What follows belongs to an exercise in optimizing a design on an open flow for small area; a production flow would make more cautious choices.
The RTL was checked by simulation tests, not by an equivalence proof against the original design.
Some runs may be left out. An edit can pass the tests and still lose a function that they never use.
Power is estimated from default activity; no workload was simulated.

## flow/run.sh

```bash
#!/bin/bash
# synth_recipe.tcl (not shown) runs the flow's synth.tcl, then flattens the netlist and writes it again
# the make line also repeats each setting of config.mk as NAME=value (left out here)
make -C /OpenROAD-flow-scripts/flow DESIGN_CONFIG=/design/flow/config.mk WORK_HOME=/design/flow/orfs CLKGATE_MAP_FILE= SYNTH_SCRIPT=/design/flow/synth_recipe.tcl finish
```

## flow/config.mk

```make
export PLATFORM = sky130hd
export DESIGN_NAME = Gelu_Top
export DESIGN_NICKNAME = Gelu_Top
export VERILOG_FILES = /design/flow/design.v
export SDC_FILE = /design/flow/constraint.sdc
export NUM_CORES = 8
export LEC_CHECK = 0
export ABC_AREA = 1
export CAP_MARGIN = 20
export CORE_MARGIN = 2
export CORE_UTILIZATION = 40
export SLEW_MARGIN = 20
```

## flow/constraint.sdc

```tcl
create_clock -name core_clock -period 6.0 [get_ports {clk}]
set_input_delay 1.2000 -clock core_clock [delete_from_list [all_inputs] [get_ports {clk}]]
set_output_delay 1.2000 -clock core_clock [all_outputs]
set_load 0.01 [all_outputs]
```

## flow/design.v

```verilog
module gelu_corr (x00, x01, x02, x03, x04, x05, x06, x07, x08, x09, x10, z0, z1, z2, z3, z4);
  input  x00, x01, x02, x03, x04, x05, x06, x07, x08, x09, x10;
  output z0, z1, z2, z3, z4;
  wire new_n17, new_n18, new_n19, new_n20, new_n21, new_n22, new_n23,
    new_n24, new_n25, new_n27, new_n28, new_n29, new_n30, new_n31, new_n32,
    new_n33, new_n34, new_n35, new_n36, new_n37, new_n38, new_n39, new_n40,
    new_n41, new_n42, new_n43, new_n44, new_n45, new_n46, new_n47, new_n48,
    new_n49, new_n50, new_n51, new_n52, new_n53, new_n54, new_n55, new_n56,
    new_n57, new_n58, new_n59, new_n60, new_n61, new_n62, new_n63, new_n64,
    new_n65, new_n66, new_n67, new_n68, new_n69, new_n70, new_n71, new_n72,
    new_n73, new_n74, new_n75, new_n76, new_n77, new_n78, new_n79, new_n80,
    new_n82, new_n83, new_n84, new_n85, new_n86, new_n87, new_n88, new_n89,
    new_n90, new_n91, new_n92, new_n93, new_n94, new_n95, new_n96, new_n97,
    new_n98, new_n99, new_n100, new_n101, new_n102, new_n103, new_n104,
    new_n105, new_n106, new_n107, new_n108, new_n109, new_n110, new_n111,
    new_n112, new_n113, new_n114, new_n115, new_n116, new_n117, new_n118,
    new_n119, new_n120, new_n121, new_n122, new_n123, new_n124, new_n125,
    new_n126, new_n127, new_n128, new_n129, new_n130, new_n131, new_n132,
    new_n133, new_n134, new_n135, new_n136, new_n137, new_n138, new_n139,
    new_n140, new_n141, new_n142, new_n143, new_n144, new_n145, new_n146,
    new_n147, new_n149, new_n150, new_n151, new_n152, new_n153, new_n154,
    new_n155, new_n156, new_n157, new_n158, new_n159, new_n160, new_n161,
    new_n162, new_n163, new_n164, new_n165, new_n166, new_n167, new_n168,
    new_n169, new_n170, new_n171, new_n172, new_n173, new_n174, new_n175,
    new_n176, new_n177, new_n178, new_n179, new_n180, new_n181, new_n182,
    new_n183, new_n184, new_n185, new_n186, new_n187, new_n188, new_n189,
    new_n190, new_n191, new_n192, new_n193, new_n194, new_n195, new_n196,
    new_n197, new_n198, new_n199, new_n200, new_n201, new_n202, new_n203,
    new_n204, new_n205, new_n206, new_n207, new_n208, new_n209, new_n210,
    new_n211, new_n212, new_n213, new_n214, new_n216, new_n217, new_n218,
    new_n219, new_n220, new_n221, new_n222, new_n223, new_n224, new_n225,
    new_n226, new_n227, new_n228, new_n229, new_n230, new_n231, new_n232,
    new_n233, new_n234, new_n235, new_n236, new_n237, new_n238, new_n239,
    new_n240, new_n241, new_n242, new_n243, new_n244, new_n245, new_n246,
    new_n247, new_n248, new_n249, new_n250, new_n251, new_n252, new_n253,
    new_n254, new_n255, new_n256, new_n257, new_n258, new_n259, new_n260,
    new_n261, new_n262, new_n263, new_n264, new_n265, new_n266, new_n267,
    new_n268, new_n269, new_n270, new_n271, new_n272, new_n273, new_n274,
    new_n275, new_n276, new_n277, new_n278, new_n279, new_n280, new_n281,
    new_n282, new_n283, new_n284, new_n285, new_n286, new_n287, new_n288,
    new_n289, new_n290, new_n291, new_n292, new_n293, new_n294, new_n295,
    new_n296, new_n297, new_n298, new_n299, new_n300, new_n301, new_n302,
    new_n303, new_n304, new_n305, new_n306, new_n307, new_n308, new_n309,
    new_n310, new_n311, new_n312, new_n313, new_n314, new_n315, new_n316,
    new_n317, new_n318, new_n319, new_n320, new_n321, new_n322, new_n323,
    new_n324, new_n325, new_n326, new_n327, new_n328, new_n329, new_n330,
    new_n331, new_n332, new_n333, new_n334, new_n335, new_n336, new_n337,
    new_n338, new_n339, new_n340, new_n341, new_n342, new_n343, new_n344,
    new_n345, new_n346, new_n347, new_n348, new_n349, new_n350, new_n351,
    new_n352, new_n353, new_n354, new_n355, new_n356, new_n357, new_n358,
    new_n359, new_n360, new_n361, new_n362, new_n363, new_n364, new_n365,
    new_n366, new_n367, new_n368, new_n369, new_n370, new_n371, new_n372,
    new_n373, new_n374, new_n375, new_n376, new_n377, new_n378, new_n379,
    new_n380, new_n381, new_n382;
  assign new_n17 = ~x07 & ~x09;
  assign new_n18 = ~x08 & ~x10;
  assign new_n19 = new_n17 & new_n18;
  assign new_n20 = x06 & ~new_n19;
  assign new_n21 = ~x04 & ~new_n20;
  assign new_n22 = x01 & x02;
  assign new_n23 = ~x04 & ~x05;
  assign new_n24 = x00 & ~new_n23;
  assign new_n25 = new_n22 & new_n24;
  assign z0 = ~new_n21 & new_n25;
  assign new_n27 = ~x10 & new_n17;
  assign new_n28 = x02 & x05;
  assign new_n29 = ~new_n27 & ~new_n28;
  assign new_n30 = ~x09 & x10;
  assign new_n31 = x09 & ~x10;
  assign new_n32 = x07 & ~new_n31;
  assign new_n33 = ~new_n30 & new_n32;
  assign new_n34 = ~x03 & ~new_n33;
  assign new_n35 = x08 & ~new_n34;
  assign new_n36 = ~new_n29 & new_n35;
  assign new_n37 = x02 & new_n18;
  assign new_n38 = ~x02 & ~x05;
  assign new_n39 = x09 & x10;
  assign new_n40 = ~x08 & ~new_n39;
  assign new_n41 = new_n38 & ~new_n40;
  assign new_n42 = ~new_n37 & ~new_n41;
  assign new_n43 = x03 & ~x07;
  assign new_n44 = ~new_n42 & new_n43;
  assign new_n45 = x08 & x10;
  assign new_n46 = x09 & new_n45;
  assign new_n47 = ~x02 & ~x08;
  assign new_n48 = x05 & ~new_n47;
  assign new_n49 = ~new_n46 & ~new_n48;
  assign new_n50 = ~x02 & ~x07;
  assign new_n51 = ~x03 & new_n50;
  assign new_n52 = ~new_n49 & new_n51;
  assign new_n53 = ~new_n44 & ~new_n52;
  assign new_n54 = ~new_n36 & new_n53;
  assign new_n55 = x07 & new_n38;
  assign new_n56 = x03 & x05;
  assign new_n57 = x07 & new_n56;
  assign new_n58 = ~x08 & new_n57;
  assign new_n59 = ~new_n55 & ~new_n58;
  assign new_n60 = new_n54 & new_n59;
  assign new_n61 = x04 & ~new_n60;
  assign new_n62 = x03 & x10;
  assign new_n63 = ~x09 & ~new_n62;
  assign new_n64 = x08 & ~new_n63;
  assign new_n65 = ~x04 & ~x07;
  assign new_n66 = ~new_n64 & new_n65;
  assign new_n67 = ~new_n61 & ~new_n66;
  assign new_n68 = x06 & new_n38;
  assign new_n69 = ~new_n67 & new_n68;
  assign new_n70 = ~x08 & ~x09;
  assign new_n71 = ~x07 & new_n70;
  assign new_n72 = x02 & ~x05;
  assign new_n73 = new_n71 & new_n72;
  assign new_n74 = ~x06 & new_n23;
  assign new_n75 = x00 & x01;
  assign new_n76 = x04 & x05;
  assign new_n77 = new_n75 & ~new_n76;
  assign new_n78 = ~new_n74 & new_n77;
  assign new_n79 = ~new_n73 & new_n78;
  assign new_n80 = ~z0 & new_n79;
  assign z1 = ~new_n69 & new_n80;
  assign new_n82 = ~x07 & ~new_n46;
  assign new_n83 = ~x03 & ~x07;
  assign new_n84 = ~x05 & ~new_n83;
  assign new_n85 = ~new_n82 & new_n84;
  assign new_n86 = ~new_n28 & ~new_n85;
  assign new_n87 = new_n21 & ~new_n86;
  assign new_n88 = ~x08 & new_n83;
  assign new_n89 = x06 & ~new_n88;
  assign new_n90 = ~x02 & x05;
  assign new_n91 = x04 & new_n90;
  assign new_n92 = ~new_n89 & new_n91;
  assign new_n93 = ~new_n87 & ~new_n92;
  assign new_n94 = ~new_n69 & new_n93;
  assign new_n95 = x01 & ~new_n94;
  assign new_n96 = ~x03 & ~x09;
  assign new_n97 = x07 & new_n28;
  assign new_n98 = new_n35 & new_n97;
  assign new_n99 = ~new_n96 & new_n98;
  assign new_n100 = x06 & new_n28;
  assign new_n101 = ~new_n99 & ~new_n100;
  assign new_n102 = ~x10 & new_n96;
  assign new_n103 = ~x08 & new_n102;
  assign new_n104 = ~x06 & ~new_n103;
  assign new_n105 = ~new_n46 & ~new_n104;
  assign new_n106 = x07 & ~new_n105;
  assign new_n107 = x01 & ~new_n71;
  assign new_n108 = x06 & ~new_n107;
  assign new_n109 = ~x05 & ~new_n108;
  assign new_n110 = ~new_n106 & new_n109;
  assign new_n111 = x02 & ~x04;
  assign new_n112 = ~new_n110 & new_n111;
  assign new_n113 = new_n101 & new_n112;
  assign new_n114 = x03 & x07;
  assign new_n115 = ~new_n83 & ~new_n114;
  assign new_n116 = ~x05 & ~new_n115;
  assign new_n117 = ~new_n30 & ~new_n116;
  assign new_n118 = x08 & new_n72;
  assign new_n119 = ~x07 & ~new_n56;
  assign new_n120 = x04 & ~x05;
  assign new_n121 = ~x08 & new_n120;
  assign new_n122 = ~new_n90 & ~new_n121;
  assign new_n123 = new_n119 & ~new_n122;
  assign new_n124 = ~new_n118 & ~new_n123;
  assign new_n125 = ~new_n98 & new_n124;
  assign new_n126 = ~new_n117 & ~new_n125;
  assign new_n127 = ~new_n51 & ~new_n72;
  assign new_n128 = ~x03 & x09;
  assign new_n129 = x08 & new_n128;
  assign new_n130 = x04 & ~new_n129;
  assign new_n131 = ~new_n127 & new_n130;
  assign new_n132 = ~x08 & new_n30;
  assign new_n133 = x03 & new_n72;
  assign new_n134 = new_n132 & new_n133;
  assign new_n135 = x06 & ~new_n134;
  assign new_n136 = ~new_n131 & ~new_n135;
  assign new_n137 = ~new_n126 & new_n136;
  assign new_n138 = new_n46 & new_n97;
  assign new_n139 = new_n90 & new_n115;
  assign new_n140 = ~new_n138 & ~new_n139;
  assign new_n141 = new_n135 & new_n140;
  assign new_n142 = ~new_n61 & new_n141;
  assign new_n143 = ~new_n137 & ~new_n142;
  assign new_n144 = x04 & new_n22;
  assign new_n145 = ~new_n143 & new_n144;
  assign new_n146 = ~new_n113 & ~new_n145;
  assign new_n147 = ~new_n95 & new_n146;
  assign z2 = x00 & ~new_n147;
  assign new_n149 = x03 & x09;
  assign new_n150 = x10 & new_n149;
  assign new_n151 = ~x08 & ~new_n150;
  assign new_n152 = ~x07 & ~new_n151;
  assign new_n153 = x07 & ~x08;
  assign new_n154 = new_n63 & new_n153;
  assign new_n155 = ~new_n152 & ~new_n154;
  assign new_n156 = new_n22 & new_n74;
  assign new_n157 = ~new_n155 & new_n156;
  assign new_n158 = ~x00 & ~new_n157;
  assign new_n159 = new_n40 & ~new_n149;
  assign new_n160 = new_n74 & ~new_n159;
  assign new_n161 = new_n147 & new_n160;
  assign new_n162 = x07 & new_n103;
  assign new_n163 = ~new_n46 & ~new_n162;
  assign new_n164 = x02 & x07;
  assign new_n165 = new_n163 & new_n164;
  assign new_n166 = new_n107 & ~new_n165;
  assign new_n167 = ~x01 & ~new_n50;
  assign new_n168 = x06 & ~new_n167;
  assign new_n169 = ~new_n166 & new_n168;
  assign new_n170 = ~x02 & x07;
  assign new_n171 = ~x01 & ~new_n63;
  assign new_n172 = ~x06 & ~new_n171;
  assign new_n173 = ~new_n50 & ~new_n172;
  assign new_n174 = x01 & new_n63;
  assign new_n175 = x08 & ~new_n174;
  assign new_n176 = ~new_n173 & new_n175;
  assign new_n177 = new_n170 & new_n176;
  assign new_n178 = ~x01 & x07;
  assign new_n179 = ~x02 & new_n178;
  assign new_n180 = new_n159 & new_n179;
  assign new_n181 = ~new_n177 & ~new_n180;
  assign new_n182 = ~new_n169 & new_n181;
  assign new_n183 = ~new_n69 & new_n182;
  assign new_n184 = new_n23 & ~new_n183;
  assign new_n185 = x07 & new_n39;
  assign new_n186 = new_n75 & ~new_n185;
  assign new_n187 = ~x08 & ~new_n149;
  assign new_n188 = x06 & x07;
  assign new_n189 = ~new_n102 & new_n188;
  assign new_n190 = ~new_n187 & new_n189;
  assign new_n191 = ~x04 & ~new_n190;
  assign new_n192 = ~new_n101 & new_n191;
  assign new_n193 = new_n74 & new_n162;
  assign new_n194 = x00 & ~new_n193;
  assign new_n195 = ~new_n192 & new_n194;
  assign new_n196 = ~new_n186 & ~new_n195;
  assign new_n197 = x07 & x08;
  assign new_n198 = x09 & new_n197;
  assign new_n199 = x05 & ~new_n82;
  assign new_n200 = ~new_n198 & ~new_n199;
  assign new_n201 = ~x06 & ~new_n200;
  assign new_n202 = ~x03 & x05;
  assign new_n203 = new_n197 & new_n202;
  assign new_n204 = ~new_n19 & ~new_n90;
  assign new_n205 = ~x06 & new_n70;
  assign new_n206 = ~new_n204 & ~new_n205;
  assign new_n207 = ~new_n203 & ~new_n206;
  assign new_n208 = ~new_n201 & new_n207;
  assign new_n209 = ~x04 & ~new_n208;
  assign new_n210 = ~new_n143 & ~new_n209;
  assign new_n211 = x01 & ~new_n210;
  assign new_n212 = ~new_n196 & ~new_n211;
  assign new_n213 = ~new_n184 & new_n212;
  assign new_n214 = ~new_n161 & new_n213;
  assign z3 = ~new_n158 & ~new_n214;
  assign new_n216 = new_n47 & ~new_n114;
  assign new_n217 = ~new_n119 & new_n216;
  assign new_n218 = ~new_n128 & new_n217;
  assign new_n219 = new_n56 & new_n197;
  assign new_n220 = new_n18 & new_n55;
  assign new_n221 = ~new_n219 & ~new_n220;
  assign new_n222 = new_n135 & new_n221;
  assign new_n223 = ~new_n218 & new_n222;
  assign new_n224 = new_n54 & new_n223;
  assign new_n225 = x03 & new_n118;
  assign new_n226 = ~x03 & x10;
  assign new_n227 = new_n38 & new_n226;
  assign new_n228 = ~new_n50 & ~new_n227;
  assign new_n229 = ~new_n225 & new_n228;
  assign new_n230 = ~x03 & ~new_n129;
  assign new_n231 = x02 & new_n27;
  assign new_n232 = ~new_n132 & ~new_n231;
  assign new_n233 = ~new_n230 & new_n232;
  assign new_n234 = ~new_n229 & new_n233;
  assign new_n235 = ~x06 & ~new_n217;
  assign new_n236 = ~new_n234 & new_n235;
  assign new_n237 = x04 & ~new_n236;
  assign new_n238 = ~new_n224 & new_n237;
  assign new_n239 = x07 & ~x09;
  assign new_n240 = x06 & ~x08;
  assign new_n241 = ~new_n239 & ~new_n240;
  assign new_n242 = new_n41 & new_n115;
  assign new_n243 = ~x06 & ~new_n45;
  assign new_n244 = x02 & new_n57;
  assign new_n245 = ~new_n243 & new_n244;
  assign new_n246 = ~new_n242 & ~new_n245;
  assign new_n247 = ~new_n241 & ~new_n246;
  assign new_n248 = ~x04 & ~x09;
  assign new_n249 = ~x06 & new_n43;
  assign new_n250 = new_n248 & new_n249;
  assign new_n251 = ~new_n48 & new_n250;
  assign new_n252 = ~new_n247 & ~new_n251;
  assign new_n253 = ~new_n238 & new_n252;
  assign new_n254 = x01 & ~new_n253;
  assign new_n255 = x02 & new_n103;
  assign new_n256 = ~x01 & ~x07;
  assign new_n257 = new_n70 & ~new_n256;
  assign new_n258 = ~new_n255 & new_n257;
  assign new_n259 = new_n50 & ~new_n62;
  assign new_n260 = x03 & new_n178;
  assign new_n261 = x09 & ~new_n260;
  assign new_n262 = ~new_n259 & new_n261;
  assign new_n263 = x06 & ~new_n262;
  assign new_n264 = ~new_n258 & new_n263;
  assign new_n265 = ~new_n40 & new_n170;
  assign new_n266 = ~x07 & new_n45;
  assign new_n267 = ~new_n64 & ~new_n266;
  assign new_n268 = ~new_n265 & new_n267;
  assign new_n269 = ~new_n264 & new_n268;
  assign new_n270 = x02 & new_n39;
  assign new_n271 = ~new_n231 & ~new_n270;
  assign new_n272 = ~new_n176 & new_n271;
  assign new_n273 = ~new_n269 & new_n272;
  assign new_n274 = new_n62 & new_n71;
  assign new_n275 = ~x01 & ~new_n163;
  assign new_n276 = ~new_n17 & ~new_n128;
  assign new_n277 = ~new_n114 & new_n276;
  assign new_n278 = x08 & ~x10;
  assign new_n279 = ~new_n178 & new_n278;
  assign new_n280 = new_n277 & new_n279;
  assign new_n281 = ~new_n179 & ~new_n280;
  assign new_n282 = ~new_n275 & new_n281;
  assign new_n283 = ~x06 & ~new_n282;
  assign new_n284 = ~new_n274 & ~new_n283;
  assign new_n285 = ~new_n273 & new_n284;
  assign new_n286 = new_n23 & ~new_n285;
  assign new_n287 = x01 & ~new_n31;
  assign new_n288 = ~x02 & ~new_n287;
  assign new_n289 = x01 & new_n28;
  assign new_n290 = new_n30 & new_n289;
  assign new_n291 = ~new_n118 & ~new_n290;
  assign new_n292 = x01 & x09;
  assign new_n293 = x07 & new_n292;
  assign new_n294 = ~x03 & ~new_n248;
  assign new_n295 = ~new_n293 & new_n294;
  assign new_n296 = ~new_n291 & new_n295;
  assign new_n297 = ~new_n128 & ~new_n256;
  assign new_n298 = x02 & ~new_n297;
  assign new_n299 = x07 & ~new_n260;
  assign new_n300 = ~new_n298 & ~new_n299;
  assign new_n301 = new_n121 & ~new_n152;
  assign new_n302 = ~new_n300 & new_n301;
  assign new_n303 = ~new_n296 & ~new_n302;
  assign new_n304 = ~new_n288 & ~new_n303;
  assign new_n305 = new_n27 & new_n47;
  assign new_n306 = ~new_n270 & ~new_n305;
  assign new_n307 = x05 & ~x07;
  assign new_n308 = ~x08 & new_n307;
  assign new_n309 = x01 & x07;
  assign new_n310 = ~new_n197 & ~new_n309;
  assign new_n311 = ~new_n308 & new_n310;
  assign new_n312 = ~new_n306 & new_n311;
  assign new_n313 = new_n202 & new_n256;
  assign new_n314 = new_n306 & ~new_n313;
  assign new_n315 = ~x04 & ~new_n314;
  assign new_n316 = ~new_n312 & new_n315;
  assign new_n317 = ~new_n304 & ~new_n316;
  assign new_n318 = ~x06 & ~new_n317;
  assign new_n319 = ~new_n190 & ~new_n308;
  assign new_n320 = x01 & x05;
  assign new_n321 = new_n40 & new_n320;
  assign new_n322 = new_n319 & new_n321;
  assign new_n323 = ~new_n96 & ~new_n292;
  assign new_n324 = new_n266 & ~new_n323;
  assign new_n325 = new_n150 & new_n153;
  assign new_n326 = ~new_n19 & ~new_n325;
  assign new_n327 = ~new_n324 & new_n326;
  assign new_n328 = ~new_n322 & new_n327;
  assign new_n329 = x06 & ~new_n328;
  assign new_n330 = ~x06 & ~x09;
  assign new_n331 = new_n56 & new_n330;
  assign new_n332 = new_n119 & new_n292;
  assign new_n333 = ~x06 & new_n320;
  assign new_n334 = ~new_n57 & ~new_n333;
  assign new_n335 = ~new_n332 & new_n334;
  assign new_n336 = ~new_n39 & ~new_n335;
  assign new_n337 = ~new_n331 & ~new_n336;
  assign new_n338 = x08 & ~new_n337;
  assign new_n339 = ~x07 & new_n96;
  assign new_n340 = x05 & ~new_n339;
  assign new_n341 = x06 & ~new_n340;
  assign new_n342 = new_n319 & ~new_n341;
  assign new_n343 = ~x01 & ~new_n342;
  assign new_n344 = ~new_n338 & ~new_n343;
  assign new_n345 = ~new_n329 & new_n344;
  assign new_n346 = new_n111 & ~new_n345;
  assign new_n347 = ~new_n318 & ~new_n346;
  assign new_n348 = ~new_n286 & new_n347;
  assign new_n349 = ~new_n254 & new_n348;
  assign new_n350 = x00 & ~new_n349;
  assign new_n351 = x02 & ~new_n63;
  assign new_n352 = ~x02 & new_n96;
  assign new_n353 = ~new_n149 & ~new_n352;
  assign new_n354 = ~new_n351 & new_n353;
  assign new_n355 = x01 & ~new_n354;
  assign new_n356 = x07 & ~new_n355;
  assign new_n357 = ~x02 & ~new_n159;
  assign new_n358 = ~x00 & ~new_n357;
  assign new_n359 = x00 & ~new_n277;
  assign new_n360 = ~new_n358 & ~new_n359;
  assign new_n361 = ~x03 & new_n19;
  assign new_n362 = new_n74 & ~new_n361;
  assign new_n363 = ~x00 & ~x01;
  assign new_n364 = ~new_n40 & ~new_n363;
  assign new_n365 = x08 & ~new_n102;
  assign new_n366 = ~new_n364 & ~new_n365;
  assign new_n367 = new_n362 & new_n366;
  assign new_n368 = ~new_n360 & new_n367;
  assign new_n369 = ~new_n356 & new_n368;
  assign new_n370 = new_n22 & new_n23;
  assign new_n371 = x00 & x09;
  assign new_n372 = ~new_n330 & ~new_n371;
  assign new_n373 = new_n370 & new_n372;
  assign new_n374 = new_n88 & new_n373;
  assign new_n375 = x00 & ~new_n129;
  assign new_n376 = new_n50 & ~new_n375;
  assign new_n377 = ~x00 & new_n164;
  assign new_n378 = ~new_n376 & ~new_n377;
  assign new_n379 = x01 & new_n160;
  assign new_n380 = ~new_n378 & new_n379;
  assign new_n381 = ~new_n374 & ~new_n380;
  assign new_n382 = ~new_n369 & new_n381;
  assign z4 = new_n350 | ~new_n382;
endmodule
module Gelu (
    input  [2:0] in_scale,
    input        g,
    input  [7:0] x,
    output [7:0] y
);
wire       sign = x[7];
wire [6:0] m    = x[6:0] ^ {7{sign}};
wire [4:0] c;
gelu_corr u_c (
    .x00(in_scale[2]), .x01(in_scale[1]), .x02(in_scale[0]), .x03(sign),
    .x04(m[6]), .x05(m[5]), .x06(m[4]), .x07(m[3]), .x08(m[2]), .x09(m[1]), .x10(m[0]),
    .z0(c[4]), .z1(c[3]), .z2(c[2]), .z3(c[1]), .z4(c[0])
);
wire [7:0] xp = x & {8{~sign & g}};
wire [4:0] cg = c & {5{g}};
assign y = xp - {3'b000, cg};
endmodule
module Gelu_Top
(
    input clk,
    input rst_n,
    input gelu,
    input [2:0]    in_scale,
    input [8 *32-1:0]    dat_in,
    output[8 *32-1:0]    dat_out,
    input  in_vld,
    output out_vld
);
wire [8 *32-1:0] y;
genvar i;
generate
    for (i = 0; i < 32; i = i + 1) begin : act
        Gelu u_Gelu (
            .in_scale (in_scale),
            .g        (gelu),
            .x        (dat_in[i*8 +: 8]),
            .y        (y[i*8 +: 8])
        );
    end
endgenerate
reg [8 *32-1:0] y_reg;
reg vld_reg;
always @(posedge clk) y_reg <= y;
always @(posedge clk or negedge rst_n)
    if (!rst_n) vld_reg <= 1'b0;
    else        vld_reg <= in_vld;
assign dat_out = y_reg;
assign out_vld = vld_reg;
endmodule
```

Figure 1. Zoomed window (run 1).
Scale bar: 10 um. Region (183, 105) to (208, 130) um. Cells in gray, sequential cells in the stronger gray; small squares are vias.
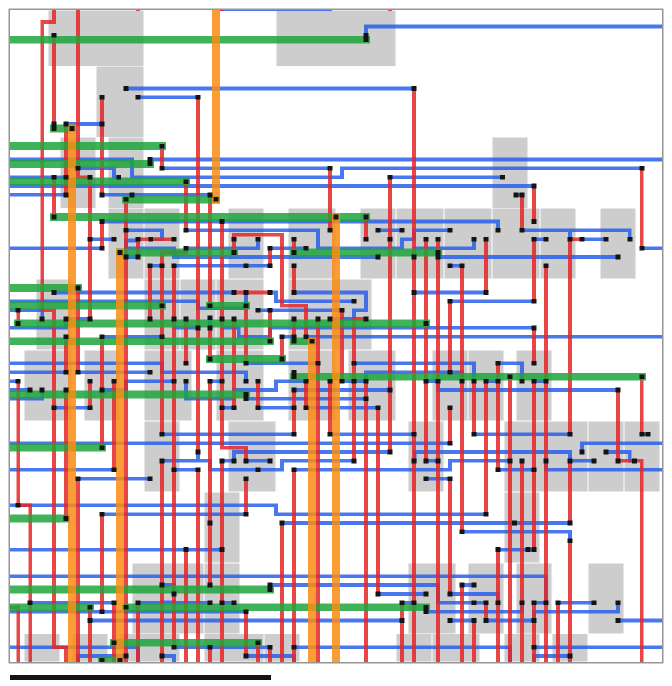
- met4: orange
- met2: red
- met3: green
- met1: blue
- cells with their middle in the window: 44
- most frequent: nand2_1 (15), nor2_1 (5)
- sequential cells in the window: 0

Figure 2. Cell sizes after repair (run 1).
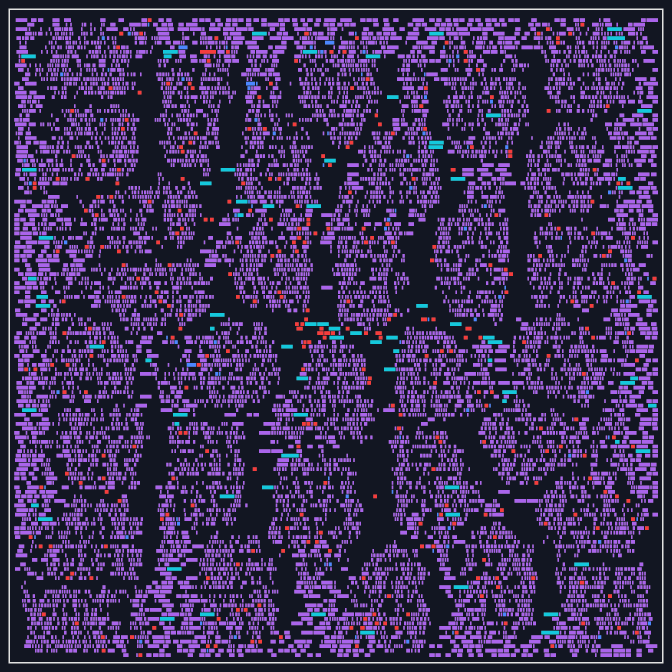
- drive 1 or less: purple (cells 11155)
- drive 3 to 4: red (cells 320)
- drive 2: blue (cells 97)
- drive 6 and up: cyan (cells 77)
crit path setup slack, layout: 0.933 ns
Area growth, synth to finish: 15.0%

==> results.sh, run 1 <==
export IMPL_ctsResizeCount=0
export IMPL_ys_flop_type="dfxtp_1"
export IMPL_grt_max_degree=108
export IMPL_switching_share_pct=50.1
export IMPL_min_path_type="primary input to async pin"
export IMPL_totalWireLength_um=296000
export IMPL_h_tree_depth=2
export IMPL_cpLargestDelayFamily="simple AND/OR/NAND/NOR gates"
export IMPL_post_dp_cell_area_sq_um=67500
export IMPL_rsz0062_at_grt="no"
export IMPL_whs_ns=0.720
export IMPL_dr_pass1_iters=19
export IMPL_drt_initial_drc_count=13300
export IMPL_remaining_drc_errors=0
export IMPL_routedWlPerCell_um=21.7
export IMPL_cp_slowest_cell="clkdlybuf4s50_1"
export IMPL_async_reset_ff_share_pct=0.389
export IMPL_grt_total_usage_pct=36.6
export IMPL_syn_nets=12100
export IMPL_die_height_um=391
export IMPL_switchingPower_mw=6.33
export IMPL_cp_required_ns=6.57
export IMPL_cts_buffers=39
export IMPL_pre_cts_ws_ns=0.441
export IMPL_max_freq_ghz=0.197
export IMPL_clk_pin_slew_ns=0.06
export IMPL_synth_edff_count=0
export IMPL_syn_area_sq_um=59900
export IMPL_post_cts_setup_buffer_count=0
export IMPL_grt_pass1_vias=78000
export IMPL_final_max_slew_viol_count=0
export IMPL_vias=83900
export IMPL_synthCells=11300
export IMPL_maxCapViolCount=0
export IMPL_setup_tns_final_ns=0
export IMPL_ys_seq_elements=257
export IMPL_synth_most_common_cell="nand2_1"
export IMPL_cp_max_fo=10
export IMPL_outcome="timing/DRC/antenna clean"
export IMPL_cts_root_buf="clkbuf_16"
export IMPL_largest_reg_flops=256
export IMPL_synth_cell_type_count=56
export IMPL_slew_headroom_pct=47.0
export IMPL_cp_end_kind="flip-flop"
export IMPL_synthTopCellsByCount="nand2_1 (3442), nor2_1 (1408), inv_1 (1223), o21ai_0 (819), nand3_1 (716)"
export IMPL_yosys_area_top_type="nand2_1"
export IMPL_finalCritPeriodShare_pct=84.5
export IMPL_die_w_um=391
export IMPL_globalplace_congestion=1.04
export IMPL_crit_top_cell="nand2_1"
Figure 3. Nets reached from selected ports (run 1).
Scale bar: 100 um.
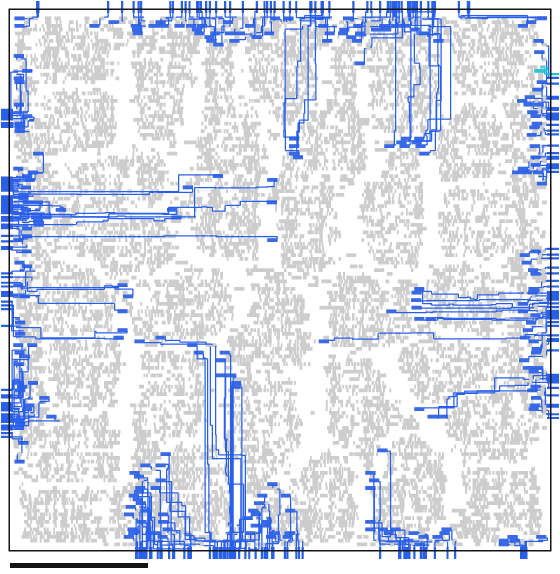
- `dat_out`: blue (bits 256; direction output; edge 71 south, 66 west, 62 north, 57 east; end cells 256; buffers 256; wire 11700 um)
- `out_vld`: cyan (bits 1; direction output; edge east; end cells 1; buffers 1; wire 15.3 um)
# port buffers: 519
# IOs: 520

Figure 4. Placed cells, one color a class (run 1).
Scale bar: 100 um.
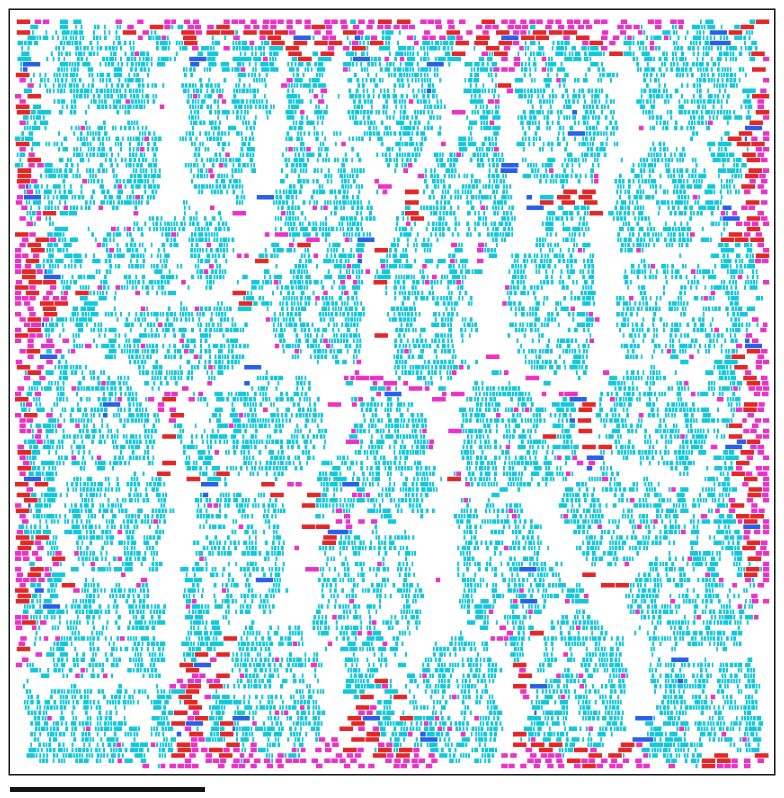
- all other logic: cyan (cells 10485)
- clock drivers and dummy loads: blue (cells 70)
- other buffers and delay cells: magenta (cells 837)
- flip-flops: red (cells 257)
row count: 141
fin area: 68900 sq um

-- run 1: layout make-up --
type,instances,area (sq um),share of cell area (%)
sequential,257,5150,7.48
clock inverter,20,223,0.323
tap,1930,2410,3.51
multi-input combinational,9182,47200,68.5
clock buffer,50,1100,1.60
timing repair buffer,837,7830,11.4
inverter,1303,4920,7.14
antenna,16,40.0,0.0581
-- run 1: metal layers --
| layer | GRT usage, % | share of wire (%) |
|---|---|---|
| met5 | 0 | 0.039 |
| met4 | 19.1 | 6.1 |
| met1 | 47.6 | 39 |
| met3 | 9.00 | 13 |
| met2 | 55.6 | 42 |
-- run 1: through the flow --
step	utilization, %	power, mW	std cells
floorplan	-	6.85	11300
global route	46.5	13.4	13600
detailed placement	45.6	9.83	13500
CTS	46.5	12.4	13600
global placement	45.6	9.95	13500
finish	46.5	12.6	13600
-- run 1: cell families after synthesis --
group / Yosys count / share of synthesized area, %
flip-flops: 257 / 8.60
buffers and inverters: 1866 / 12.6
AO/OA/AOI/OAI: 2342 / 23.0
XOR/XNOR: 172 / 2.60
adder cells (fa/ha/maj): 512 / 11.1
AND/OR/NAND/NOR: 6156 / 42.1
-- run 1: power by group through the flow --
stage | Clock (mW) | Combinational (mW) | Sequential, mW
3_5_place_dp | 0 | 7.47 | 2.36
6_report | 2.51 | 7.78 | 2.34
4_1_cts | 2.59 | 7.51 | 2.33
3_3_place_gp | 0 | 7.58 | 2.37
2_1_floorplan | 0 | 4.38 | 2.47
5_1_grt | 2.63 | 8.41 | 2.36
-- run 1: layout by cell type, fill, tap and decap left out, types with 52 or more instances in the layout --
master	count
o211ai_1	152
o2111ai_1	73
nand2_1	3440
ha_1	480
a21oi_1	701
o21ai_0	819
xor2_1	110
o31ai_1	76
clkdlybuf4s50_1	515
o22ai_1	113
nor2_1	1405
inv_1	1218
buf_4	300
a22oi_1	52
nor3_1	265
nand3_1	716
dfxtp_1	256
xnor2_1	57
a211oi_1	101
nand4_1	189
-- run 1: worst paths after layout --
path | start | to | slack, ns | depth (start not counted)
worst max-delay path | dat_in[247] | y_reg[247] | 0.93 | 25
worst min-delay path | rst_n | vld_reg | 0.72 | 1
max in group asynchronous | rst_n | vld_reg | 5.18 | 1
min in group core_clock | in_vld | vld_reg | 1.03 | 1
Figure 5. CTS result over the die (run 1).
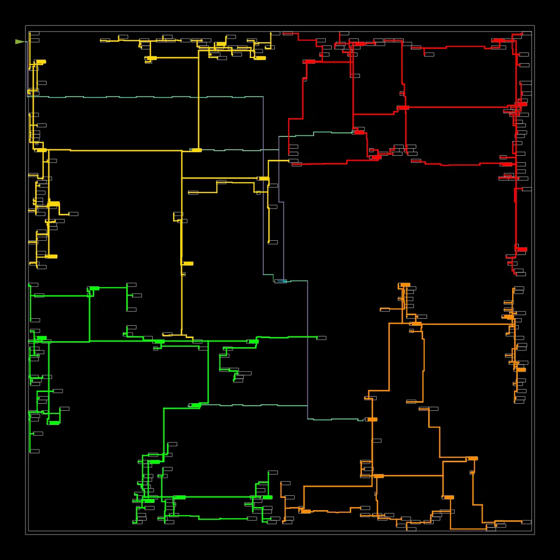

--- run 2 (changed files replaced; the others as in run 1) ---
removed: flow/run.sh
==> flow/design.v <==
module gelu_corr (x00, x01, x02, x03, x04, x05, x06, x07, x08, x09, x10, z0, z1, z2, z3, z4);
  input  x00, x01, x02, x03, x04, x05, x06, x07, x08, x09, x10;
  output z0, z1, z2, z3, z4;
  wire new_n17, new_n18, new_n19, new_n20, new_n21, new_n22, new_n23,
    new_n24, new_n25, new_n26, new_n28, new_n29, new_n30, new_n31, new_n32,
    new_n33, new_n34, new_n35, new_n36, new_n37, new_n38, new_n39, new_n40,
    new_n41, new_n42, new_n43, new_n44, new_n45, new_n46, new_n47, new_n48,
    new_n49, new_n50, new_n51, new_n52, new_n53, new_n54, new_n55, new_n56,
    new_n57, new_n58, new_n59, new_n60, new_n61, new_n62, new_n63, new_n64,
    new_n65, new_n66, new_n67, new_n68, new_n69, new_n70, new_n71, new_n72,
    new_n73, new_n74, new_n75, new_n76, new_n77, new_n79, new_n80, new_n81,
    new_n82, new_n83, new_n84, new_n85, new_n86, new_n87, new_n88, new_n89,
    new_n90, new_n91, new_n92, new_n93, new_n94, new_n95, new_n96, new_n97,
    new_n98, new_n99, new_n100, new_n101, new_n102, new_n103, new_n104,
    new_n105, new_n106, new_n107, new_n108, new_n109, new_n110, new_n111,
    new_n112, new_n113, new_n114, new_n115, new_n116, new_n117, new_n118,
    new_n119, new_n120, new_n121, new_n122, new_n123, new_n124, new_n125,
    new_n126, new_n127, new_n128, new_n129, new_n130, new_n131, new_n132,
    new_n133, new_n134, new_n135, new_n136, new_n137, new_n138, new_n139,
    new_n140, new_n141, new_n142, new_n143, new_n144, new_n145, new_n146,
    new_n147, new_n148, new_n149, new_n150, new_n151, new_n152, new_n153,
    new_n154, new_n155, new_n156, new_n157, new_n158, new_n159, new_n160,
    new_n161, new_n162, new_n163, new_n164, new_n165, new_n166, new_n167,
    new_n168, new_n169, new_n170, new_n171, new_n172, new_n173, new_n174,
    new_n175, new_n176, new_n177, new_n178, new_n179, new_n180, new_n181,
    new_n182, new_n183, new_n184, new_n185, new_n186, new_n187, new_n188,
    new_n189, new_n190, new_n191, new_n192, new_n193, new_n194, new_n195,
    new_n197, new_n198, new_n199, new_n200, new_n201, new_n202, new_n203,
    new_n204, new_n205, new_n206, new_n207, new_n208, new_n209, new_n210,
    new_n211, new_n212, new_n213, new_n214, new_n215, new_n216, new_n217,
    new_n218, new_n219, new_n220, new_n221, new_n222, new_n223, new_n224,
    new_n225, new_n226, new_n227, new_n228, new_n229, new_n231, new_n232,
    new_n233, new_n234, new_n235, new_n236, new_n237, new_n238, new_n239,
    new_n240, new_n241, new_n242, new_n243, new_n244, new_n245, new_n246,
    new_n247, new_n248, new_n249, new_n250, new_n251, new_n252, new_n253,
    new_n254, new_n255, new_n256, new_n257, new_n258, new_n259, new_n260,
    new_n261, new_n262, new_n263, new_n264, new_n265, new_n266, new_n267,
    new_n268, new_n269, new_n270, new_n271, new_n272;
  assign new_n17 = x00 & ~x04;
  assign new_n18 = ~x07 & ~x08;
  assign new_n19 = ~x09 & ~x10;
  assign new_n20 = new_n18 & new_n19;
  assign new_n21 = x02 & ~x05;
  assign new_n22 = x06 & ~new_n21;
  assign new_n23 = ~new_n20 & new_n22;
  assign new_n24 = new_n17 & ~new_n23;
  assign new_n25 = x02 & ~new_n24;
  assign new_n26 = x00 & x01;
  assign z0 = new_n25 & new_n26;
  assign new_n28 = ~x03 & x04;
  assign new_n29 = x09 & x10;
  assign new_n30 = x08 & new_n29;
  assign new_n31 = x03 & x05;
  assign new_n32 = x08 & new_n31;
  assign new_n33 = ~new_n30 & ~new_n32;
  assign new_n34 = ~x02 & ~x07;
  assign new_n35 = x02 & x07;
  assign new_n36 = ~new_n34 & ~new_n35;
  assign new_n37 = ~new_n33 & ~new_n36;
  assign new_n38 = ~x02 & x07;
  assign new_n39 = ~x08 & ~x09;
  assign new_n40 = ~x03 & ~x10;
  assign new_n41 = new_n39 & new_n40;
  assign new_n42 = ~new_n38 & ~new_n41;
  assign new_n43 = ~x05 & ~new_n42;
  assign new_n44 = ~new_n37 & ~new_n43;
  assign new_n45 = ~x02 & ~new_n44;
  assign new_n46 = new_n28 & ~new_n45;
  assign new_n47 = x10 & new_n39;
  assign new_n48 = new_n21 & ~new_n47;
  assign new_n49 = x04 & ~new_n48;
  assign new_n50 = ~x03 & ~x09;
  assign new_n51 = ~new_n19 & ~new_n50;
  assign new_n52 = x08 & new_n51;
  assign new_n53 = ~x07 & ~new_n52;
  assign new_n54 = ~new_n49 & ~new_n53;
  assign new_n55 = ~x04 & ~new_n39;
  assign new_n56 = ~x05 & ~x09;
  assign new_n57 = x10 & new_n18;
  assign new_n58 = ~new_n56 & new_n57;
  assign new_n59 = ~new_n55 & ~new_n58;
  assign new_n60 = x02 & ~new_n59;
  assign new_n61 = x03 & x09;
  assign new_n62 = x10 & new_n61;
  assign new_n63 = new_n18 & ~new_n62;
  assign new_n64 = ~x02 & ~x05;
  assign new_n65 = x04 & new_n64;
  assign new_n66 = new_n63 & new_n65;
  assign new_n67 = ~new_n60 & ~new_n66;
  assign new_n68 = ~new_n54 & new_n67;
  assign new_n69 = ~new_n46 & new_n68;
  assign new_n70 = ~x05 & x06;
  assign new_n71 = new_n69 & new_n70;
  assign new_n72 = x04 & ~new_n64;
  assign new_n73 = ~new_n71 & ~new_n72;
  assign new_n74 = ~x04 & ~x05;
  assign new_n75 = ~x06 & new_n74;
  assign new_n76 = new_n26 & ~new_n75;
  assign new_n77 = ~new_n25 & new_n76;
  assign z1 = new_n73 & new_n77;
  assign new_n79 = new_n26 & ~new_n73;
  assign new_n80 = x07 & ~new_n44;
  assign new_n81 = ~x05 & new_n52;
  assign new_n82 = ~new_n80 & ~new_n81;
  assign new_n83 = ~x02 & ~new_n61;
  assign new_n84 = new_n44 & new_n83;
  assign new_n85 = ~x01 & ~new_n84;
  assign new_n86 = ~new_n82 & new_n85;
  assign new_n87 = ~x01 & ~x07;
  assign new_n88 = ~x05 & x07;
  assign new_n89 = ~new_n87 & ~new_n88;
  assign new_n90 = x03 & new_n34;
  assign new_n91 = x08 & new_n61;
  assign new_n92 = ~new_n90 & ~new_n91;
  assign new_n93 = ~new_n89 & new_n92;
  assign new_n94 = x01 & x02;
  assign new_n95 = new_n20 & ~new_n94;
  assign new_n96 = ~x08 & ~new_n29;
  assign new_n97 = new_n94 & ~new_n96;
  assign new_n98 = ~new_n95 & ~new_n97;
  assign new_n99 = ~new_n93 & new_n98;
  assign new_n100 = x02 & new_n30;
  assign new_n101 = ~new_n74 & ~new_n100;
  assign new_n102 = ~new_n99 & new_n101;
  assign new_n103 = ~x09 & new_n40;
  assign new_n104 = x01 & ~x05;
  assign new_n105 = ~new_n62 & new_n104;
  assign new_n106 = ~new_n103 & new_n105;
  assign new_n107 = ~x08 & ~new_n40;
  assign new_n108 = ~x07 & ~new_n107;
  assign new_n109 = new_n106 & new_n108;
  assign new_n110 = ~new_n102 & ~new_n109;
  assign new_n111 = ~new_n86 & new_n110;
  assign new_n112 = ~x06 & ~new_n111;
  assign new_n113 = new_n32 & ~new_n111;
  assign new_n114 = ~new_n22 & ~new_n37;
  assign new_n115 = x01 & ~new_n19;
  assign new_n116 = new_n18 & ~new_n115;
  assign new_n117 = x08 & new_n115;
  assign new_n118 = ~x09 & new_n87;
  assign new_n119 = ~new_n117 & ~new_n118;
  assign new_n120 = ~new_n116 & new_n119;
  assign new_n121 = x02 & ~new_n120;
  assign new_n122 = ~new_n114 & new_n121;
  assign new_n123 = ~new_n113 & new_n122;
  assign new_n124 = ~new_n112 & ~new_n123;
  assign new_n125 = x08 & ~new_n103;
  assign new_n126 = ~new_n70 & ~new_n125;
  assign new_n127 = x07 & x08;
  assign new_n128 = new_n126 & new_n127;
  assign new_n129 = ~x02 & x05;
  assign new_n130 = x06 & ~new_n129;
  assign new_n131 = x06 & new_n18;
  assign new_n132 = ~new_n130 & ~new_n131;
  assign new_n133 = ~new_n128 & ~new_n132;
  assign new_n134 = x05 & x07;
  assign new_n135 = new_n30 & new_n134;
  assign new_n136 = new_n133 & ~new_n135;
  assign new_n137 = ~new_n69 & new_n136;
  assign new_n138 = x01 & new_n137;
  assign new_n139 = new_n124 & new_n138;
  assign new_n140 = ~new_n86 & ~new_n130;
  assign new_n141 = ~x03 & ~new_n96;
  assign new_n142 = ~new_n52 & new_n141;
  assign new_n143 = x09 & new_n134;
  assign new_n144 = new_n142 & new_n143;
  assign new_n145 = ~new_n61 & new_n96;
  assign new_n146 = x07 & ~new_n145;
  assign new_n147 = ~x01 & ~new_n21;
  assign new_n148 = ~new_n146 & new_n147;
  assign new_n149 = ~new_n144 & ~new_n148;
  assign new_n150 = new_n133 & new_n149;
  assign new_n151 = x08 & new_n21;
  assign new_n152 = ~new_n150 & ~new_n151;
  assign new_n153 = ~new_n140 & new_n152;
  assign new_n154 = new_n62 & new_n117;
  assign new_n155 = ~x05 & ~x07;
  assign new_n156 = ~x06 & new_n155;
  assign new_n157 = ~new_n154 & new_n156;
  assign new_n158 = new_n24 & ~new_n129;
  assign new_n159 = ~new_n157 & new_n158;
  assign new_n160 = ~new_n153 & new_n159;
  assign new_n161 = ~new_n139 & new_n160;
  assign new_n162 = ~new_n79 & ~new_n161;
  assign new_n163 = x02 & ~x09;
  assign new_n164 = x10 & new_n163;
  assign new_n165 = ~new_n142 & ~new_n164;
  assign new_n166 = ~new_n44 & ~new_n165;
  assign new_n167 = ~x08 & ~new_n51;
  assign new_n168 = x07 & ~new_n167;
  assign new_n169 = ~new_n63 & ~new_n168;
  assign new_n170 = ~x03 & new_n169;
  assign new_n171 = ~new_n42 & ~new_n170;
  assign new_n172 = ~x05 & ~x08;
  assign new_n173 = ~x10 & new_n172;
  assign new_n174 = ~new_n32 & ~new_n173;
  assign new_n175 = new_n171 & new_n174;
  assign new_n176 = x02 & new_n88;
  assign new_n177 = ~x06 & ~new_n176;
  assign new_n178 = x06 & ~new_n34;
  assign new_n179 = new_n52 & ~new_n178;
  assign new_n180 = ~new_n177 & ~new_n179;
  assign new_n181 = x02 & ~x03;
  assign new_n182 = ~new_n31 & ~new_n181;
  assign new_n183 = new_n52 & new_n182;
  assign new_n184 = ~new_n180 & ~new_n183;
  assign new_n185 = x04 & ~new_n184;
  assign new_n186 = ~new_n175 & new_n185;
  assign new_n187 = ~new_n137 & new_n186;
  assign new_n188 = ~new_n166 & ~new_n187;
  assign new_n189 = ~new_n155 & new_n188;
  assign new_n190 = ~x02 & ~new_n47;
  assign new_n191 = x04 & ~new_n190;
  assign new_n192 = ~new_n189 & new_n191;
  assign new_n193 = ~x06 & ~new_n192;
  assign new_n194 = new_n72 & ~new_n137;
  assign new_n195 = ~new_n193 & new_n194;
  assign z2 = ~new_n162 & ~new_n195;
  assign new_n197 = ~new_n145 & new_n157;
  assign new_n198 = x01 & x07;
  assign new_n199 = ~new_n126 & new_n198;
  assign new_n200 = new_n44 & new_n199;
  assign new_n201 = ~new_n197 & ~new_n200;
  assign new_n202 = ~new_n153 & new_n201;
  assign new_n203 = new_n17 & ~new_n202;
  assign new_n204 = ~new_n55 & new_n90;
  assign new_n205 = ~x08 & new_n38;
  assign new_n206 = ~new_n164 & ~new_n205;
  assign new_n207 = new_n28 & ~new_n206;
  assign new_n208 = ~new_n204 & ~new_n207;
  assign new_n209 = new_n193 & ~new_n208;
  assign new_n210 = new_n188 & ~new_n209;
  assign new_n211 = ~new_n59 & new_n129;
  assign new_n212 = x04 & new_n34;
  assign new_n213 = ~new_n211 & ~new_n212;
  assign new_n214 = new_n210 & ~new_n213;
  assign new_n215 = ~new_n52 & ~new_n134;
  assign new_n216 = ~x07 & ~new_n29;
  assign new_n217 = ~x04 & ~new_n155;
  assign new_n218 = ~new_n216 & new_n217;
  assign new_n219 = ~new_n215 & new_n218;
  assign new_n220 = x00 & ~new_n219;
  assign new_n221 = new_n193 & new_n220;
  assign new_n222 = ~new_n214 & new_n221;
  assign new_n223 = new_n32 & new_n38;
  assign new_n224 = new_n26 & ~new_n223;
  assign new_n225 = new_n74 & new_n94;
  assign new_n226 = new_n169 & new_n225;
  assign new_n227 = ~new_n224 & ~new_n226;
  assign new_n228 = ~new_n137 & ~new_n227;
  assign new_n229 = ~new_n222 & new_n228;
  assign z3 = new_n203 | new_n229;
  assign new_n231 = x00 & ~new_n145;
  assign new_n232 = new_n171 & ~new_n231;
  assign new_n233 = x00 & new_n169;
  assign new_n234 = ~x02 & ~new_n145;
  assign new_n235 = ~x07 & ~new_n125;
  assign new_n236 = ~new_n234 & new_n235;
  assign new_n237 = ~x01 & ~new_n236;
  assign new_n238 = new_n75 & ~new_n237;
  assign new_n239 = ~new_n233 & new_n238;
  assign new_n240 = ~new_n232 & new_n239;
  assign new_n241 = ~z3 & new_n240;
  assign new_n242 = z1 & ~new_n121;
  assign new_n243 = ~x05 & ~new_n242;
  assign new_n244 = ~x07 & ~new_n243;
  assign new_n245 = ~x08 & new_n106;
  assign new_n246 = new_n150 & ~new_n245;
  assign new_n247 = x06 & new_n63;
  assign new_n248 = ~new_n246 & ~new_n247;
  assign new_n249 = ~x04 & ~new_n248;
  assign new_n250 = ~new_n244 & new_n249;
  assign new_n251 = x01 & ~x02;
  assign new_n252 = new_n167 & new_n251;
  assign new_n253 = new_n250 & ~new_n252;
  assign new_n254 = new_n124 & ~new_n253;
  assign new_n255 = x03 & ~new_n63;
  assign new_n256 = x00 & new_n21;
  assign new_n257 = ~new_n198 & new_n256;
  assign new_n258 = ~new_n255 & new_n257;
  assign new_n259 = ~new_n29 & ~new_n39;
  assign new_n260 = new_n26 & new_n38;
  assign new_n261 = ~new_n259 & new_n260;
  assign new_n262 = ~new_n17 & ~new_n261;
  assign new_n263 = ~new_n258 & new_n262;
  assign new_n264 = ~new_n124 & new_n253;
  assign new_n265 = ~new_n263 & ~new_n264;
  assign new_n266 = ~new_n254 & new_n265;
  assign new_n267 = new_n26 & ~new_n210;
  assign new_n268 = x01 & new_n18;
  assign new_n269 = new_n181 & new_n268;
  assign new_n270 = new_n250 & new_n269;
  assign new_n271 = ~new_n267 & ~new_n270;
  assign new_n272 = ~new_n266 & new_n271;
  assign z4 = new_n241 | ~new_n272;
endmodule
module Gelu (
    input  [2:0] in_scale,
    input        g,
    input  [7:0] x,
    output [7:0] y
);
wire       sign = x[7];
wire [6:0] m    = x[6:0] ^ {7{sign}};
wire [4:0] ct;
gelu_corr u_c (
    .x00(in_scale[2]), .x01(in_scale[1]), .x02(in_scale[0]), .x03(sign),
    .x04(m[6]), .x05(m[5]), .x06(m[4]), .x07(m[3]), .x08(m[2]), .x09(m[1]), .x10(m[0]),
    .z0(ct[4]), .z1(ct[3]), .z2(ct[2]), .z3(ct[1]), .z4(ct[0])
);
wire [6:0] a = x[6:0] & {7{~sign & g}};
wire [6:0] c = {2'b00, ct & {5{g}}};
wire [7:0] b;                        
assign b[0] = 1'b0;
genvar i;
generate
    for (i = 0; i < 7; i = i + 1) begin : sub
        wire p = a[i] ^ c[i];
        assign y[i]   = p ^ b[i];
        assign b[i+1] = (~a[i] & c[i]) | (~p & b[i]);
    end
endgenerate
assign y[7] = b[7];
endmodule
module Gelu_Top
(
    input clk,
    input rst_n,
    input gelu,
    input [2:0]    in_scale,
    input [8 *32-1:0]    dat_in,
    output[8 *32-1:0]    dat_out,
    input  in_vld,
    output out_vld
);
wire [8 *32-1:0] y;
genvar i;
generate
    for (i = 0; i < 32; i = i + 1) begin : act
        Gelu u_Gelu (
            .in_scale (in_scale),
            .g        (gelu),
            .x        (dat_in[i*8 +: 8]),
            .y        (y[i*8 +: 8])
        );
    end
endgenerate
reg [8 *32-1:0] y_reg;
reg vld_reg;
always @(posedge clk) y_reg <= y;
always @(posedge clk or negedge rst_n)
    if (!rst_n) vld_reg <= 1'b0;
    else        vld_reg <= in_vld;
assign dat_out = y_reg;
assign out_vld = vld_reg;
endmodule
==> flow/flow/run.sh <==
#!/bin/bash
# Own layout flow: the standard ORFS flow (standard.sh) with these changes:
#  - synthesis maps the logic with an area-only ABC script (flow/abc_area.script:
#    no buffering/upsizing inside ABC; OpenROAD repairs timing later) and without
#    Yosys's full/half-adder extraction;
#  - ports are buffered with sky130_fd_sc_hd__buf_1;
#  - CTS adds no dummy loads.
# make's output goes to flow_make.log here; ORFS keeps each step's log under orfs/logs.
set -euo pipefail
W=$(pwd)
rm -rf "$W/scripts"
cp -r "$FLOW_HOME/scripts" "$W/scripts"
cp "$W/flow/abc_area.script" "$W/scripts/abc_area.script"
export SCRIPTS_DIR="$W/scripts"
bash standard.sh ADDER_MAP_FILE= \
  "BUFFER_PORTS_ARGS=-buffer_cell sky130_fd_sc_hd__buf_1" \
  "CTS_ARGS=-sink_clustering_enable -repair_clock_nets -dont_use_dummy_load" \
  finish > "$W/flow_make.log" 2>&1
==> flow/flow/abc_area.script <==
strash
dch
map -a
topo
stime -c
==> flow/standard.sh <==
#!/bin/bash
# synth_recipe.tcl (not shown) runs the flow's synth.tcl, then flattens the netlist and writes it again
# the make line also repeats each setting of config.mk as NAME=value (left out here)
make -C /OpenROAD-flow-scripts/flow DESIGN_CONFIG=/design/flow/config.mk WORK_HOME=/design/flow/orfs CLKGATE_MAP_FILE= SYNTH_SCRIPT=/design/flow/synth_recipe.tcl "${@:-finish}"
==> flow/config.mk <==
export PLATFORM = sky130hd
export DESIGN_NAME = Gelu_Top
export DESIGN_NICKNAME = Gelu_Top
export VERILOG_FILES = /design/flow/design.v
export SDC_FILE = /design/flow/constraint.sdc
export NUM_CORES = 8
export LEC_CHECK = 0
export ABC_AREA = 1
export CAP_MARGIN = 20
export CORE_MARGIN = 2
export CORE_UTILIZATION = 30
export GPL_TIMING_DRIVEN = 0
export SETUP_SLACK_MARGIN = 0.2
export SLEW_MARGIN = 20
Figure 6. CTS result over the die (run 2).
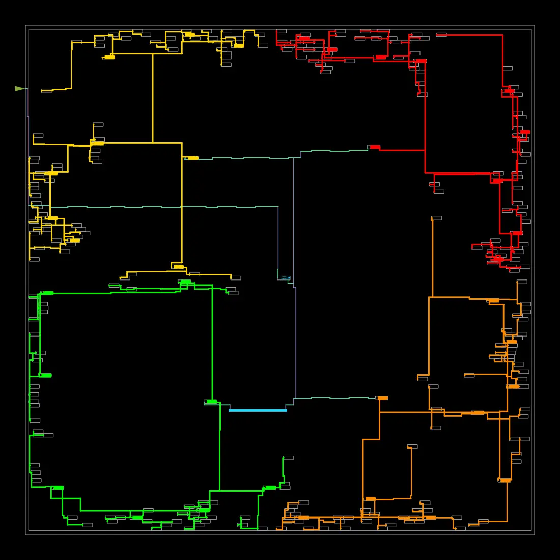
clock root buffer: clkbuf_16
H-Tree Depth: 2
clock sink count: 257

Figure 7. Nets reached from selected ports (run 2).
Scale bar: 100 um.
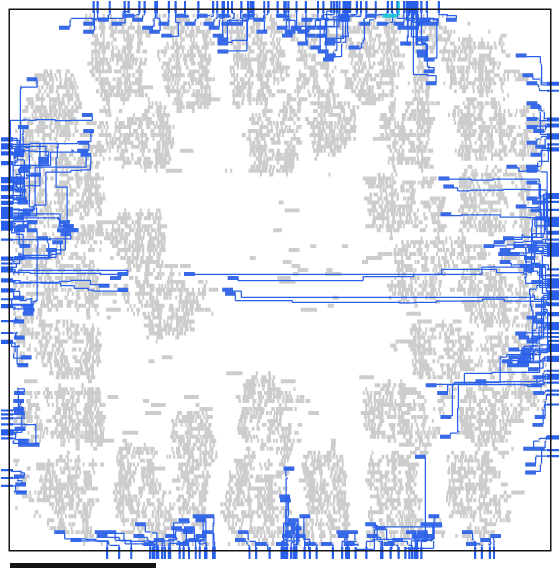
- `dat_out`: blue (bits 256; direction output; edge 75 east, 64 north, 59 west, 58 south; end cells 256; buffers 256; wire 8010 um)
- `out_vld`: cyan (bits 1; direction output; edge north; end cells 1; buffers 1; wire 6.30 um)

==> run 2 against run 1 <==
Compared with the run above:
- hold slack got worse by 0.36 ns
- still clean
- sequential power fell by 6%
- synthesized cell count fell by 34%
- largest cell class unchanged
- maximum frequency fell by 9.4%
- core utilization fell by 9.1 points
- die area fell by 11%
- routed wire length fell by 27%
- via count fell by 26%
- sequential share of layout area rose by 2.9 points
- cell area fell by 28%
==> results.sh, run 2 <==
export IMPL_outcome="timing/DRC/antenna clean"
export IMPL_grt_total_usage_pct=28.0
export IMPL_switchingPower_mw=4.78
export IMPL_cp_slowest_cell="o21ai_2"
export IMPL_switching_share_pct=50.0
export IMPL_totalWireLength_um=217000
export IMPL_grt_max_degree=129
export IMPL_synth_cell_type_count=38
export IMPL_async_reset_ff_share_pct=0.389
export IMPL_yosys_area_top_type="nor2_1"
export IMPL_cp_end_kind="flip-flop"
export IMPL_min_path_type="primary input to async pin"
export IMPL_crit_top_cell="nand2_1"
export IMPL_ys_flop_type="dfxtp_1"
export IMPL_final_max_slew_viol_count=0
export IMPL_vias=62300
export IMPL_routedWlPerCell_um=21.7
export IMPL_synth_edff_count=0
export IMPL_instances_no_fill=10000
export IMPL_ys_seq_elements=257
export IMPL_cpLargestDelayFamily="compound AO/OA/AOI/OAI gates"
export IMPL_synthCells=7483
export IMPL_portBuffers=519
export IMPL_final_common_cell="nor2_1"
export IMPL_setup_slack_ns=0.406
export IMPL_synth_most_common_cell="nor2_1"
export IMPL_placed_cells=9809
export IMPL_remaining_drc_errors=0
export IMPL_maxCapViolCount=0
export IMPL_clk_pin_slew_ns=0.05
export IMPL_largest_reg_flops=256
export IMPL_finalCritPeriodShare_pct=93.2
export IMPL_die_height_um=370
export IMPL_rsz0062_at_grt="yes"
export IMPL_layout_common_cells="nor2_1 (1498), nand2_1 (1158), clkinv_1 (890)"
export IMPL_drt_initial_drc_count=9243
export IMPL_postLayoutCoreUtil_pct=37.4
export IMPL_synthTopCellsByCount="nor2_1 (1768), nand2_1 (1174), clkinv_1 (1037), o21ai_0 (638), a21oi_1 (534)"
export IMPL_dr_pass1_iters=9
export IMPL_pre_cts_ws_ns=-1.85
export IMPL_syn_nets=7746
export IMPL_setup_tns_final_ns=0
export IMPL_globalplace_congestion=1.03
export IMPL_cts_buffers=37
export IMPL_p_total_mw=9.55
export IMPL_grt_pass1_vias=55900
export IMPL_die_w_um=370
Figure 8. Placed cells, one color a class (run 2).
Scale bar: 100 um.
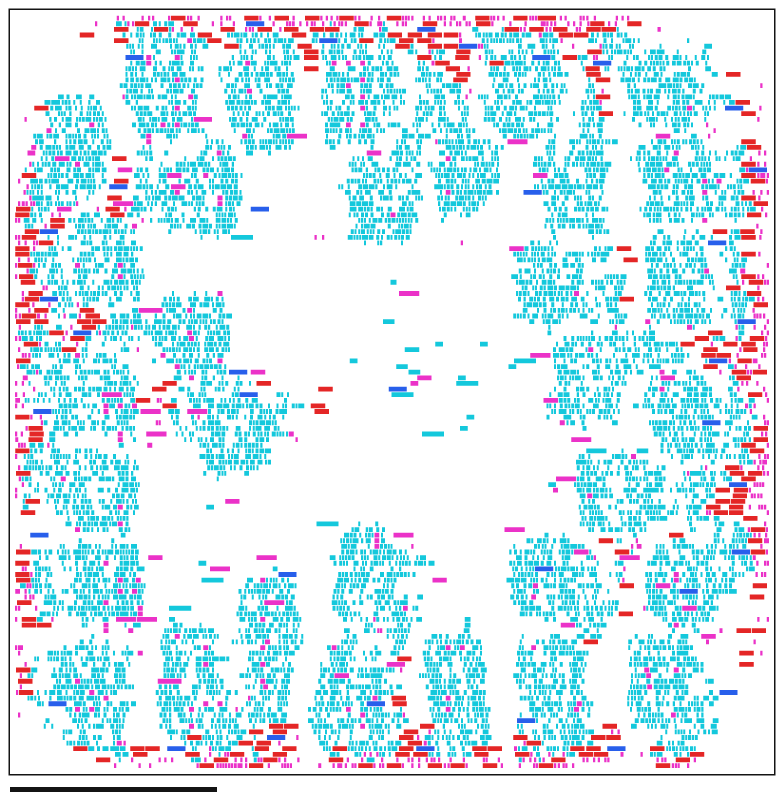
- all other logic: cyan (cells 7241)
- cells driving clock nets: blue (cells 37)
- flip-flops: red (cells 257)
- other buffers and delay cells: magenta (cells 696)
Seq area share: 10.3%
row count: 134

-- run 2: cell types whose count changed after synthesis, sizes merged, moves of 70 or more --
cell | previous run | this run
nand2 | 3467 | 1174
clkinv | 41 | 1037
o21ai | 847 | 638
ha | 480 | 0
nand3 | 716 | 489
inv | 1262 | 0
clkbuf | 192 | 0
a21oi | 701 | 534
nor2 | 1419 | 1768
xnor2 | 58 | 128
buf | 371 | 0
nand4 | 189 | 54
-- run 2: final timing paths --
path	start	to	slack, ns	cells after the start
worst max-delay path	in_scale[0]	y_reg[38]	0.41	30
worst min-delay path	rst_n	vld_reg	0.36	1
max in group asynchronous	rst_n	vld_reg	5.55	1
min in group core_clock	in_vld	vld_reg	0.70	1
-- run 2: cells by family (layout without fill, tap and decap cells) --
group           after synthesis  in the layout  share of synthesized area, %
other cells                   0              7                             0
xor+xnor                    198            198                          4.32
simple gates               3828           3829                          39.1
compound gates             2163           2163                          34.0
buf+inv                    1037           1784                          9.70
flops                       257            257                          12.8
-- run 2: through the flow --
step                cell area (sq um)  hold WS [ns]
finish                          49800         0.357
global placement                44400         0.962
detailed placement              45300         0.964
CTS                             47100         0.327
floorplan                       40200         0.904
global route                    49800         0.336
-- run 2: what timing repair did --
action / in CTS / in global routing
endpoints found under the setup margin: 223 / 149
buffers inserted: 7 / 127
cloned: 8 / 11
pin swaps: 3 / 46
resized for setup: 297 / 563
hold endpoints to repair: 0 / 0
-- run 2: power groups by stage --
stage / registers (mW) / clock network [mW] / logic (mW)
3_3_place_gp: 2.24 / 0 / 4.75
4_1_cts: 2.21 / 2.02 / 4.84
3_5_place_dp: 2.24 / 0 / 4.69
6_report: 2.21 / 1.95 / 5.39
2_1_floorplan: 2.39 / 0 / 2.90
5_1_grt: 2.24 / 2.07 / 5.79
-- run 2: area by class of cell --
type,count,area [sq um],share of cell area (%)
tap,1768,2210,4.44
timing repair buffer,696,4120,8.28
clock buffer,37,926,1.86
multi-input combinational,6190,32800,65.9
antenna,7,17.5,0.0352
timing repair inverter,14,238,0.478
inverter,1037,4290,8.62
sequential,257,5150,10.3
-- run 2: per-layer routing --
metal,part of all wire [%],vias to the layer above,GRT usage (%)
met4,7.2,38,15.2
met3,14,1386,8.35
met5,0.13,-,0
met1,38,27600,36.0
met2,41,5276,41.9
li1,-,28000,-
Figure 9. Zoomed window (run 2).
Scale bar: 10 um. Region (172, 98) to (197, 123) um. Cells in gray, sequential cells in the stronger gray; small squares are vias.
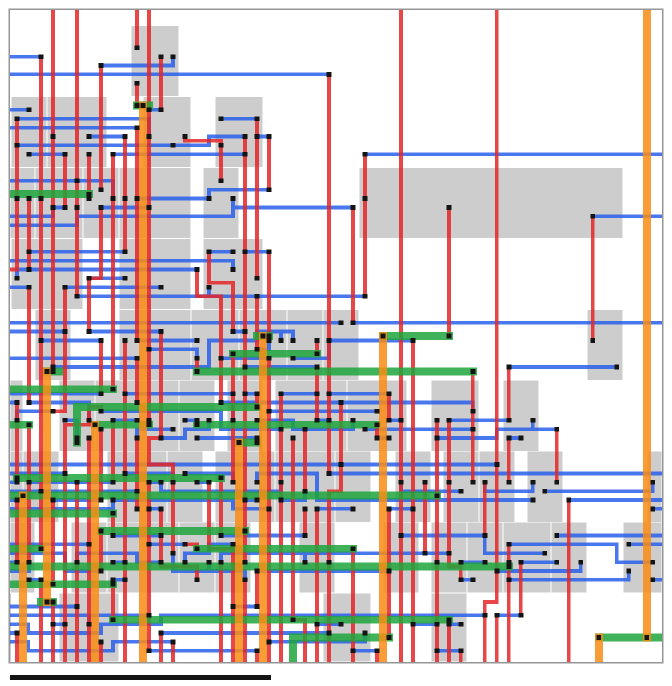

==> run 2 -> run 3 <==
--- a/flow/config.mk
+++ b/flow/config.mk
@@ -10,5 +10,5 @@
 export CORE_MARGIN = 2
-export CORE_UTILIZATION = 30
+export CORE_UTILIZATION = 40
 export GPL_TIMING_DRIVEN = 0
-export SETUP_SLACK_MARGIN = 0.2
+export SETUP_SLACK_MARGIN = 0.1
 export SLEW_MARGIN = 20
Figure 10. Zoomed window (run 3).
Scale bar: 10 um. Region (148, 84) to (173, 109) um. Cells in gray, sequential cells in the stronger gray; small squares are vias.
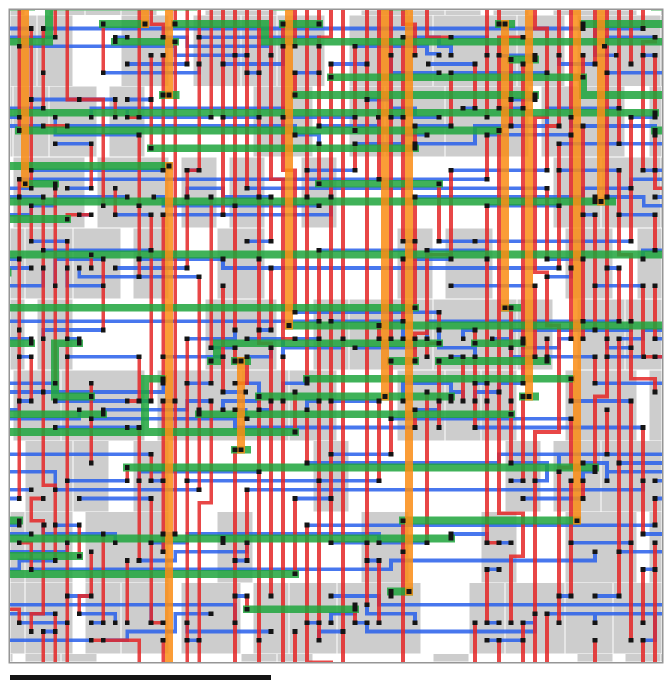
- met3: green
- met2: red
- met1: blue
- met4: orange
- most frequent: a21oi_1 (11), nor2_1 (9)
- sequential cells in the window: 0
- cells with their middle in the window: 73

Figure 11. Nets reached from selected ports (run 3).
Scale bar: 100 um.
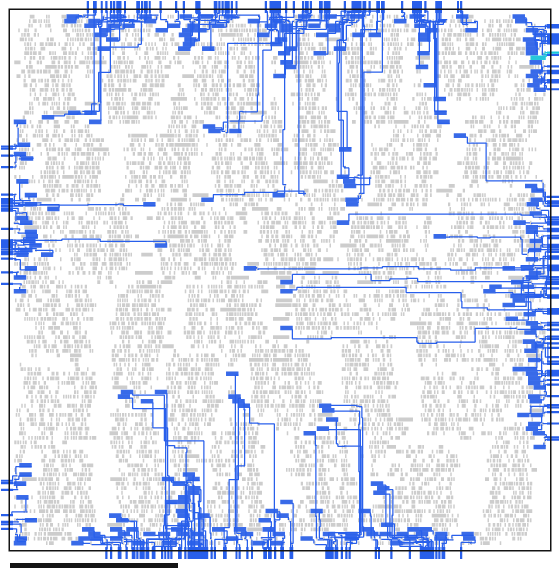
- `dat_out`: blue (bits 256; direction output; edge 80 south, 80 north, 67 east, 29 west; end cells 256; buffers 256; wire 8730 um)
- `out_vld`: cyan (bits 1; direction output; edge east; end cells 1; buffers 1; wire 6.90 um)

==> run 3 against run 2 <==
Compared with the run above:
- core utilization grew 11 points
- critical path depth unchanged
- sequential share of layout area up 0.30 points
- largest power group unchanged
- critical path type unchanged
- routed wire length is 4.7% lower
- worst setup slack worse by 0.14 ns
- critical endpoint is now y_reg[6]
- sequential cell count unchanged
- die area is 25% lower
- maximum frequency shrank 2.4%
- hold slack got worse by 0.032 ns
- via count shrank 2.0%
==> results.sh, run 3 <==
export IMPL_outcome="timing/DRC/antenna clean"
export IMPL_synth_xor_area_share_pct=4.32
export IMPL_instances_no_fill=9495
export IMPL_ys_seq_elements=257
export IMPL_synthMuxAreaShare_pct=0
export IMPL_syn_nets=7746
export IMPL_switching_share_pct=50.0
export IMPL_synth_top_family_by_area="simple AND/OR/NAND/NOR gates"
export IMPL_row_count=116
export IMPL_post_dp_cell_area_sq_um=44700
export IMPL_synthTopCellsByCount="nor2_1 (1768), nand2_1 (1174), clkinv_1 (1037), o21ai_0 (638), a21oi_1 (534)"
export IMPL_routedWlPerCell_um=21.8
export IMPL_cts_buffers=37
export IMPL_clock_sinks=257
export IMPL_crit_top_cell="nand2_1"
export IMPL_layout_common_cells="nor2_1 (1523), nand2_1 (1161), clkinv_1 (890)"
export IMPL_die_w_um=321
export IMPL_synth_compound_area_share_pct=34.0
export IMPL_cts_root_buf="clkbuf_16"
export IMPL_grt_max_degree=197
export IMPL_maxCapViolCount=0
export IMPL_switchingPower_mw=4.73
export IMPL_synthSimpleGateAreaFrac_pct=39.1
export IMPL_h_tree_depth=2
export IMPL_min_path_type="primary input to async pin"
export IMPL_synth_cell_type_count=38
export IMPL_whs_ns=0.325
export IMPL_cp_end_kind="flip-flop"
export IMPL_grt_pass1_vias=55100
export IMPL_p_total_mw=9.45
export IMPL_finalCritPeriodShare_pct=95.5
Figure 12. Placed cells, one color a class (run 3).
Scale bar: 100 um.
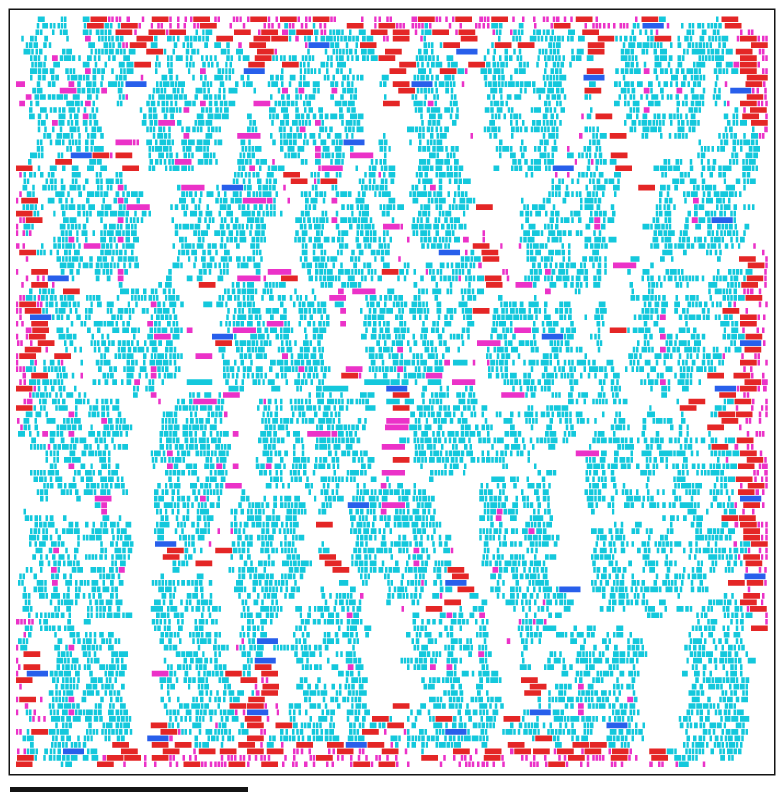
fin area: 48400 sq um
Seq area share: 10.6%

## run 3: cell families after synthesis
logic type	Yosys count
AO/OA/AOI/OAI	2163
XOR/XNOR	198
buffers and inverters	1037
flip-flops	257
AND/OR/NAND/NOR	3828
## run 3: final timing paths
path | endpoint | slack (ns)
min in group core_clock | vld_reg | 0.68
min | vld_reg | 0.32
max in group asynchronous | vld_reg | 5.58
max | y_reg[6] | 0.27
## run 3: worst max-delay path, delay by kind of cell
kind                   cells  cell delay (ns)
AO/OA/AOI/OAI             10             1.79
AND/OR/NAND/NOR           14             1.69
buffers and inverters      5             1.17
XOR/XNOR                   1             0.18
## run 3: final cells by class
class | instances | area [sq um]
Clock buffer | 37 | 926
Antenna cell | 12 | 30.0
Multi-Input combinational cell | 6190 | 32500
Inverter | 1037 | 4280
Timing Repair inverter | 3 | 38.8
Sequential cell | 257 | 5150
Tap cell | 1298 | 1620
Fill cell | 10800 | 51300
Timing Repair Buffer | 661 | 3770
## run 3: routing by layer
metal / part of all wire, % / wire, um / vias to the layer above / global-route usage (%)
li1: - / - / 27800 / -
met1: 37 / 77400 / 27100 / 46.4
met2: 43 / 89100 / 4866 / 57.6
met3: 13 / 27200 / 1170 / 8.99
met4: 6.3 / 13000 / 12 / 19.3
met5: 0.062 / 129 / - / 0
## run 3: what timing repair did
action                     in CTS  in global routing
setup buffers                   4                 98
setup endpoints to repair     232                153
hold endpoints to repair        0                  0
cloned                          1                  4
gates resized for setup       244                519
pin swaps                       2                 24
## run 3: power by group through the flow
stage	logic (mW)	clock network [mW]	registers (mW)
floorplan	2.90	0	2.39
detailed placement	4.73	0	2.25
global placement	4.81	0	2.25
global route	5.68	2.04	2.24
CTS	4.82	1.98	2.22
finish	5.29	1.94	2.22
Figure 13. CTS result over the die (run 3).
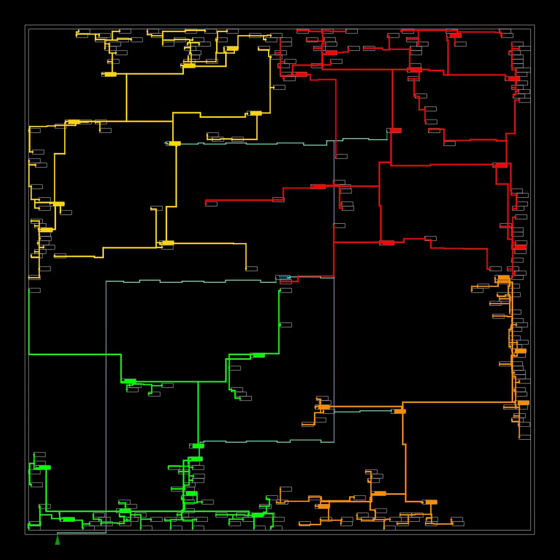

==> run 3 -> run 4 <==
--- a/flow/config.mk
+++ b/flow/config.mk
@@ -10,3 +10,3 @@
 export CORE_MARGIN = 2
-export CORE_UTILIZATION = 40
+export CORE_UTILIZATION = 35
 export GPL_TIMING_DRIVEN = 0
Figure 14. CTS result over the die (run 4).
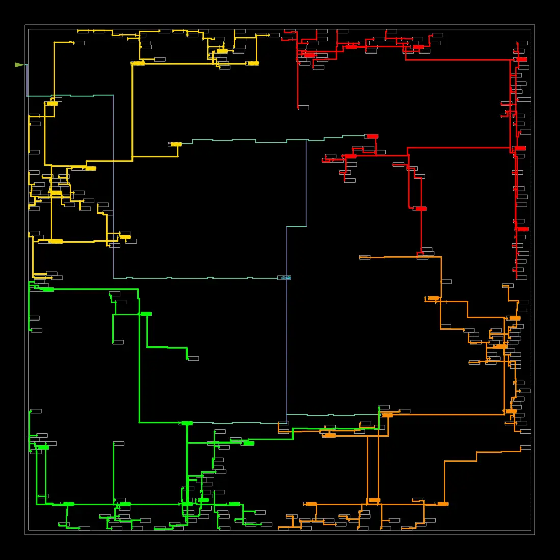
seq_cells: 257
Num CTS Buffers: 38

Figure 15. Cell sizes after repair (run 4).
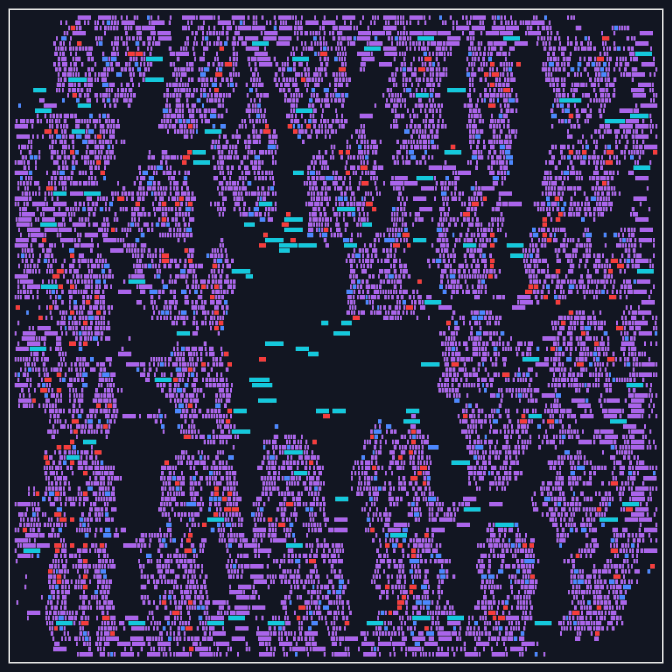
- drive 6 and up: cyan (cells 96)
- drive 1 or less: purple (cells 7365)
- drive 2: blue (cells 477)
- drive 3 to 4: red (cells 260)
Repair and plain buffers: 671
fin area: 48800 sq um
crit path setup slack, layout: 0.253 ns

==> run 4 against run 3 <==
Compared with the run above:
- combinational power about the same
- sequential share of layout area decreased by 0.10 points
- first-iteration DRC count increased by 19%
- synthesized area unchanged
- critical endpoint is now y_reg[54]
- critical path depth increased by 3
==> results.sh, run 4 <==
export IMPL_synth_most_common_cell="nor2_1"
export IMPL_wl_met2_um=87200
export IMPL_row_count=124
export IMPL_outcome="timing/DRC/antenna clean"
export IMPL_synth_edff_count=0
export IMPL_finalCritPeriodShare_pct=95.8
export IMPL_start_kind="primary input"
export IMPL_grt_overflow_total=0
export IMPL_crit_top_cell="nand2_1"
export IMPL_fill_cells=12500
export IMPL_vias=61300
export IMPL_remaining_drc_errors=0
export IMPL_route_met3_wl_um=27500
export IMPL_layout_common_cells="nor2_1 (1525), nand2_1 (1166), clkinv_1 (896)"
export IMPL_cts_tree="yes"
export IMPL_grt_max_degree=99
export IMPL_ir_drop_v=0.000225
export IMPL_top_layer="met5"
export IMPL_p_total_mw=9.43
export IMPL_p_leak_nw=17.9
export IMPL_cts_root_buf="clkbuf_16"
export IMPL_cpLargestDelayFamily="compound AO/OA/AOI/OAI gates"
export IMPL_clock_sinks=257
export IMPL_grt_total_usage_pct=32.0
export IMPL_syn_nets=7746
export IMPL_synth_area_top_cells="nor2_1 (17%), dfxtp_1 (13%), nand2_1 (11%)"
export IMPL_whs_ns=0.347
export IMPL_max_freq_ghz=0.174
export IMPL_portBuffers=519
export IMPL_min_path_type="primary input to async pin"
export IMPL_routedWlPerCell_um=21.2
export IMPL_rsz0062_at_grt="yes"
export IMPL_cp_end_kind="flip-flop"
export IMPL_ys_flop_type="dfxtp_1"
export IMPL_core_sq_um=114000
export IMPL_slew_headroom_pct=29.4
export IMPL_synthTopCellsByCount="nor2_1 (1768), nand2_1 (1174), clkinv_1 (1037), o21ai_0 (638), a21oi_1 (534)"
export IMPL_area_delta_synth_final_pct=21.6
export IMPL_setup_tns_final_ns=0
export IMPL_ys_seq_elements=257
export IMPL_critPathBufInv=6
export IMPL_h_tree_depth=2
export IMPL_synth_cell_type_count=38
export IMPL_grt_pass1_vias=55100
export IMPL_wirelength_met1_um=77500
export IMPL_totalWireLength_um=207000
export IMPL_die_w_um=343
export IMPL_post_dp_cell_area_sq_um=45000
export IMPL_clk_pin_slew_ns=0.05
export IMPL_critPathKind="primary input to flip-flop"
export IMPL_cpPeakStageDelay_ns=0.28
export IMPL_maxCapViolCount=0
export IMPL_antenna_found_initial=27
export IMPL_async_reset_ff_share_pct=0.389
export IMPL_final_max_slew_viol_count=0
export IMPL_largest_reg_flops=256
export IMPL_fin_nets=8463
Figure 16. Zoomed window (run 4).
Scale bar: 10 um. Region (159, 90) to (184, 115) um. Cells in gray, sequential cells in the stronger gray; small squares are vias.
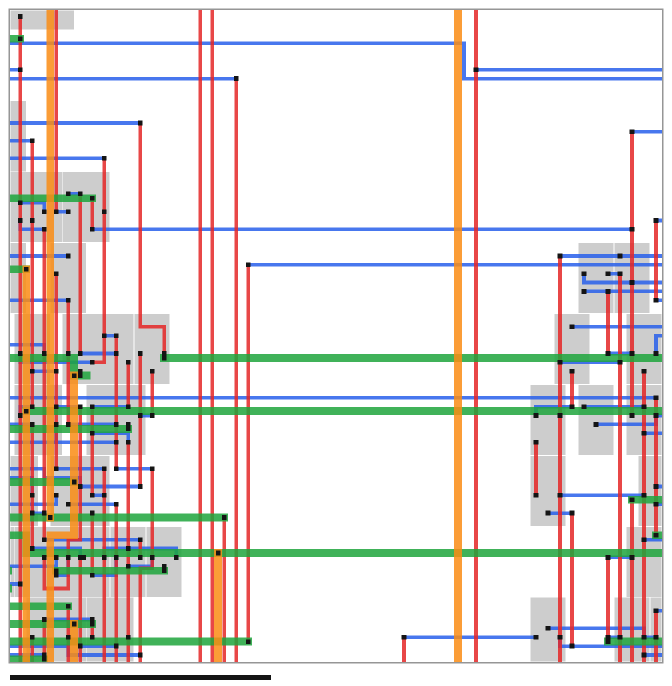
- met4: orange
- met2: red
- met3: green
- met1: blue
- most frequent: clkinv_1 (6), nor2_1 (6), nand2_1 (5)
- sequential cells in the window: 0
- cells with their middle in the window: 26

==> run 4: cell counts after synthesis <==
No cell type changed its count.
==> run 4: worst max-delay path by stage <==
stage / cells past startpoint / endpoint / start / slack [ns]
final: 33 / y_reg[54] / dat_in[55] / 0.25
after global routing: 34 / y_reg[198] / dat_in[199] / 0.02
after CTS: 32 / y_reg[198] / in_scale[0] / 0.10
after detailed placement: 31 / y_reg[134] / dat_in[135] / -2.15
after global placement: 15 / y_reg[46] / in_scale[0] / -33.51
after floorplan: 24 / y_reg[102] / in_scale[0] / 0.12
==> run 4: kinds of logic (layout without fill, tap and decap cells) <==
logic type,after synthesis,after routing,share of synthesized area (%)
simple gates,3828,3828,39.1
compound gates,2163,2163,34.0
buf+inv,1037,1752,9.70
flops,257,257,12.8
xor+xnor,198,198,4.32
other cells,0,17,0
==> run 4: final cells by class <==
cell class	instances	area, sq um	area share (%)
multi-input combinational	6189	32500	66.6
sequential	257	5150	10.5
inverter	1037	4260	8.72
timing repair buffer	671	3940	8.07
tap	1512	1890	3.87
clock buffer	38	951	1.95
timing repair inverter	6	76.3	0.156
antenna	17	42.5	0.0871
==> run 4: layer usage <==
layer  up-vias  track usage, %
met5         -               0
met4        22            18.3
met3      1297            8.55
met2      5008            49.2
met1     27100            40.3
li1      27800               -
==> run 4: metrics by stage <==
| step | cells | setup WS (ns) |
|---|---|---|
| floorplan | 7483 | 0.119 |
| global route | 9722 | 0.0217 |
| detailed placement | 9555 | -2.15 |
| global placement | 9514 | -33.51 |
| finish | 9727 | 0.253 |
| CTS | 9599 | 0.100 |
==> run 4: where the power goes <==
| group | internal, mW | leakage (nW) | switching, mW |
|---|---|---|---|
| Combinational | 1.58 | 15.3 | 3.68 |
| Clock | 1.10 | 0.468 | 0.859 |
| Sequential | 2.07 | 2.14 | 0.132 |
| Total | 4.76 | 17.9 | 4.67 |
==> run 4: repair_timing <==
action | in CTS | in global routing
gates resized for setup | 241 | 505
setup buffers | 2 | 104
endpoints found under the setup margin | 225 | 149
pin swaps | 2 | 25
gates cloned | 5 | 7
Figure 17. Nets reached from selected ports (run 4).
Scale bar: 100 um.
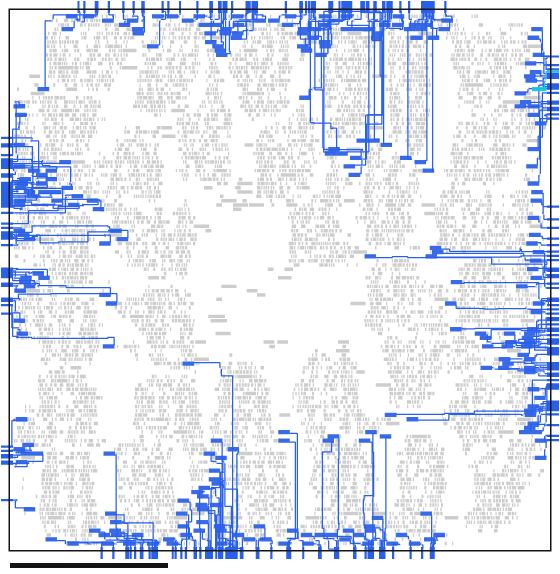

==> run 4 -> run 5 <==
--- a/flow/flow/run.sh
+++ b/flow/flow/run.sh
@@ -2,4 +2,5 @@
 # Own layout flow: the standard ORFS flow (standard.sh) with these changes:
-#  - synthesis maps the logic with an area-only ABC script (flow/abc_area.script:
-#    no buffering/upsizing inside ABC; OpenROAD repairs timing later) and without
+#  - synthesis maps the logic with its own ABC script (flow/abc_area.script: a
+#    balanced AIG mapped for area under a 2.5 ns delay target, with no buffering or
+#    upsizing inside ABC, as OpenROAD repairs timing later) and without
 #    Yosys's full/half-adder extraction;
==> flow/flow/abc_area.script (replaced) <==
strash
&get -n
&b
&put
dch
map -D 2500
topo
--- a/flow/config.mk
+++ b/flow/config.mk
@@ -10,3 +10,3 @@
 export CORE_MARGIN = 2
-export CORE_UTILIZATION = 35
+export CORE_UTILIZATION = 40
 export GPL_TIMING_DRIVEN = 0
Figure 18. Nets reached from selected ports (run 5).
Scale bar: 100 um.
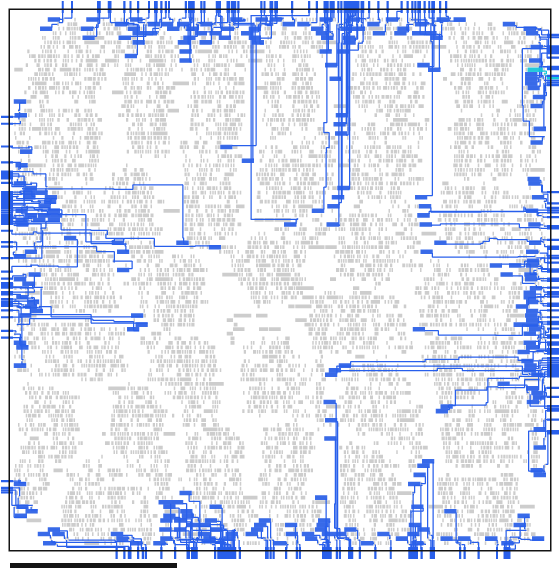

Figure 19. Placed cells, one color a class (run 5).
Scale bar: 100 um.
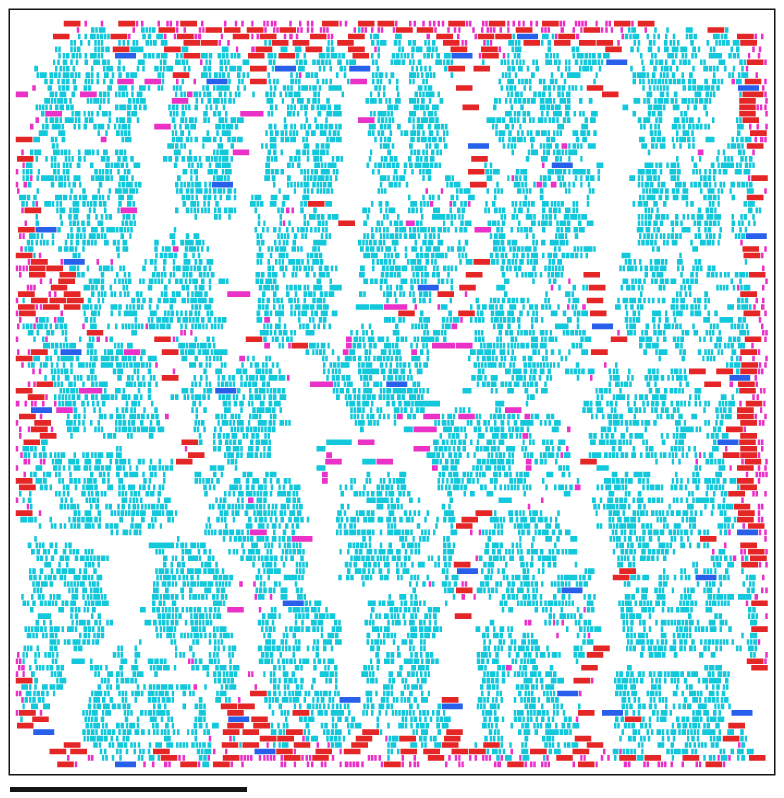
row count: 116
Util after Layout: 46.9%
fin area: 47000 sq um
Core ar.: 100000 sq um
Seq area share: 10.9%

==> run 5 against run 4 <==
Compared with the run above:
- sequential cell count unchanged
- highest routed layer unchanged
- synthesized cell count increased by 0.80%
- critical path depth fell by 9
- cell area shrank 3.7%
- first-iteration DRC count decreased by 15%
- sequential power is essentially flat
- hold slack worse by 0.022 ns
- count of clock-buffer cells in the layout down 2
- die area is 11% lower
- critical endpoint is now y_reg[126]
- total power down 1.9%
==> results.sh, run 5 <==
export IMPL_outcome="timing/DRC/antenna clean"
export IMPL_ys_seq_elements=257
export IMPL_synthAdderAreaFrac_pct=0
export IMPL_rsz0062_at_grt="yes"
export IMPL_die_w_um=323
export IMPL_maxCapViolCount=0
export IMPL_portBuffers=519
export IMPL_final_max_slew_viol_count=0
export IMPL_globalplace_congestion=1.04
export IMPL_synth_top_family_by_area="simple AND/OR/NAND/NOR gates"
export IMPL_p_total_mw=9.25
export IMPL_synthTopCellsByCount="nand2_1 (1864), nor2_1 (1240), clkinv_1 (870), o21ai_0 (669), a21oi_1 (582)"
export IMPL_cpLargestDelayFamily="compound AO/OA/AOI/OAI gates"
export IMPL_cts_root_buf="clkbuf_16"
export IMPL_synth_most_common_cell="nand2_1"
export IMPL_cp_end_kind="flip-flop"
export IMPL_grt_pass1_vias=54800
export IMPL_whs_ns=0.325
export IMPL_layout_common_cells="nand2_1 (1860), nor2_1 (1160), clkinv_1 (831)"
export IMPL_synth_cell_type_count=41
export IMPL_area_delta_synth_final_pct=15.9
export IMPL_vias=61100
export IMPL_cp_startpoint="in_scale[0]"
export IMPL_ys_flop_type="dfxtp_1"
export IMPL_clk_pin_slew_ns=0.05
export IMPL_clock_sinks=257
export IMPL_async_reset_ff_share_pct=0.389
export IMPL_antenna_found_initial=38
export IMPL_cts_buffers=36
export IMPL_grt_overflow_total=0
export IMPL_ir_drop_v=0.000200
export IMPL_grt_total_usage_pct=36.3
export IMPL_synth_edff_count=0
export IMPL_largest_reg_flops=256
export IMPL_ys_warn_count=1
export IMPL_post_dp_cell_area_sq_um=45100
export IMPL_synth_compound_area_share_pct=34.9
export IMPL_min_path_type="primary input to async pin"
export IMPL_synth_area_top_cells="nand2_1 (17%), dfxtp_1 (13%), nor2_1 (11%)"
export IMPL_slew_headroom_pct=24.0
export IMPL_synth_xor_area_share_pct=4.92
export IMPL_synthSimpleGateAreaFrac_pct=39.4
export IMPL_cts_tree="yes"
export IMPL_p_leak_nw=17.8
export IMPL_fill_cells=11000
export IMPL_drt_initial_drc_count=8467
Figure 20. Zoomed window (run 5).
Scale bar: 10 um. Region (149, 84) to (174, 109) um. Cells in gray, sequential cells in the stronger gray; small squares are vias.
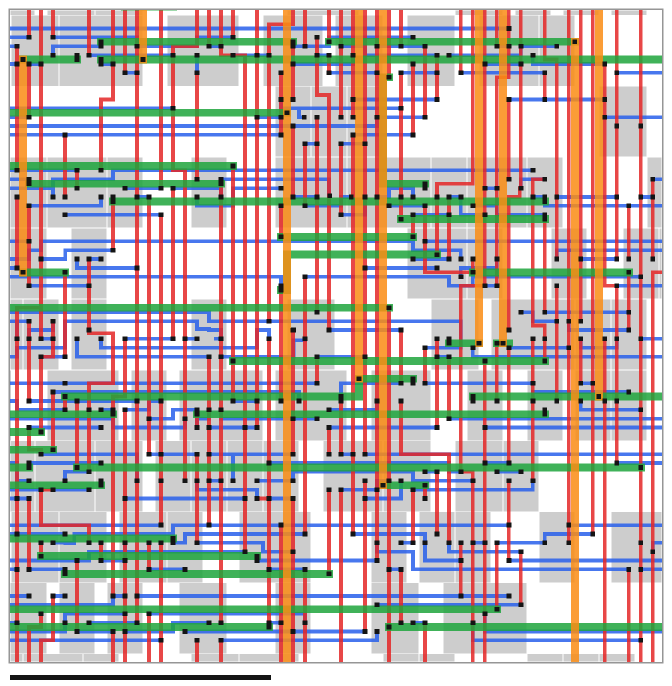
- met2: red
- met3: green
- met1: blue
- met4: orange
- cells with their middle in the window: 72
- sequential cells in the window: 0
- most frequent: nand2_1 (19), nor2_1 (12), a21oi_1 (8)

-- run 5: cell count changes after synthesis, moves of 57 or more --
cell	before	now
clkinv_1	1037	870
o211ai_1	138	60
a31oi_1	87	192
a22oi_1	97	40
xor2_1	70	127
nor2_1	1768	1240
nand2_1	1174	1864
-- run 5: repair_timing --
action,CTS,global route
setup buffers,6,14
gates cloned,3,3
setup endpoints to repair,253,120
pin swaps,4,4
hold endpoints to repair,0,0
gates resized for setup,106,204
-- run 5: how the worst max path moves through the flow --
stage            endpoint  cells past startpoint
6_report       y_reg[126]                     24
5_1_grt        y_reg[110]                     25
4_1_cts        y_reg[254]                     21
3_5_place_dp   y_reg[254]                     23
3_3_place_gp    y_reg[95]                     12
2_1_floorplan  y_reg[103]                     11
-- run 5: logic make-up after synthesis --
logic type,count (synthesis)
AND/OR/NAND/NOR,3920
buffers and inverters,870
XOR/XNOR,228
flip-flops,257
AO/OA/AOI/OAI,2268
-- run 5: stage by stage --
step           setup WS [ns]  TNS [ns]  std cells
2_1_floorplan          0.176         0       7543
3_3_place_gp          -25.61  -5557.88       9419
3_5_place_dp           -2.03   -301.70       9456
4_1_cts               0.0131         0       9501
5_1_grt              0.00979         0       9537
6_report               0.231         0       9539
-- run 5: area by class of cell --
type	count	area, sq um	area share (%)
antenna	21	52.6	0.112
clock buffer	36	901	1.91
timing repair inverter	5	88.8	0.189
tap	1357	1700	3.61
sequential	257	5150	10.9
timing repair buffer	577	2890	6.14
inverter	870	3420	7.26
multi-input combinational	6416	32800	69.8
-- run 5: routing by layer --
| metal | part of all wire [%] | wire length, um | vias to the layer above | track usage (%) |
|---|---|---|---|---|
| li1 | - | - | 27900 | - |
| met1 | 37 | 76100 | 26900 | 45.8 |
| met2 | 42 | 85400 | 5118 | 55.6 |
| met3 | 14 | 28100 | 1186 | 10.1 |
| met4 | 6.8 | 13800 | 28 | 20.4 |
| met5 | 0.082 | 166 | - | 0 |
-- run 5: power breakdown --
| group | internal, mW | switching, mW |
|---|---|---|
| clock network | 1.05 | 0.844 |
| registers | 2.07 | 0.140 |
| logic | 1.51 | 3.65 |
| total | 4.62 | 4.63 |
Figure 21. CTS result over the die (run 5).
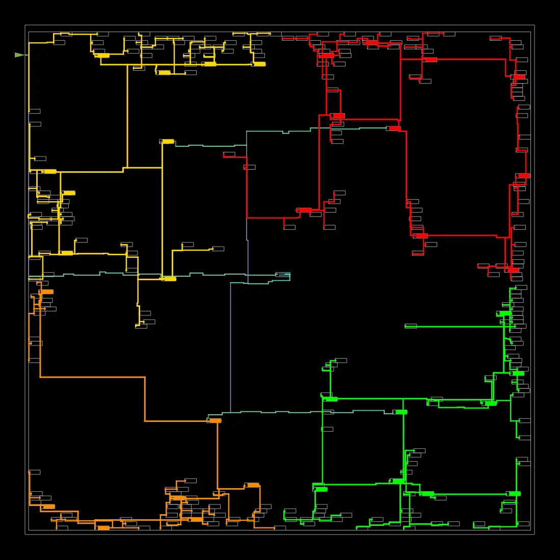

==> run 5 -> run 6 <==
--- a/flow/flow/run.sh
+++ b/flow/flow/run.sh
@@ -7,3 +7,3 @@
 #  - ports are buffered with sky130_fd_sc_hd__buf_1;
-#  - CTS adds no dummy loads.
+#  - CTS clusters up to 20 sinks within 80 um per leaf buffer and adds no dummy loads.
 # make's output goes to flow_make.log here; ORFS keeps each step's log under orfs/logs.
@@ -17,3 +17,3 @@
   "BUFFER_PORTS_ARGS=-buffer_cell sky130_fd_sc_hd__buf_1" \
-  "CTS_ARGS=-sink_clustering_enable -repair_clock_nets -dont_use_dummy_load" \
+  "CTS_ARGS=-sink_clustering_enable -repair_clock_nets -dont_use_dummy_load -sink_clustering_size 20 -sink_clustering_max_diameter 80" \
   finish > "$W/flow_make.log" 2>&1
--- a/flow/config.mk
+++ b/flow/config.mk
@@ -12,3 +12,3 @@
 export GPL_TIMING_DRIVEN = 0
-export SETUP_SLACK_MARGIN = 0.1
+export SETUP_SLACK_MARGIN = 0.15
 export SLEW_MARGIN = 20
Figure 22. CTS result over the die (run 6).
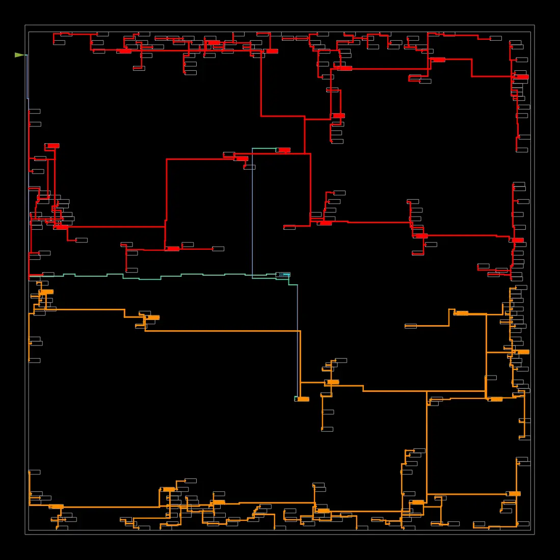
H-Tree Depth: 1
Num CTS Buffers: 29

Figure 23. Zoomed window (run 6).
Scale bar: 10 um. Region (149, 84) to (174, 109) um. Cells in gray, sequential cells in the stronger gray; small squares are vias.
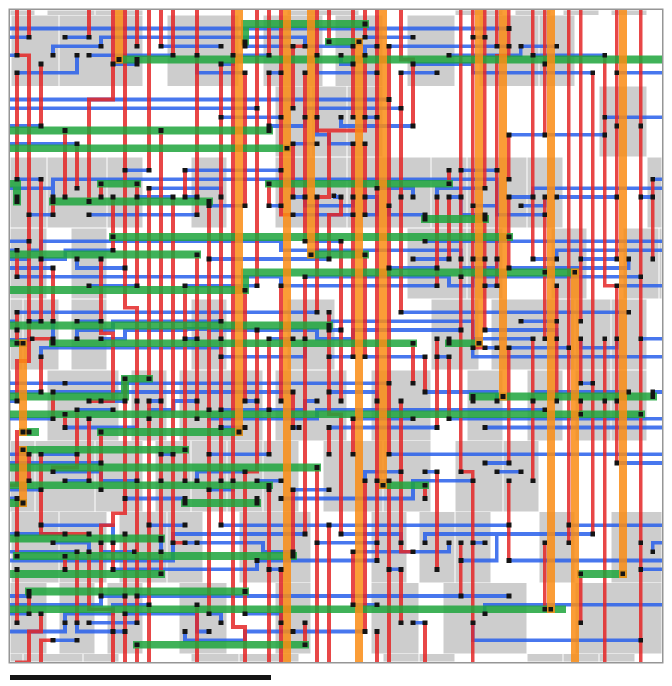
- met2: red
- met1: blue
- met4: orange
- met3: green
- sequential cells in the window: 0
- most frequent: nand2_1 (19), nor2_1 (12), a21oi_1 (8)
- cells with their middle in the window: 72

==> run 6 against run 5 <==
Compared with the run above:
- cell area fell by 0.41%
- via count is essentially flat
- sequential power hardly changed
- worst setup slack better by 0.040 ns
- total power decreased by 3.5%
- synthesized area unchanged
- synthesized cell count stayed put
- die area is the same
- combinational power hardly changed
- core utilization shrank 0.19 points
- clock power decreased by 16%
==> results.sh, run 6 <==
export IMPL_outcome="timing/DRC/antenna clean"
export IMPL_setup_slack_ns=0.272
export IMPL_final_max_slew_viol_count=0
export IMPL_cts_root_buf="clkbuf_16"
export IMPL_layout_common_cells="nand2_1 (1859), nor2_1 (1162), clkinv_1 (830)"
export IMPL_rsz0062_at_grt="yes"
export IMPL_die_w_um=323
export IMPL_drt_initial_drc_count=8601
export IMPL_comb_power_share_pct=57.6
export IMPL_cp_end_kind="flip-flop"
export IMPL_ys_warn_count=1
export IMPL_antenna_found_initial=37
export IMPL_syn_area_sq_um=40600
export IMPL_switching_share_pct=50.7
export IMPL_netlist_area_leader_share_pct=17.2
export IMPL_post_dp_cell_area_sq_um=45100
export IMPL_async_reset_ff_share_pct=0.389
export IMPL_synth_most_common_cell="nand2_1"
export IMPL_setup_tns_final_ns=0
export IMPL_globalplace_congestion=1.04
export IMPL_grt_pass1_vias=54800
export IMPL_p_leak_nw=17.7
export IMPL_maxCapViolCount=0
export IMPL_whs_ns=0.289
export IMPL_clock_sinks=257
export IMPL_synth_area_top_cells="nand2_1 (17%), dfxtp_1 (13%), nor2_1 (11%)"
export IMPL_largest_reg_flops=256
export IMPL_p_seq_share_pct=24.7
export IMPL_pwr_share_clk_pct=17.7
export IMPL_grt_total_usage_pct=36.1
export IMPL_min_path_type="primary input to async pin"
export IMPL_vias=61100
export IMPL_ys_flop_type="dfxtp_1"
export IMPL_cpLargestDelayFamily="compound AO/OA/AOI/OAI gates"
export IMPL_pre_cts_ws_ns=-2.03
export IMPL_p_total_mw=8.93
export IMPL_cts_tree="yes"
export IMPL_instances_no_fill=9537
export IMPL_area_delta_synth_final_pct=15.4
export IMPL_clk_pin_slew_ns=0.06
export IMPL_core_sq_um=100000
export IMPL_row_count=116
export IMPL_ir_drop_v=0.000258
export IMPL_portBuffers=519
export IMPL_synth_edff_count=0
export IMPL_cp_depth=24
export IMPL_ys_seq_elements=257
export IMPL_slew_headroom_pct=24.1
export IMPL_synth_cell_type_count=41
Figure 24. Placed cells, one color a class (run 6).
Scale bar: 100 um.
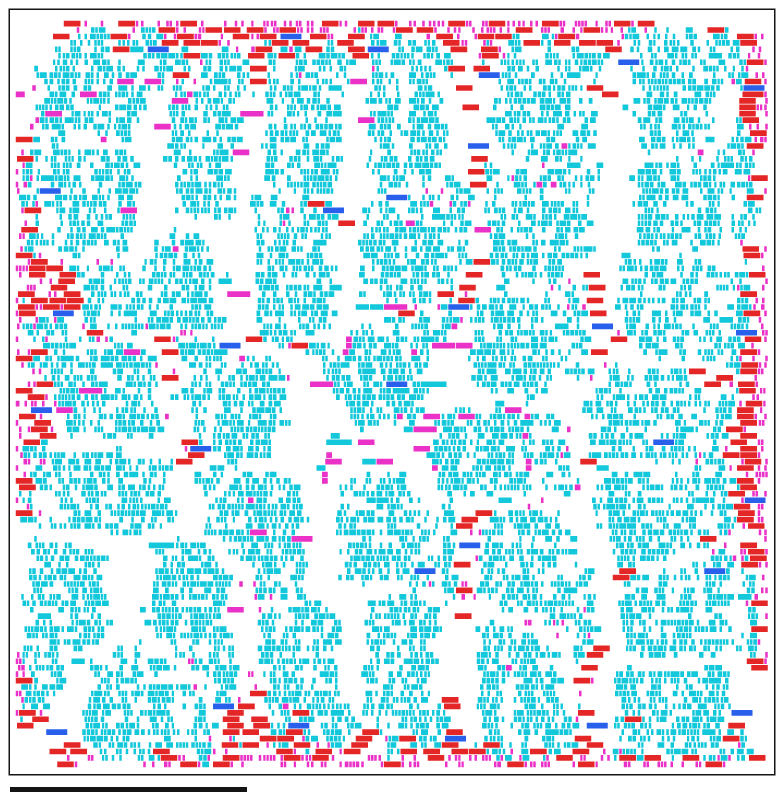
Seq area share: 11.0%
fin area: 46900 sq um
Util after Layout: 46.7%

run 6: power by group through the flow:
stage               sequential [mW]  combinational (mW)  clock [mW]
floorplan                      2.38                2.96           0
global placement               2.24                4.87           0
detailed placement             2.24                4.78           0
CTS                            2.21                4.85        1.63
global route                   2.23                5.57        1.70
finish                         2.21                5.14        1.58
run 6: layout make-up:
class                           instances  area (sq um)
Fill cell                           11000         53400
Inverter                              870          3420
Antenna cell                           28          70.1
Timing Repair inverter                  4          77.6
Multi-Input combinational cell       6416         32800
Timing Repair Buffer                  576          2880
Clock buffer                           29           726
Sequential cell                       257          5150
Tap cell                             1357          1700
run 6: cell families after synthesis:
family	Yosys count	share of synthesized area, %
xor+xnor	228	4.92
simple gates	3920	39.4
compound gates	2268	34.9
buf+inv	870	8.04
flops	257	12.7
run 6: worst paths after layout:
kind                             start   endpoint  slack [ns]
worst min-delay path             rst_n    vld_reg        0.29
worst max-delay path       in_scale[0]  y_reg[62]        0.27
max in group asynchronous        rst_n    vld_reg        5.61
min in group core_clock         in_vld    vld_reg        0.64
run 6: repair_timing:
item                                   CTS  global route
setup endpoints to repair              252           116
resized for setup                       97           209
gates cloned                             3             2
buffers inserted                         6            13
pin swaps                                4             3
hold buffers                             0             0
endpoints found under the hold margin    0             0
run 6: routing by layer:
metal / GRT usage [%] / routed length [um]
met1: 45.5 / 76300
met2: 55.3 / 85500
met3: 9.95 / 26900
met4: 20.1 / 12400
met5: 0 / 148
Figure 25. Nets reached from selected ports (run 6).
Scale bar: 100 um.
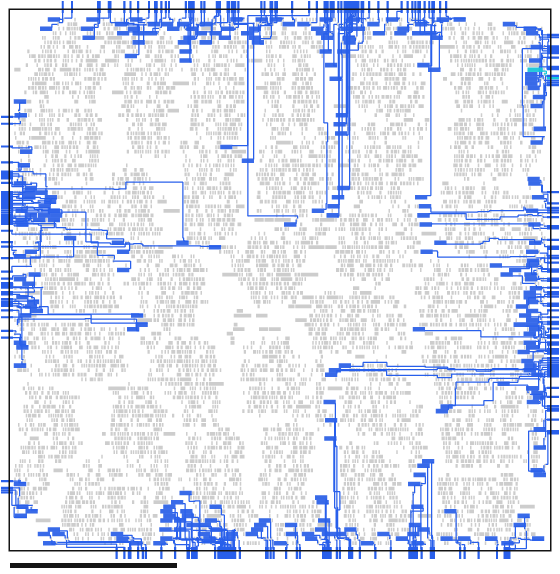

==> run 6 -> run 7 <==
==> flow/run.sh (new file) <==
#!/bin/bash
# synth_recipe.tcl (not shown) runs the flow's synth.tcl, then flattens the netlist and writes it again
# the make line also repeats each setting of config.mk as NAME=value (left out here)
make -C /OpenROAD-flow-scripts/flow DESIGN_CONFIG=/design/flow/config.mk WORK_HOME=/design/flow/orfs CLKGATE_MAP_FILE= SYNTH_SCRIPT=/design/flow/synth_recipe.tcl finish
--- a/flow/config.mk
+++ b/flow/config.mk
@@ -10,5 +10,5 @@
 export CORE_MARGIN = 2
-export CORE_UTILIZATION = 40
+export CORE_UTILIZATION = 30
 export GPL_TIMING_DRIVEN = 0
-export SETUP_SLACK_MARGIN = 0.15
+export SETUP_SLACK_MARGIN = 0.2
 export SLEW_MARGIN = 20
removed: flow/flow/run.sh
removed: flow/flow/abc_area.script
removed: flow/standard.sh
Figure 26. Nets reached from selected ports (run 7).
Scale bar: 100 um.
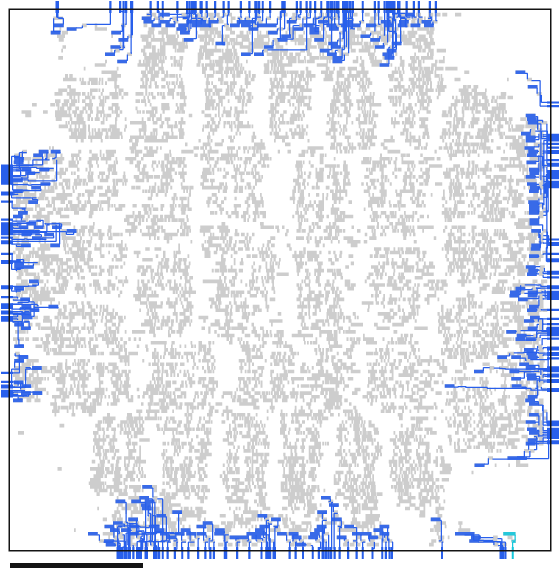
- `out_vld`: cyan (bits 1; direction output; edge south; end cells 1; buffers 1; wire 15.1 um)
- `dat_out`: blue (bits 256; direction output; edge 72 east, 72 north, 65 south, 47 west; end cells 256; buffers 256; wire 5800 um)
# port buffers: 517

Figure 27. CTS result over the die (run 7).
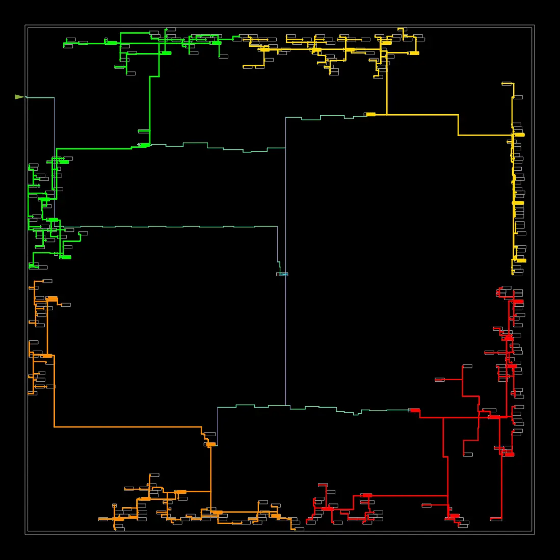
Num CTS Buffers: 35
H-Tree Depth: 2

Figure 28. Zoomed window (run 7).
Scale bar: 10 um. Region (191, 110) to (216, 135) um. Cells in gray, sequential cells in the stronger gray; small squares are vias.
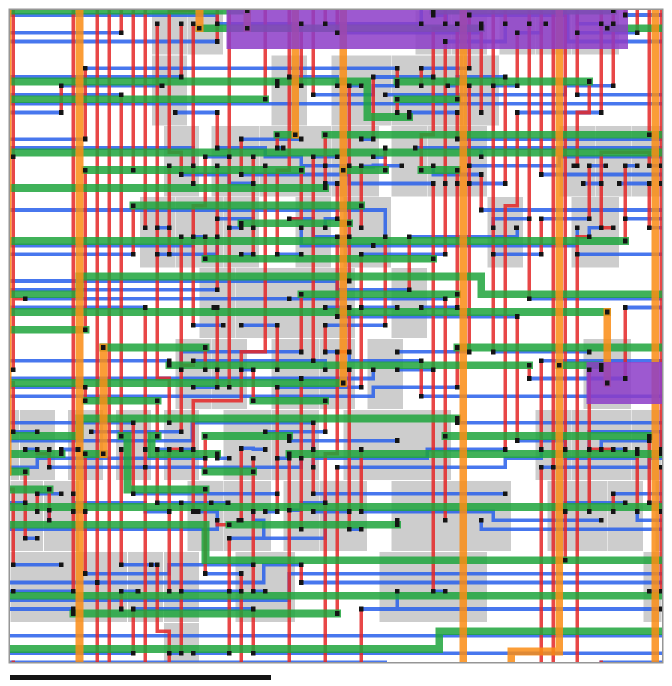

==> run 7 against run 6 <==
Compared with the run above:
- highest routed layer unchanged
- non-clock buffer count rose by 468
- cell area rose by 33%
- final cell count rose by 23%
- synthesized area rose by 20%
- still clean on timing, DRC and antenna
- sequential cell count did not move
- critical endpoint is now y_reg[30]
- total power rose by 34%
==> results.sh, run 7 <==
export IMPL_ys_seq_elements=257
export IMPL_grt_pass1_vias=62500
export IMPL_outcome="timing/DRC/antenna clean"
export IMPL_globalplace_congestion=1.08
export IMPL_post_dp_cell_area_sq_um=57600
export IMPL_min_path_type="primary input to async pin"
export IMPL_final_area_sq_um=62200
export IMPL_cts_root_buf="clkbuf_16"
export IMPL_postLayoutCoreUtil_pct=38.3
export IMPL_synth_edff_count=0
export IMPL_pre_cts_ws_ns=-1.84
export IMPL_gr_usage_met3_pct=12.0
export IMPL_fill_cells=18100
export IMPL_maxCapViolCount=0
export IMPL_gr_max_usage_layer="met2"
export IMPL_synth_most_common_cell="nand2_1"
export IMPL_grt_total_usage_pct=36.4
export IMPL_setup_slack_ns=0.223
export IMPL_synth_cell_type_count=55
export IMPL_netlist_area_leader_share_pct=22.8
export IMPL_instances_no_fill=11800
export IMPL_slew_headroom_pct=10.0
export IMPL_synth_area_top_cells="nand2_1 (23%), dfxtp_1 (10%), inv_1 (8.7%)"
export IMPL_crit_path_end="y_reg[30]"
export IMPL_antenna_found_initial=39
export IMPL_layout_common_cells="nand2_1 (2820), inv_1 (1103), nor2_1 (764)"
export IMPL_cts_tree="yes"
export IMPL_grt_use_met1_pct=43.9
export IMPL_whs_ns=0.705
export IMPL_largest_reg_flops=256
export IMPL_setup_tns_final_ns=0
export IMPL_clock_sinks=257
export IMPL_syn_area_sq_um=48800
export IMPL_ys_flop_type="dfxtp_1"
export IMPL_rsz0062_at_grt="yes"
export IMPL_cp_end_kind="flip-flop"
export IMPL_cp_startpoint="in_scale[0]"
export IMPL_clk_pin_slew_ns=0.05
export IMPL_async_reset_ff_share_pct=0.389
export IMPL_p_total_mw=11.9
export IMPL_ys_warn_count=1
export IMPL_drt_initial_drc_count=9699
==> run 7: worst min-delay path by stage <==
stage	from	to	slack [ns]	cells past startpoint
detailed placement	rst_n	vld_reg	1.35	1
finish	rst_n	vld_reg	0.71	1
floorplan	rst_n	vld_reg	0.90	0
global placement	rst_n	vld_reg	1.35	1
CTS	rst_n	vld_reg	0.67	1
global route	rst_n	vld_reg	0.70	1
==> run 7: area by class of cell <==
type	count	area, sq um	share of cell area [%]
antenna	18	45.0	0.0724
buffer	339	2680	4.30
clock buffer	48	1010	1.62
clock inverter	13	135	0.217
inverter	1260	4920	7.92
multi-input combinational	6948	38200	61.5
sequential	257	5150	8.28
tap	2175	2720	4.38
timing repair buffer	705	7300	11.7
==> run 7: worst max-delay path: stages <==
cell and delay (ns):
buf_12 0.13, inv_8 0.08, buf_2 0.46, buf_2 0.86
nor3_1 0.17, o21ai_0 0.35, a21boi_1 0.26, nand3_1 0.10
nand2_1 0.08, nand2_1 0.11, nand3_1 0.10, a21oi_1 0.12
ha_1 0.22, fa_1 0.39, fa_1 0.39, fa_1 0.39
fa_2 0.37, ha_1 0.20, ha_1 0.28, inv_1 0.04
==> run 7: report_power, final <==
| part | internal, mW | total (mW) | switching [mW] |
|---|---|---|---|
| Sequential | 2.11 | 2.21 | 0.107 |
| Combinational | 2.69 | 7.58 | 4.89 |
| Clock | 1.26 | 2.14 | 0.879 |
==> run 7: repair_timing <==
item | in CTS | in global routing
hold buffers | 0 | 0
pin swaps | 18 | 92
setup buffers | 35 | 113
gates resized for setup | 223 | 578
setup endpoints to repair | 168 | 111
gates cloned | 6 | 1
==> run 7: logic make-up (layout without fill, tap and decap cells) <==
family,after synthesis,count (layout),share of synthesized area (%)
adders and majority gates,416,416,12.6
AOI/OAI and AO/OA,1217,1217,15.5
buffers and inverters,1599,2365,14.3
other,0,18,0
DFF,257,257,10.5
and+or+nand+nor,5315,5315,47.1
==> run 7: per-layer routing <==
metal | up-vias | wire, um
li1 | 30200 | -
met1 | 31500 | 118000
met2 | 5328 | 128000
met3 | 1437 | 42100
met4 | 28 | 31600
met5 | - | 264
Figure 29. Cell sizes after repair (run 7).
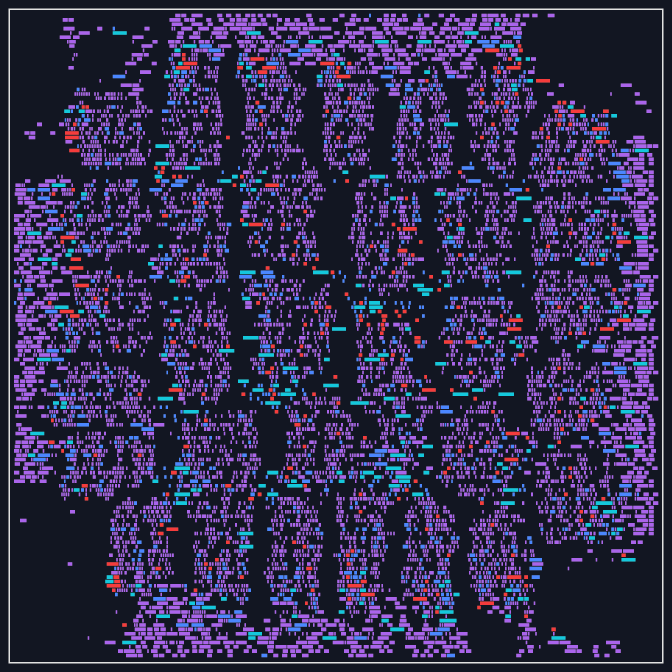

==> run 8: too many edits to list; what changed since run 7 <==
flow/design.v: 356 -> 353 lines; modules unchanged: 2
  gelu_corr: edited, 296 -> 293 lines
==> flow/flow/run.sh (new file) <==
#!/bin/bash
# Own layout flow: the standard ORFS flow (standard.sh) with these changes:
#  - synthesis maps the logic with its own ABC script (flow/abc_area.script: a
#    balanced AIG mapped for area under a 2.5 ns delay target, with no buffering or
#    upsizing inside ABC, as OpenROAD repairs timing later) and without
#    Yosys's full/half-adder extraction;
#  - ports are buffered with sky130_fd_sc_hd__buf_1;
#  - CTS clusters up to 20 sinks within 80 um per leaf buffer and adds no dummy loads.
# make's output goes to flow_make.log here; ORFS keeps each step's log under orfs/logs.
set -euo pipefail
W=$(pwd)
rm -rf "$W/scripts"
cp -r "$FLOW_HOME/scripts" "$W/scripts"
cp "$W/flow/abc_area.script" "$W/scripts/abc_area.script"
export SCRIPTS_DIR="$W/scripts"
bash standard.sh ADDER_MAP_FILE= \
  "BUFFER_PORTS_ARGS=-buffer_cell sky130_fd_sc_hd__buf_1" \
  "CTS_ARGS=-sink_clustering_enable -repair_clock_nets -dont_use_dummy_load -sink_clustering_size 20 -sink_clustering_max_diameter 80" \
  finish > "$W/flow_make.log" 2>&1
==> flow/flow/abc_area.script (new file) <==
strash
&get -n
&b
&put
dch
map -D 2500
topo
==> flow/standard.sh (new file) <==
#!/bin/bash
# synth_recipe.tcl (not shown) runs the flow's synth.tcl, then flattens the netlist and writes it again
# the make line also repeats each setting of config.mk as NAME=value (left out here)
make -C /OpenROAD-flow-scripts/flow DESIGN_CONFIG=/design/flow/config.mk WORK_HOME=/design/flow/orfs CLKGATE_MAP_FILE= SYNTH_SCRIPT=/design/flow/synth_recipe.tcl "${@:-finish}"
--- a/flow/config.mk
+++ b/flow/config.mk
@@ -9,6 +9,6 @@
 export CAP_MARGIN = 20
 export CORE_MARGIN = 2
-export CORE_UTILIZATION = 30
+export CORE_UTILIZATION = 40
 export GPL_TIMING_DRIVEN = 0
-export SETUP_SLACK_MARGIN = 0.2
+export SETUP_SLACK_MARGIN = 0.15
 export SLEW_MARGIN = 20
removed: flow/run.sh
Figure 30. Cell sizes after repair (run 8).
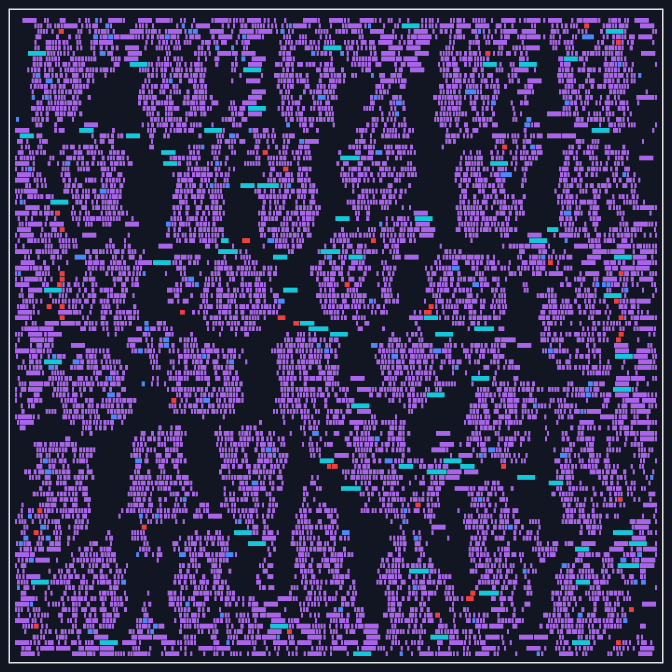
- drive 1 or less: purple (cells 7762)
- drive 2: blue (cells 158)
- drive 3 to 4: red (cells 45)
- drive 6 and up: cyan (cells 71)
fin area: 46100 sq um
crit path setup slack, layout: 0.374 ns
Repair and plain buffers: 563
Area growth, synth to finish: 14.0%

Figure 31. CTS result over the die (run 8).
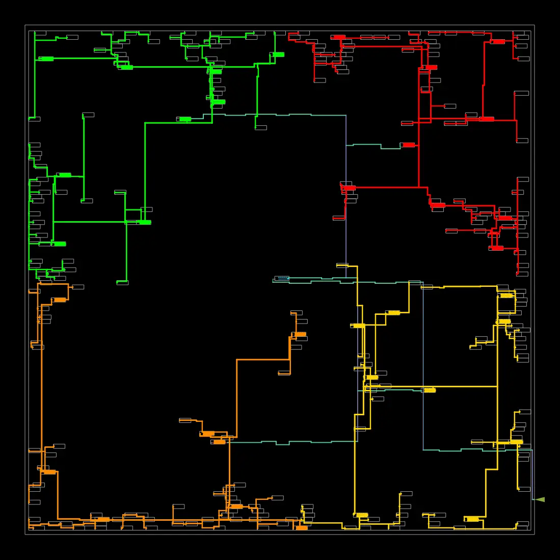
Num CTS Buffers: 36

Figure 32. Zoomed window (run 8).
Scale bar: 10 um. Region (148, 84) to (173, 109) um. Cells in gray, sequential cells in the stronger gray; small squares are vias.
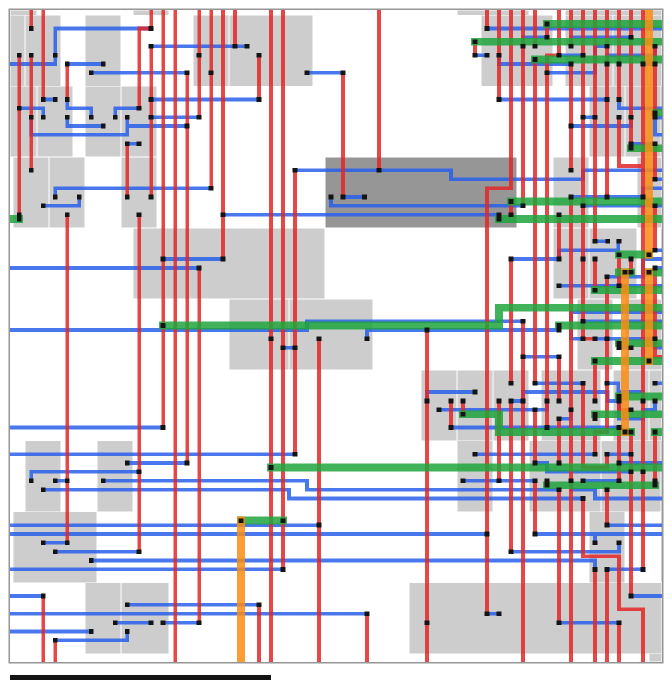
- met1: blue
- met4: orange
- met3: green
- met2: red
- sequential cells in the window: 1
- cells with their middle in the window: 41
- most frequent: nor2_1 (11), clkinv_1 (9), nand2_1 (5)
- netlist names of flops here include: `y_reg` (1)

==> run 8 against run 7 <==
Compared with the run above:
- count of clock-buffer cells in the layout fell by 12
- clock power fell by 12%
- combinational power fell by 35%
- total power fell by 25%
- hold slack got worse by 0.34 ns
- non-clock buffer count fell by 481
- maximum frequency rose by 2.7%
- core utilization rose by 7.7 points
- via count fell by 12%
- die area fell by 38%
- critical endpoint is now y_reg[102]
- largest cell class unchanged
- highest routed layer unchanged
==> results.sh, run 8 <==
export IMPL_maxCapViolCount=0
export IMPL_ys_warn_count=1
export IMPL_cpPeakStageDelay_ns=0.71
export IMPL_clk_pin_slew_ns=0.08
export IMPL_p_total_mw=8.98
export IMPL_whs_ns=0.360
export IMPL_antenna_found_initial=23
export IMPL_clock_sinks=257
export IMPL_synth_cell_type_count=48
export IMPL_globalplace_congestion=1.05
export IMPL_cp_arrival_ns=6.15
export IMPL_crit_path_end="y_reg[102]"
export IMPL_grt_overflow_total=0
export IMPL_setup_viol=0
export IMPL_gr_max_usage_layer="met2"
export IMPL_portBuffers=519
export IMPL_async_reset_ff_share_pct=0.389
export IMPL_fp_dieArea_sq_um=104000
export IMPL_largest_reg_flops=256
export IMPL_gr_usage_met3_pct=9.65
export IMPL_setup_tns_final_ns=0
export IMPL_grt_pass1_vias=54500
export IMPL_path_cells="clkbuf_4, clkinv_16, buf_16, buf_16, o21ai_0, a2111oi_0, nand2_1, nand3_1, a21oi_1, o32ai_1, a32o_1, nand3_1, nor2_1, a21oi_1, o21ai_0, a21boi_0, o22ai_1, nand2_1, xor2_1"
export IMPL_synth_most_common_cell="nand2_1"
export IMPL_syn_area_sq_um=40400
export IMPL_ys_seq_elements=257
export IMPL_vias=60500
export IMPL_cp_depth=19
export IMPL_ys_flop_type="dfxtp_1"
export IMPL_layout_common_cells="nand2_1 (1549), nor2_1 (1357), clkinv_1 (899)"
export IMPL_cts_root_buf="clkbuf_16"
export IMPL_post_route_min_period_ns=5.63
export IMPL_cpLargestDelayFamily="compound AO/OA/AOI/OAI gates"
export IMPL_cp_slowest_cell="a2111oi_0"
export IMPL_slew_headroom_pct=29.1
export IMPL_drt_initial_drc_count=11000
export IMPL_synth_area_top_cells="nand2_1 (14%), nor2_1 (13%), dfxtp_1 (13%)"
export IMPL_critPathBufInv=4
export IMPL_rsz0062_at_grt="yes"
export IMPL_cp_startpoint="in_scale[0]"
export IMPL_grt_use_met1_pct=44.6
export IMPL_start_util_pct=40.4
export IMPL_outcome="timing/DRC/antenna clean"
export IMPL_min_path_type="primary input to async pin"
export IMPL_fill_cells=10800
export IMPL_cp_end_kind="flip-flop"
export IMPL_cts_tree="yes"
export IMPL_grt_total_usage_pct=35.6
export IMPL_p_leak_nw=16.7
export IMPL_netlist_area_leader_share_pct=14.4
export IMPL_synth_edff_count=0
run 8: changes by cell type in the layout (fill, tap and decap cells not counted), sizes merged, moves of 413 or more:
cell,before,now
nand3,775,362
clkdlybuf4s50,452,0
clkinv,11,906
nor2,853,1378
inv,1248,2
nand2,3179,1549
run 8: how the worst min path moves through the flow:
stage / to / cells after the start / startpoint / slack (ns)
floorplan: vld_reg / 0 / rst_n / 0.90
finish: vld_reg / 1 / rst_n / 0.36
detailed placement: vld_reg / 1 / rst_n / 0.96
CTS: vld_reg / 1 / rst_n / 0.33
global placement: vld_reg / 1 / rst_n / 0.96
global route: vld_reg / 1 / rst_n / 0.33
run 8: stage by stage:
stage	std cells	setup slack, ns	instance area [sq um]	util (%)
2_1_floorplan	7437	0.330	40500	-
3_3_place_gp	9254	-15.29	44000	44.0
3_5_place_dp	9284	-2.09	44800	44.7
4_1_cts	9322	0.157	45700	45.7
5_1_grt	9349	0.0963	46100	46.0
6_report	9352	0.374	46100	46.0
run 8: timing repair:
item	CTS	global route
pin swaps	2	0
hold buffers	0	0
gates resized for setup	8	87
gates cloned	0	1
setup buffers	2	11
setup endpoints to repair	157	91
run 8: final cells by class:
| type | count | area (sq um) | area share, % |
|---|---|---|---|
| Timing Repair Buffer | 563 | 2800 | 6.07 |
| Inverter | 931 | 3670 | 7.96 |
| Multi-Input combinational cell | 6249 | 31900 | 69.2 |
| Tap cell | 1298 | 1620 | 3.52 |
| Antenna cell | 18 | 45.0 | 0.0977 |
| Clock buffer | 36 | 901 | 1.95 |
| Sequential cell | 257 | 5150 | 11.2 |
run 8: cells by family after synthesis:
group | share of synthesized area, %
flip-flops | 12.7
XOR/XNOR | 5.15
AO/OA/AOI/OAI | 35.7
buffers and inverters | 8.64
adder cells (fa/ha/maj) | 0.0743
AND/OR/NAND/NOR | 37.7
run 8: where the power goes:
part | switching [mW] | internal (mW) | total [mW]
clock | 0.837 | 1.04 | 1.88
sequential | 0.137 | 2.04 | 2.18
combinational | 3.45 | 1.48 | 4.92
run 8: per-layer routing:
| layer | part of all wire [%] | vias up |
|---|---|---|
| li1 | - | 27500 |
| met1 | 37 | 26400 |
| met2 | 43 | 5232 |
| met3 | 14 | 1257 |
| met4 | 6.3 | 12 |
| met5 | 0.047 | - |

==> notes/layouts.md <==
Pictures saved along the way, in no particular order.

Placed cells, one color a class.
Scale bar: 100 um.
shot_01.png
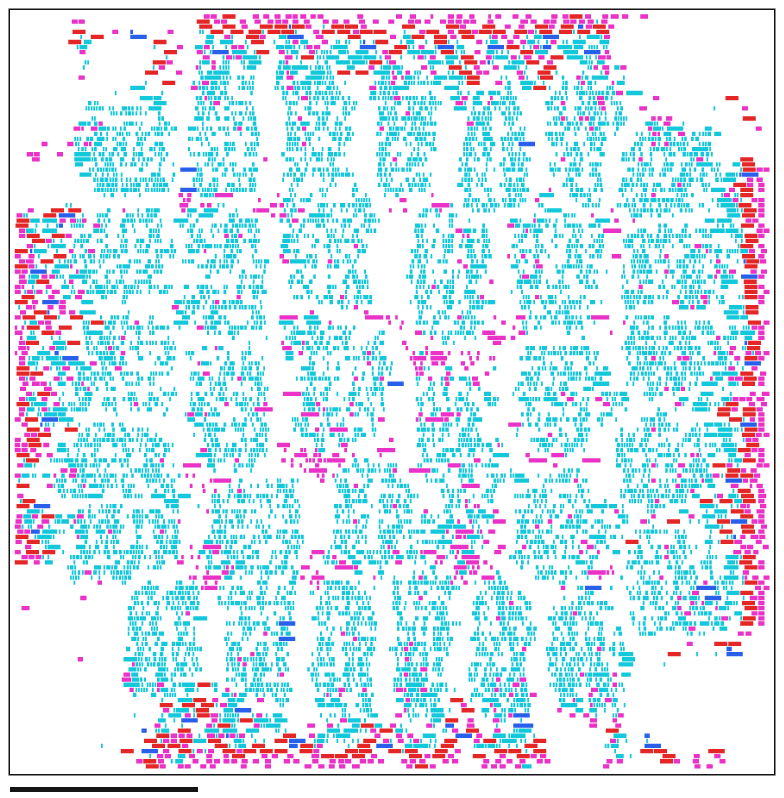
shot_02.png
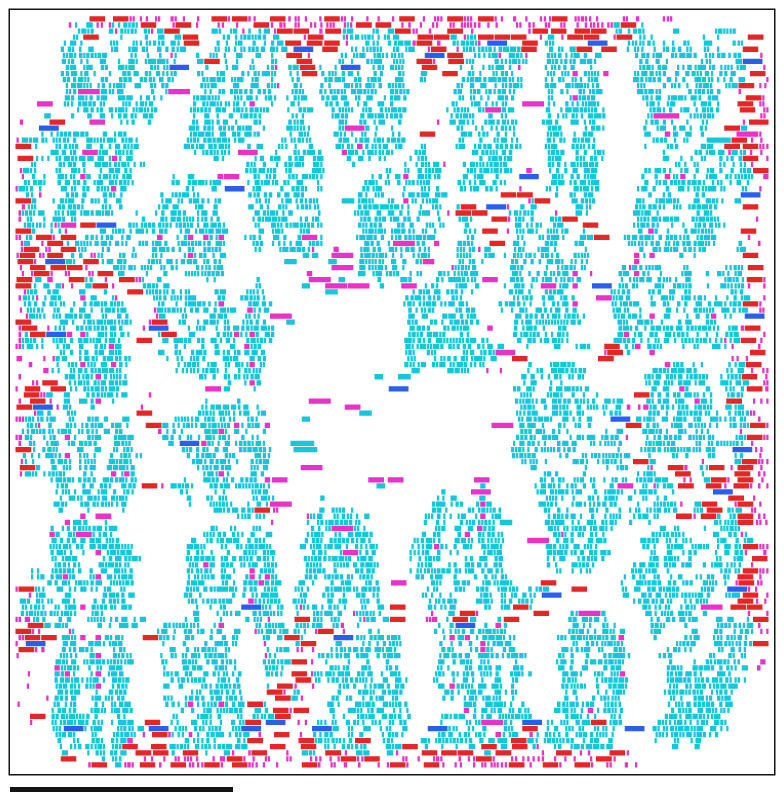
shot_03.png
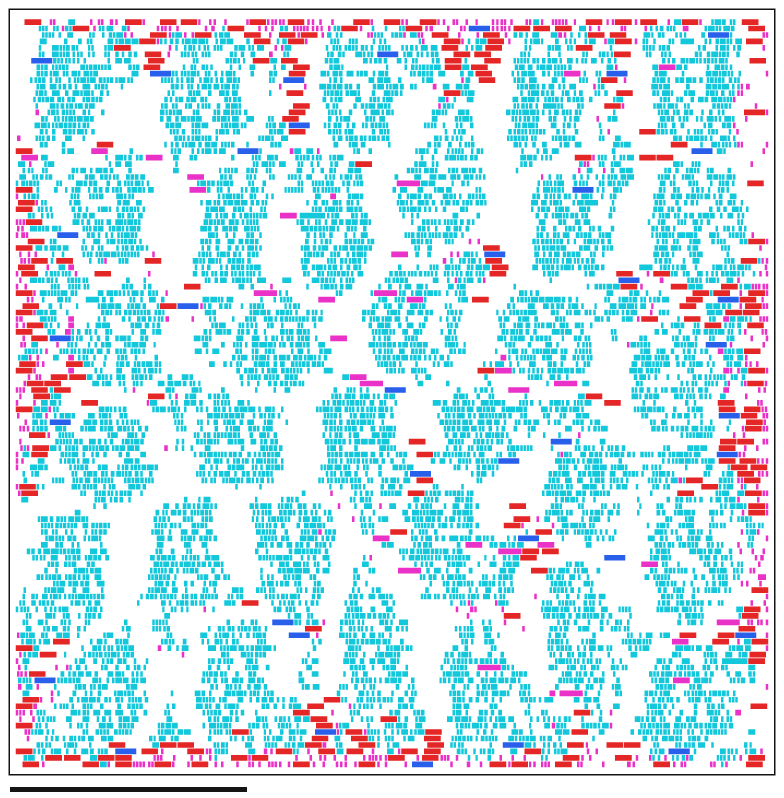
The one with the most cells is shot_01.png.
The one with the largest die is shot_01.png.
- shot_03.png = run 8
- shot_01.png = run 7
- shot_02.png = run 4

Key to shot_01.png:
- all other logic: cyan (cells 8208)
- other buffers and delay cells: magenta (cells 1044)
- clock drivers and dummy loads: blue (cells 61)
- flip-flops: red (cells 257)


==> gallery <==
Cell sizes after repair.
(a)
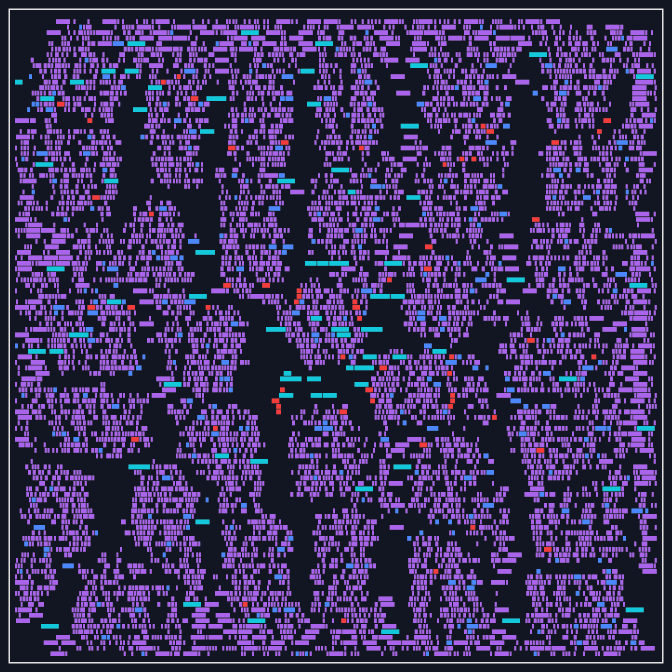
(b)
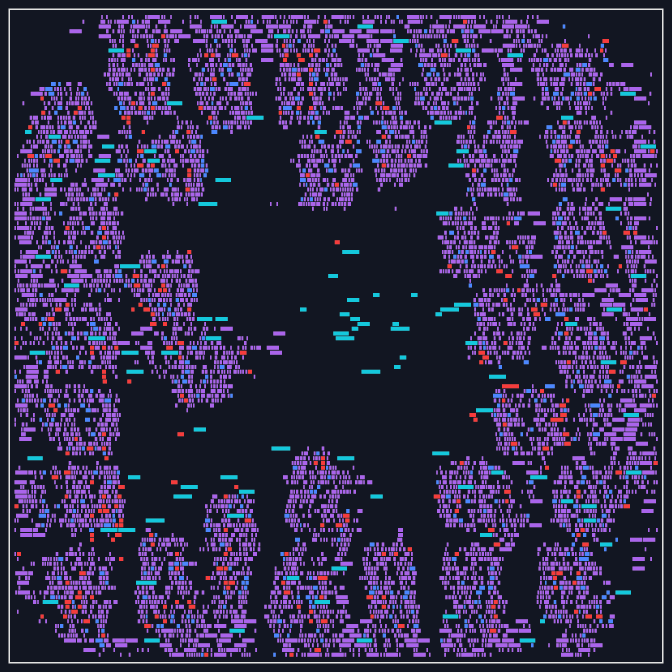
run 2 -> (b)
run 6 -> (a)

[separate check: timing with driven ports]
The flow's constraints put no driver on any port. The routed layouts listed below were extracted and timed again, unchanged, in two steps. Step 1 assumes that a clkbuf_16 drives the clock port and a buf_2 every other input. Step 2 times the ports against the registers' clock, not the clock port: input delays grow and output delays shrink by t, the midpoint of the rising clock arrivals with the driver on. a / b / c = ideal / step 1 / step 2; a / b = the first two.
| run | shift t [ns] | setup WS [ns] |
|---|---|---|
| run 1 | 0.715 | 0.933 / 0.963 / 0.248 |
| run 2 | 0.671 | 0.406 / 0.439 / -0.232 |
| run 3 | 0.679 | 0.269 / 0.308 / -0.371 |
| run 4 | 0.671 | 0.253 / 0.302 / -0.369 |
| run 5 | 0.679 | 0.231 / 0.262 / -0.418 |
| run 6 | 0.724 | 0.272 / 0.313 / -0.411 |
| run 7 | 0.716 | 0.223 / 0.124 / -0.592 |
| run 8 | 0.680 | 0.374 / 0.423 / -0.257 |
With both steps, setup timing fails in 7 of these runs, where it was met with ideal ports.
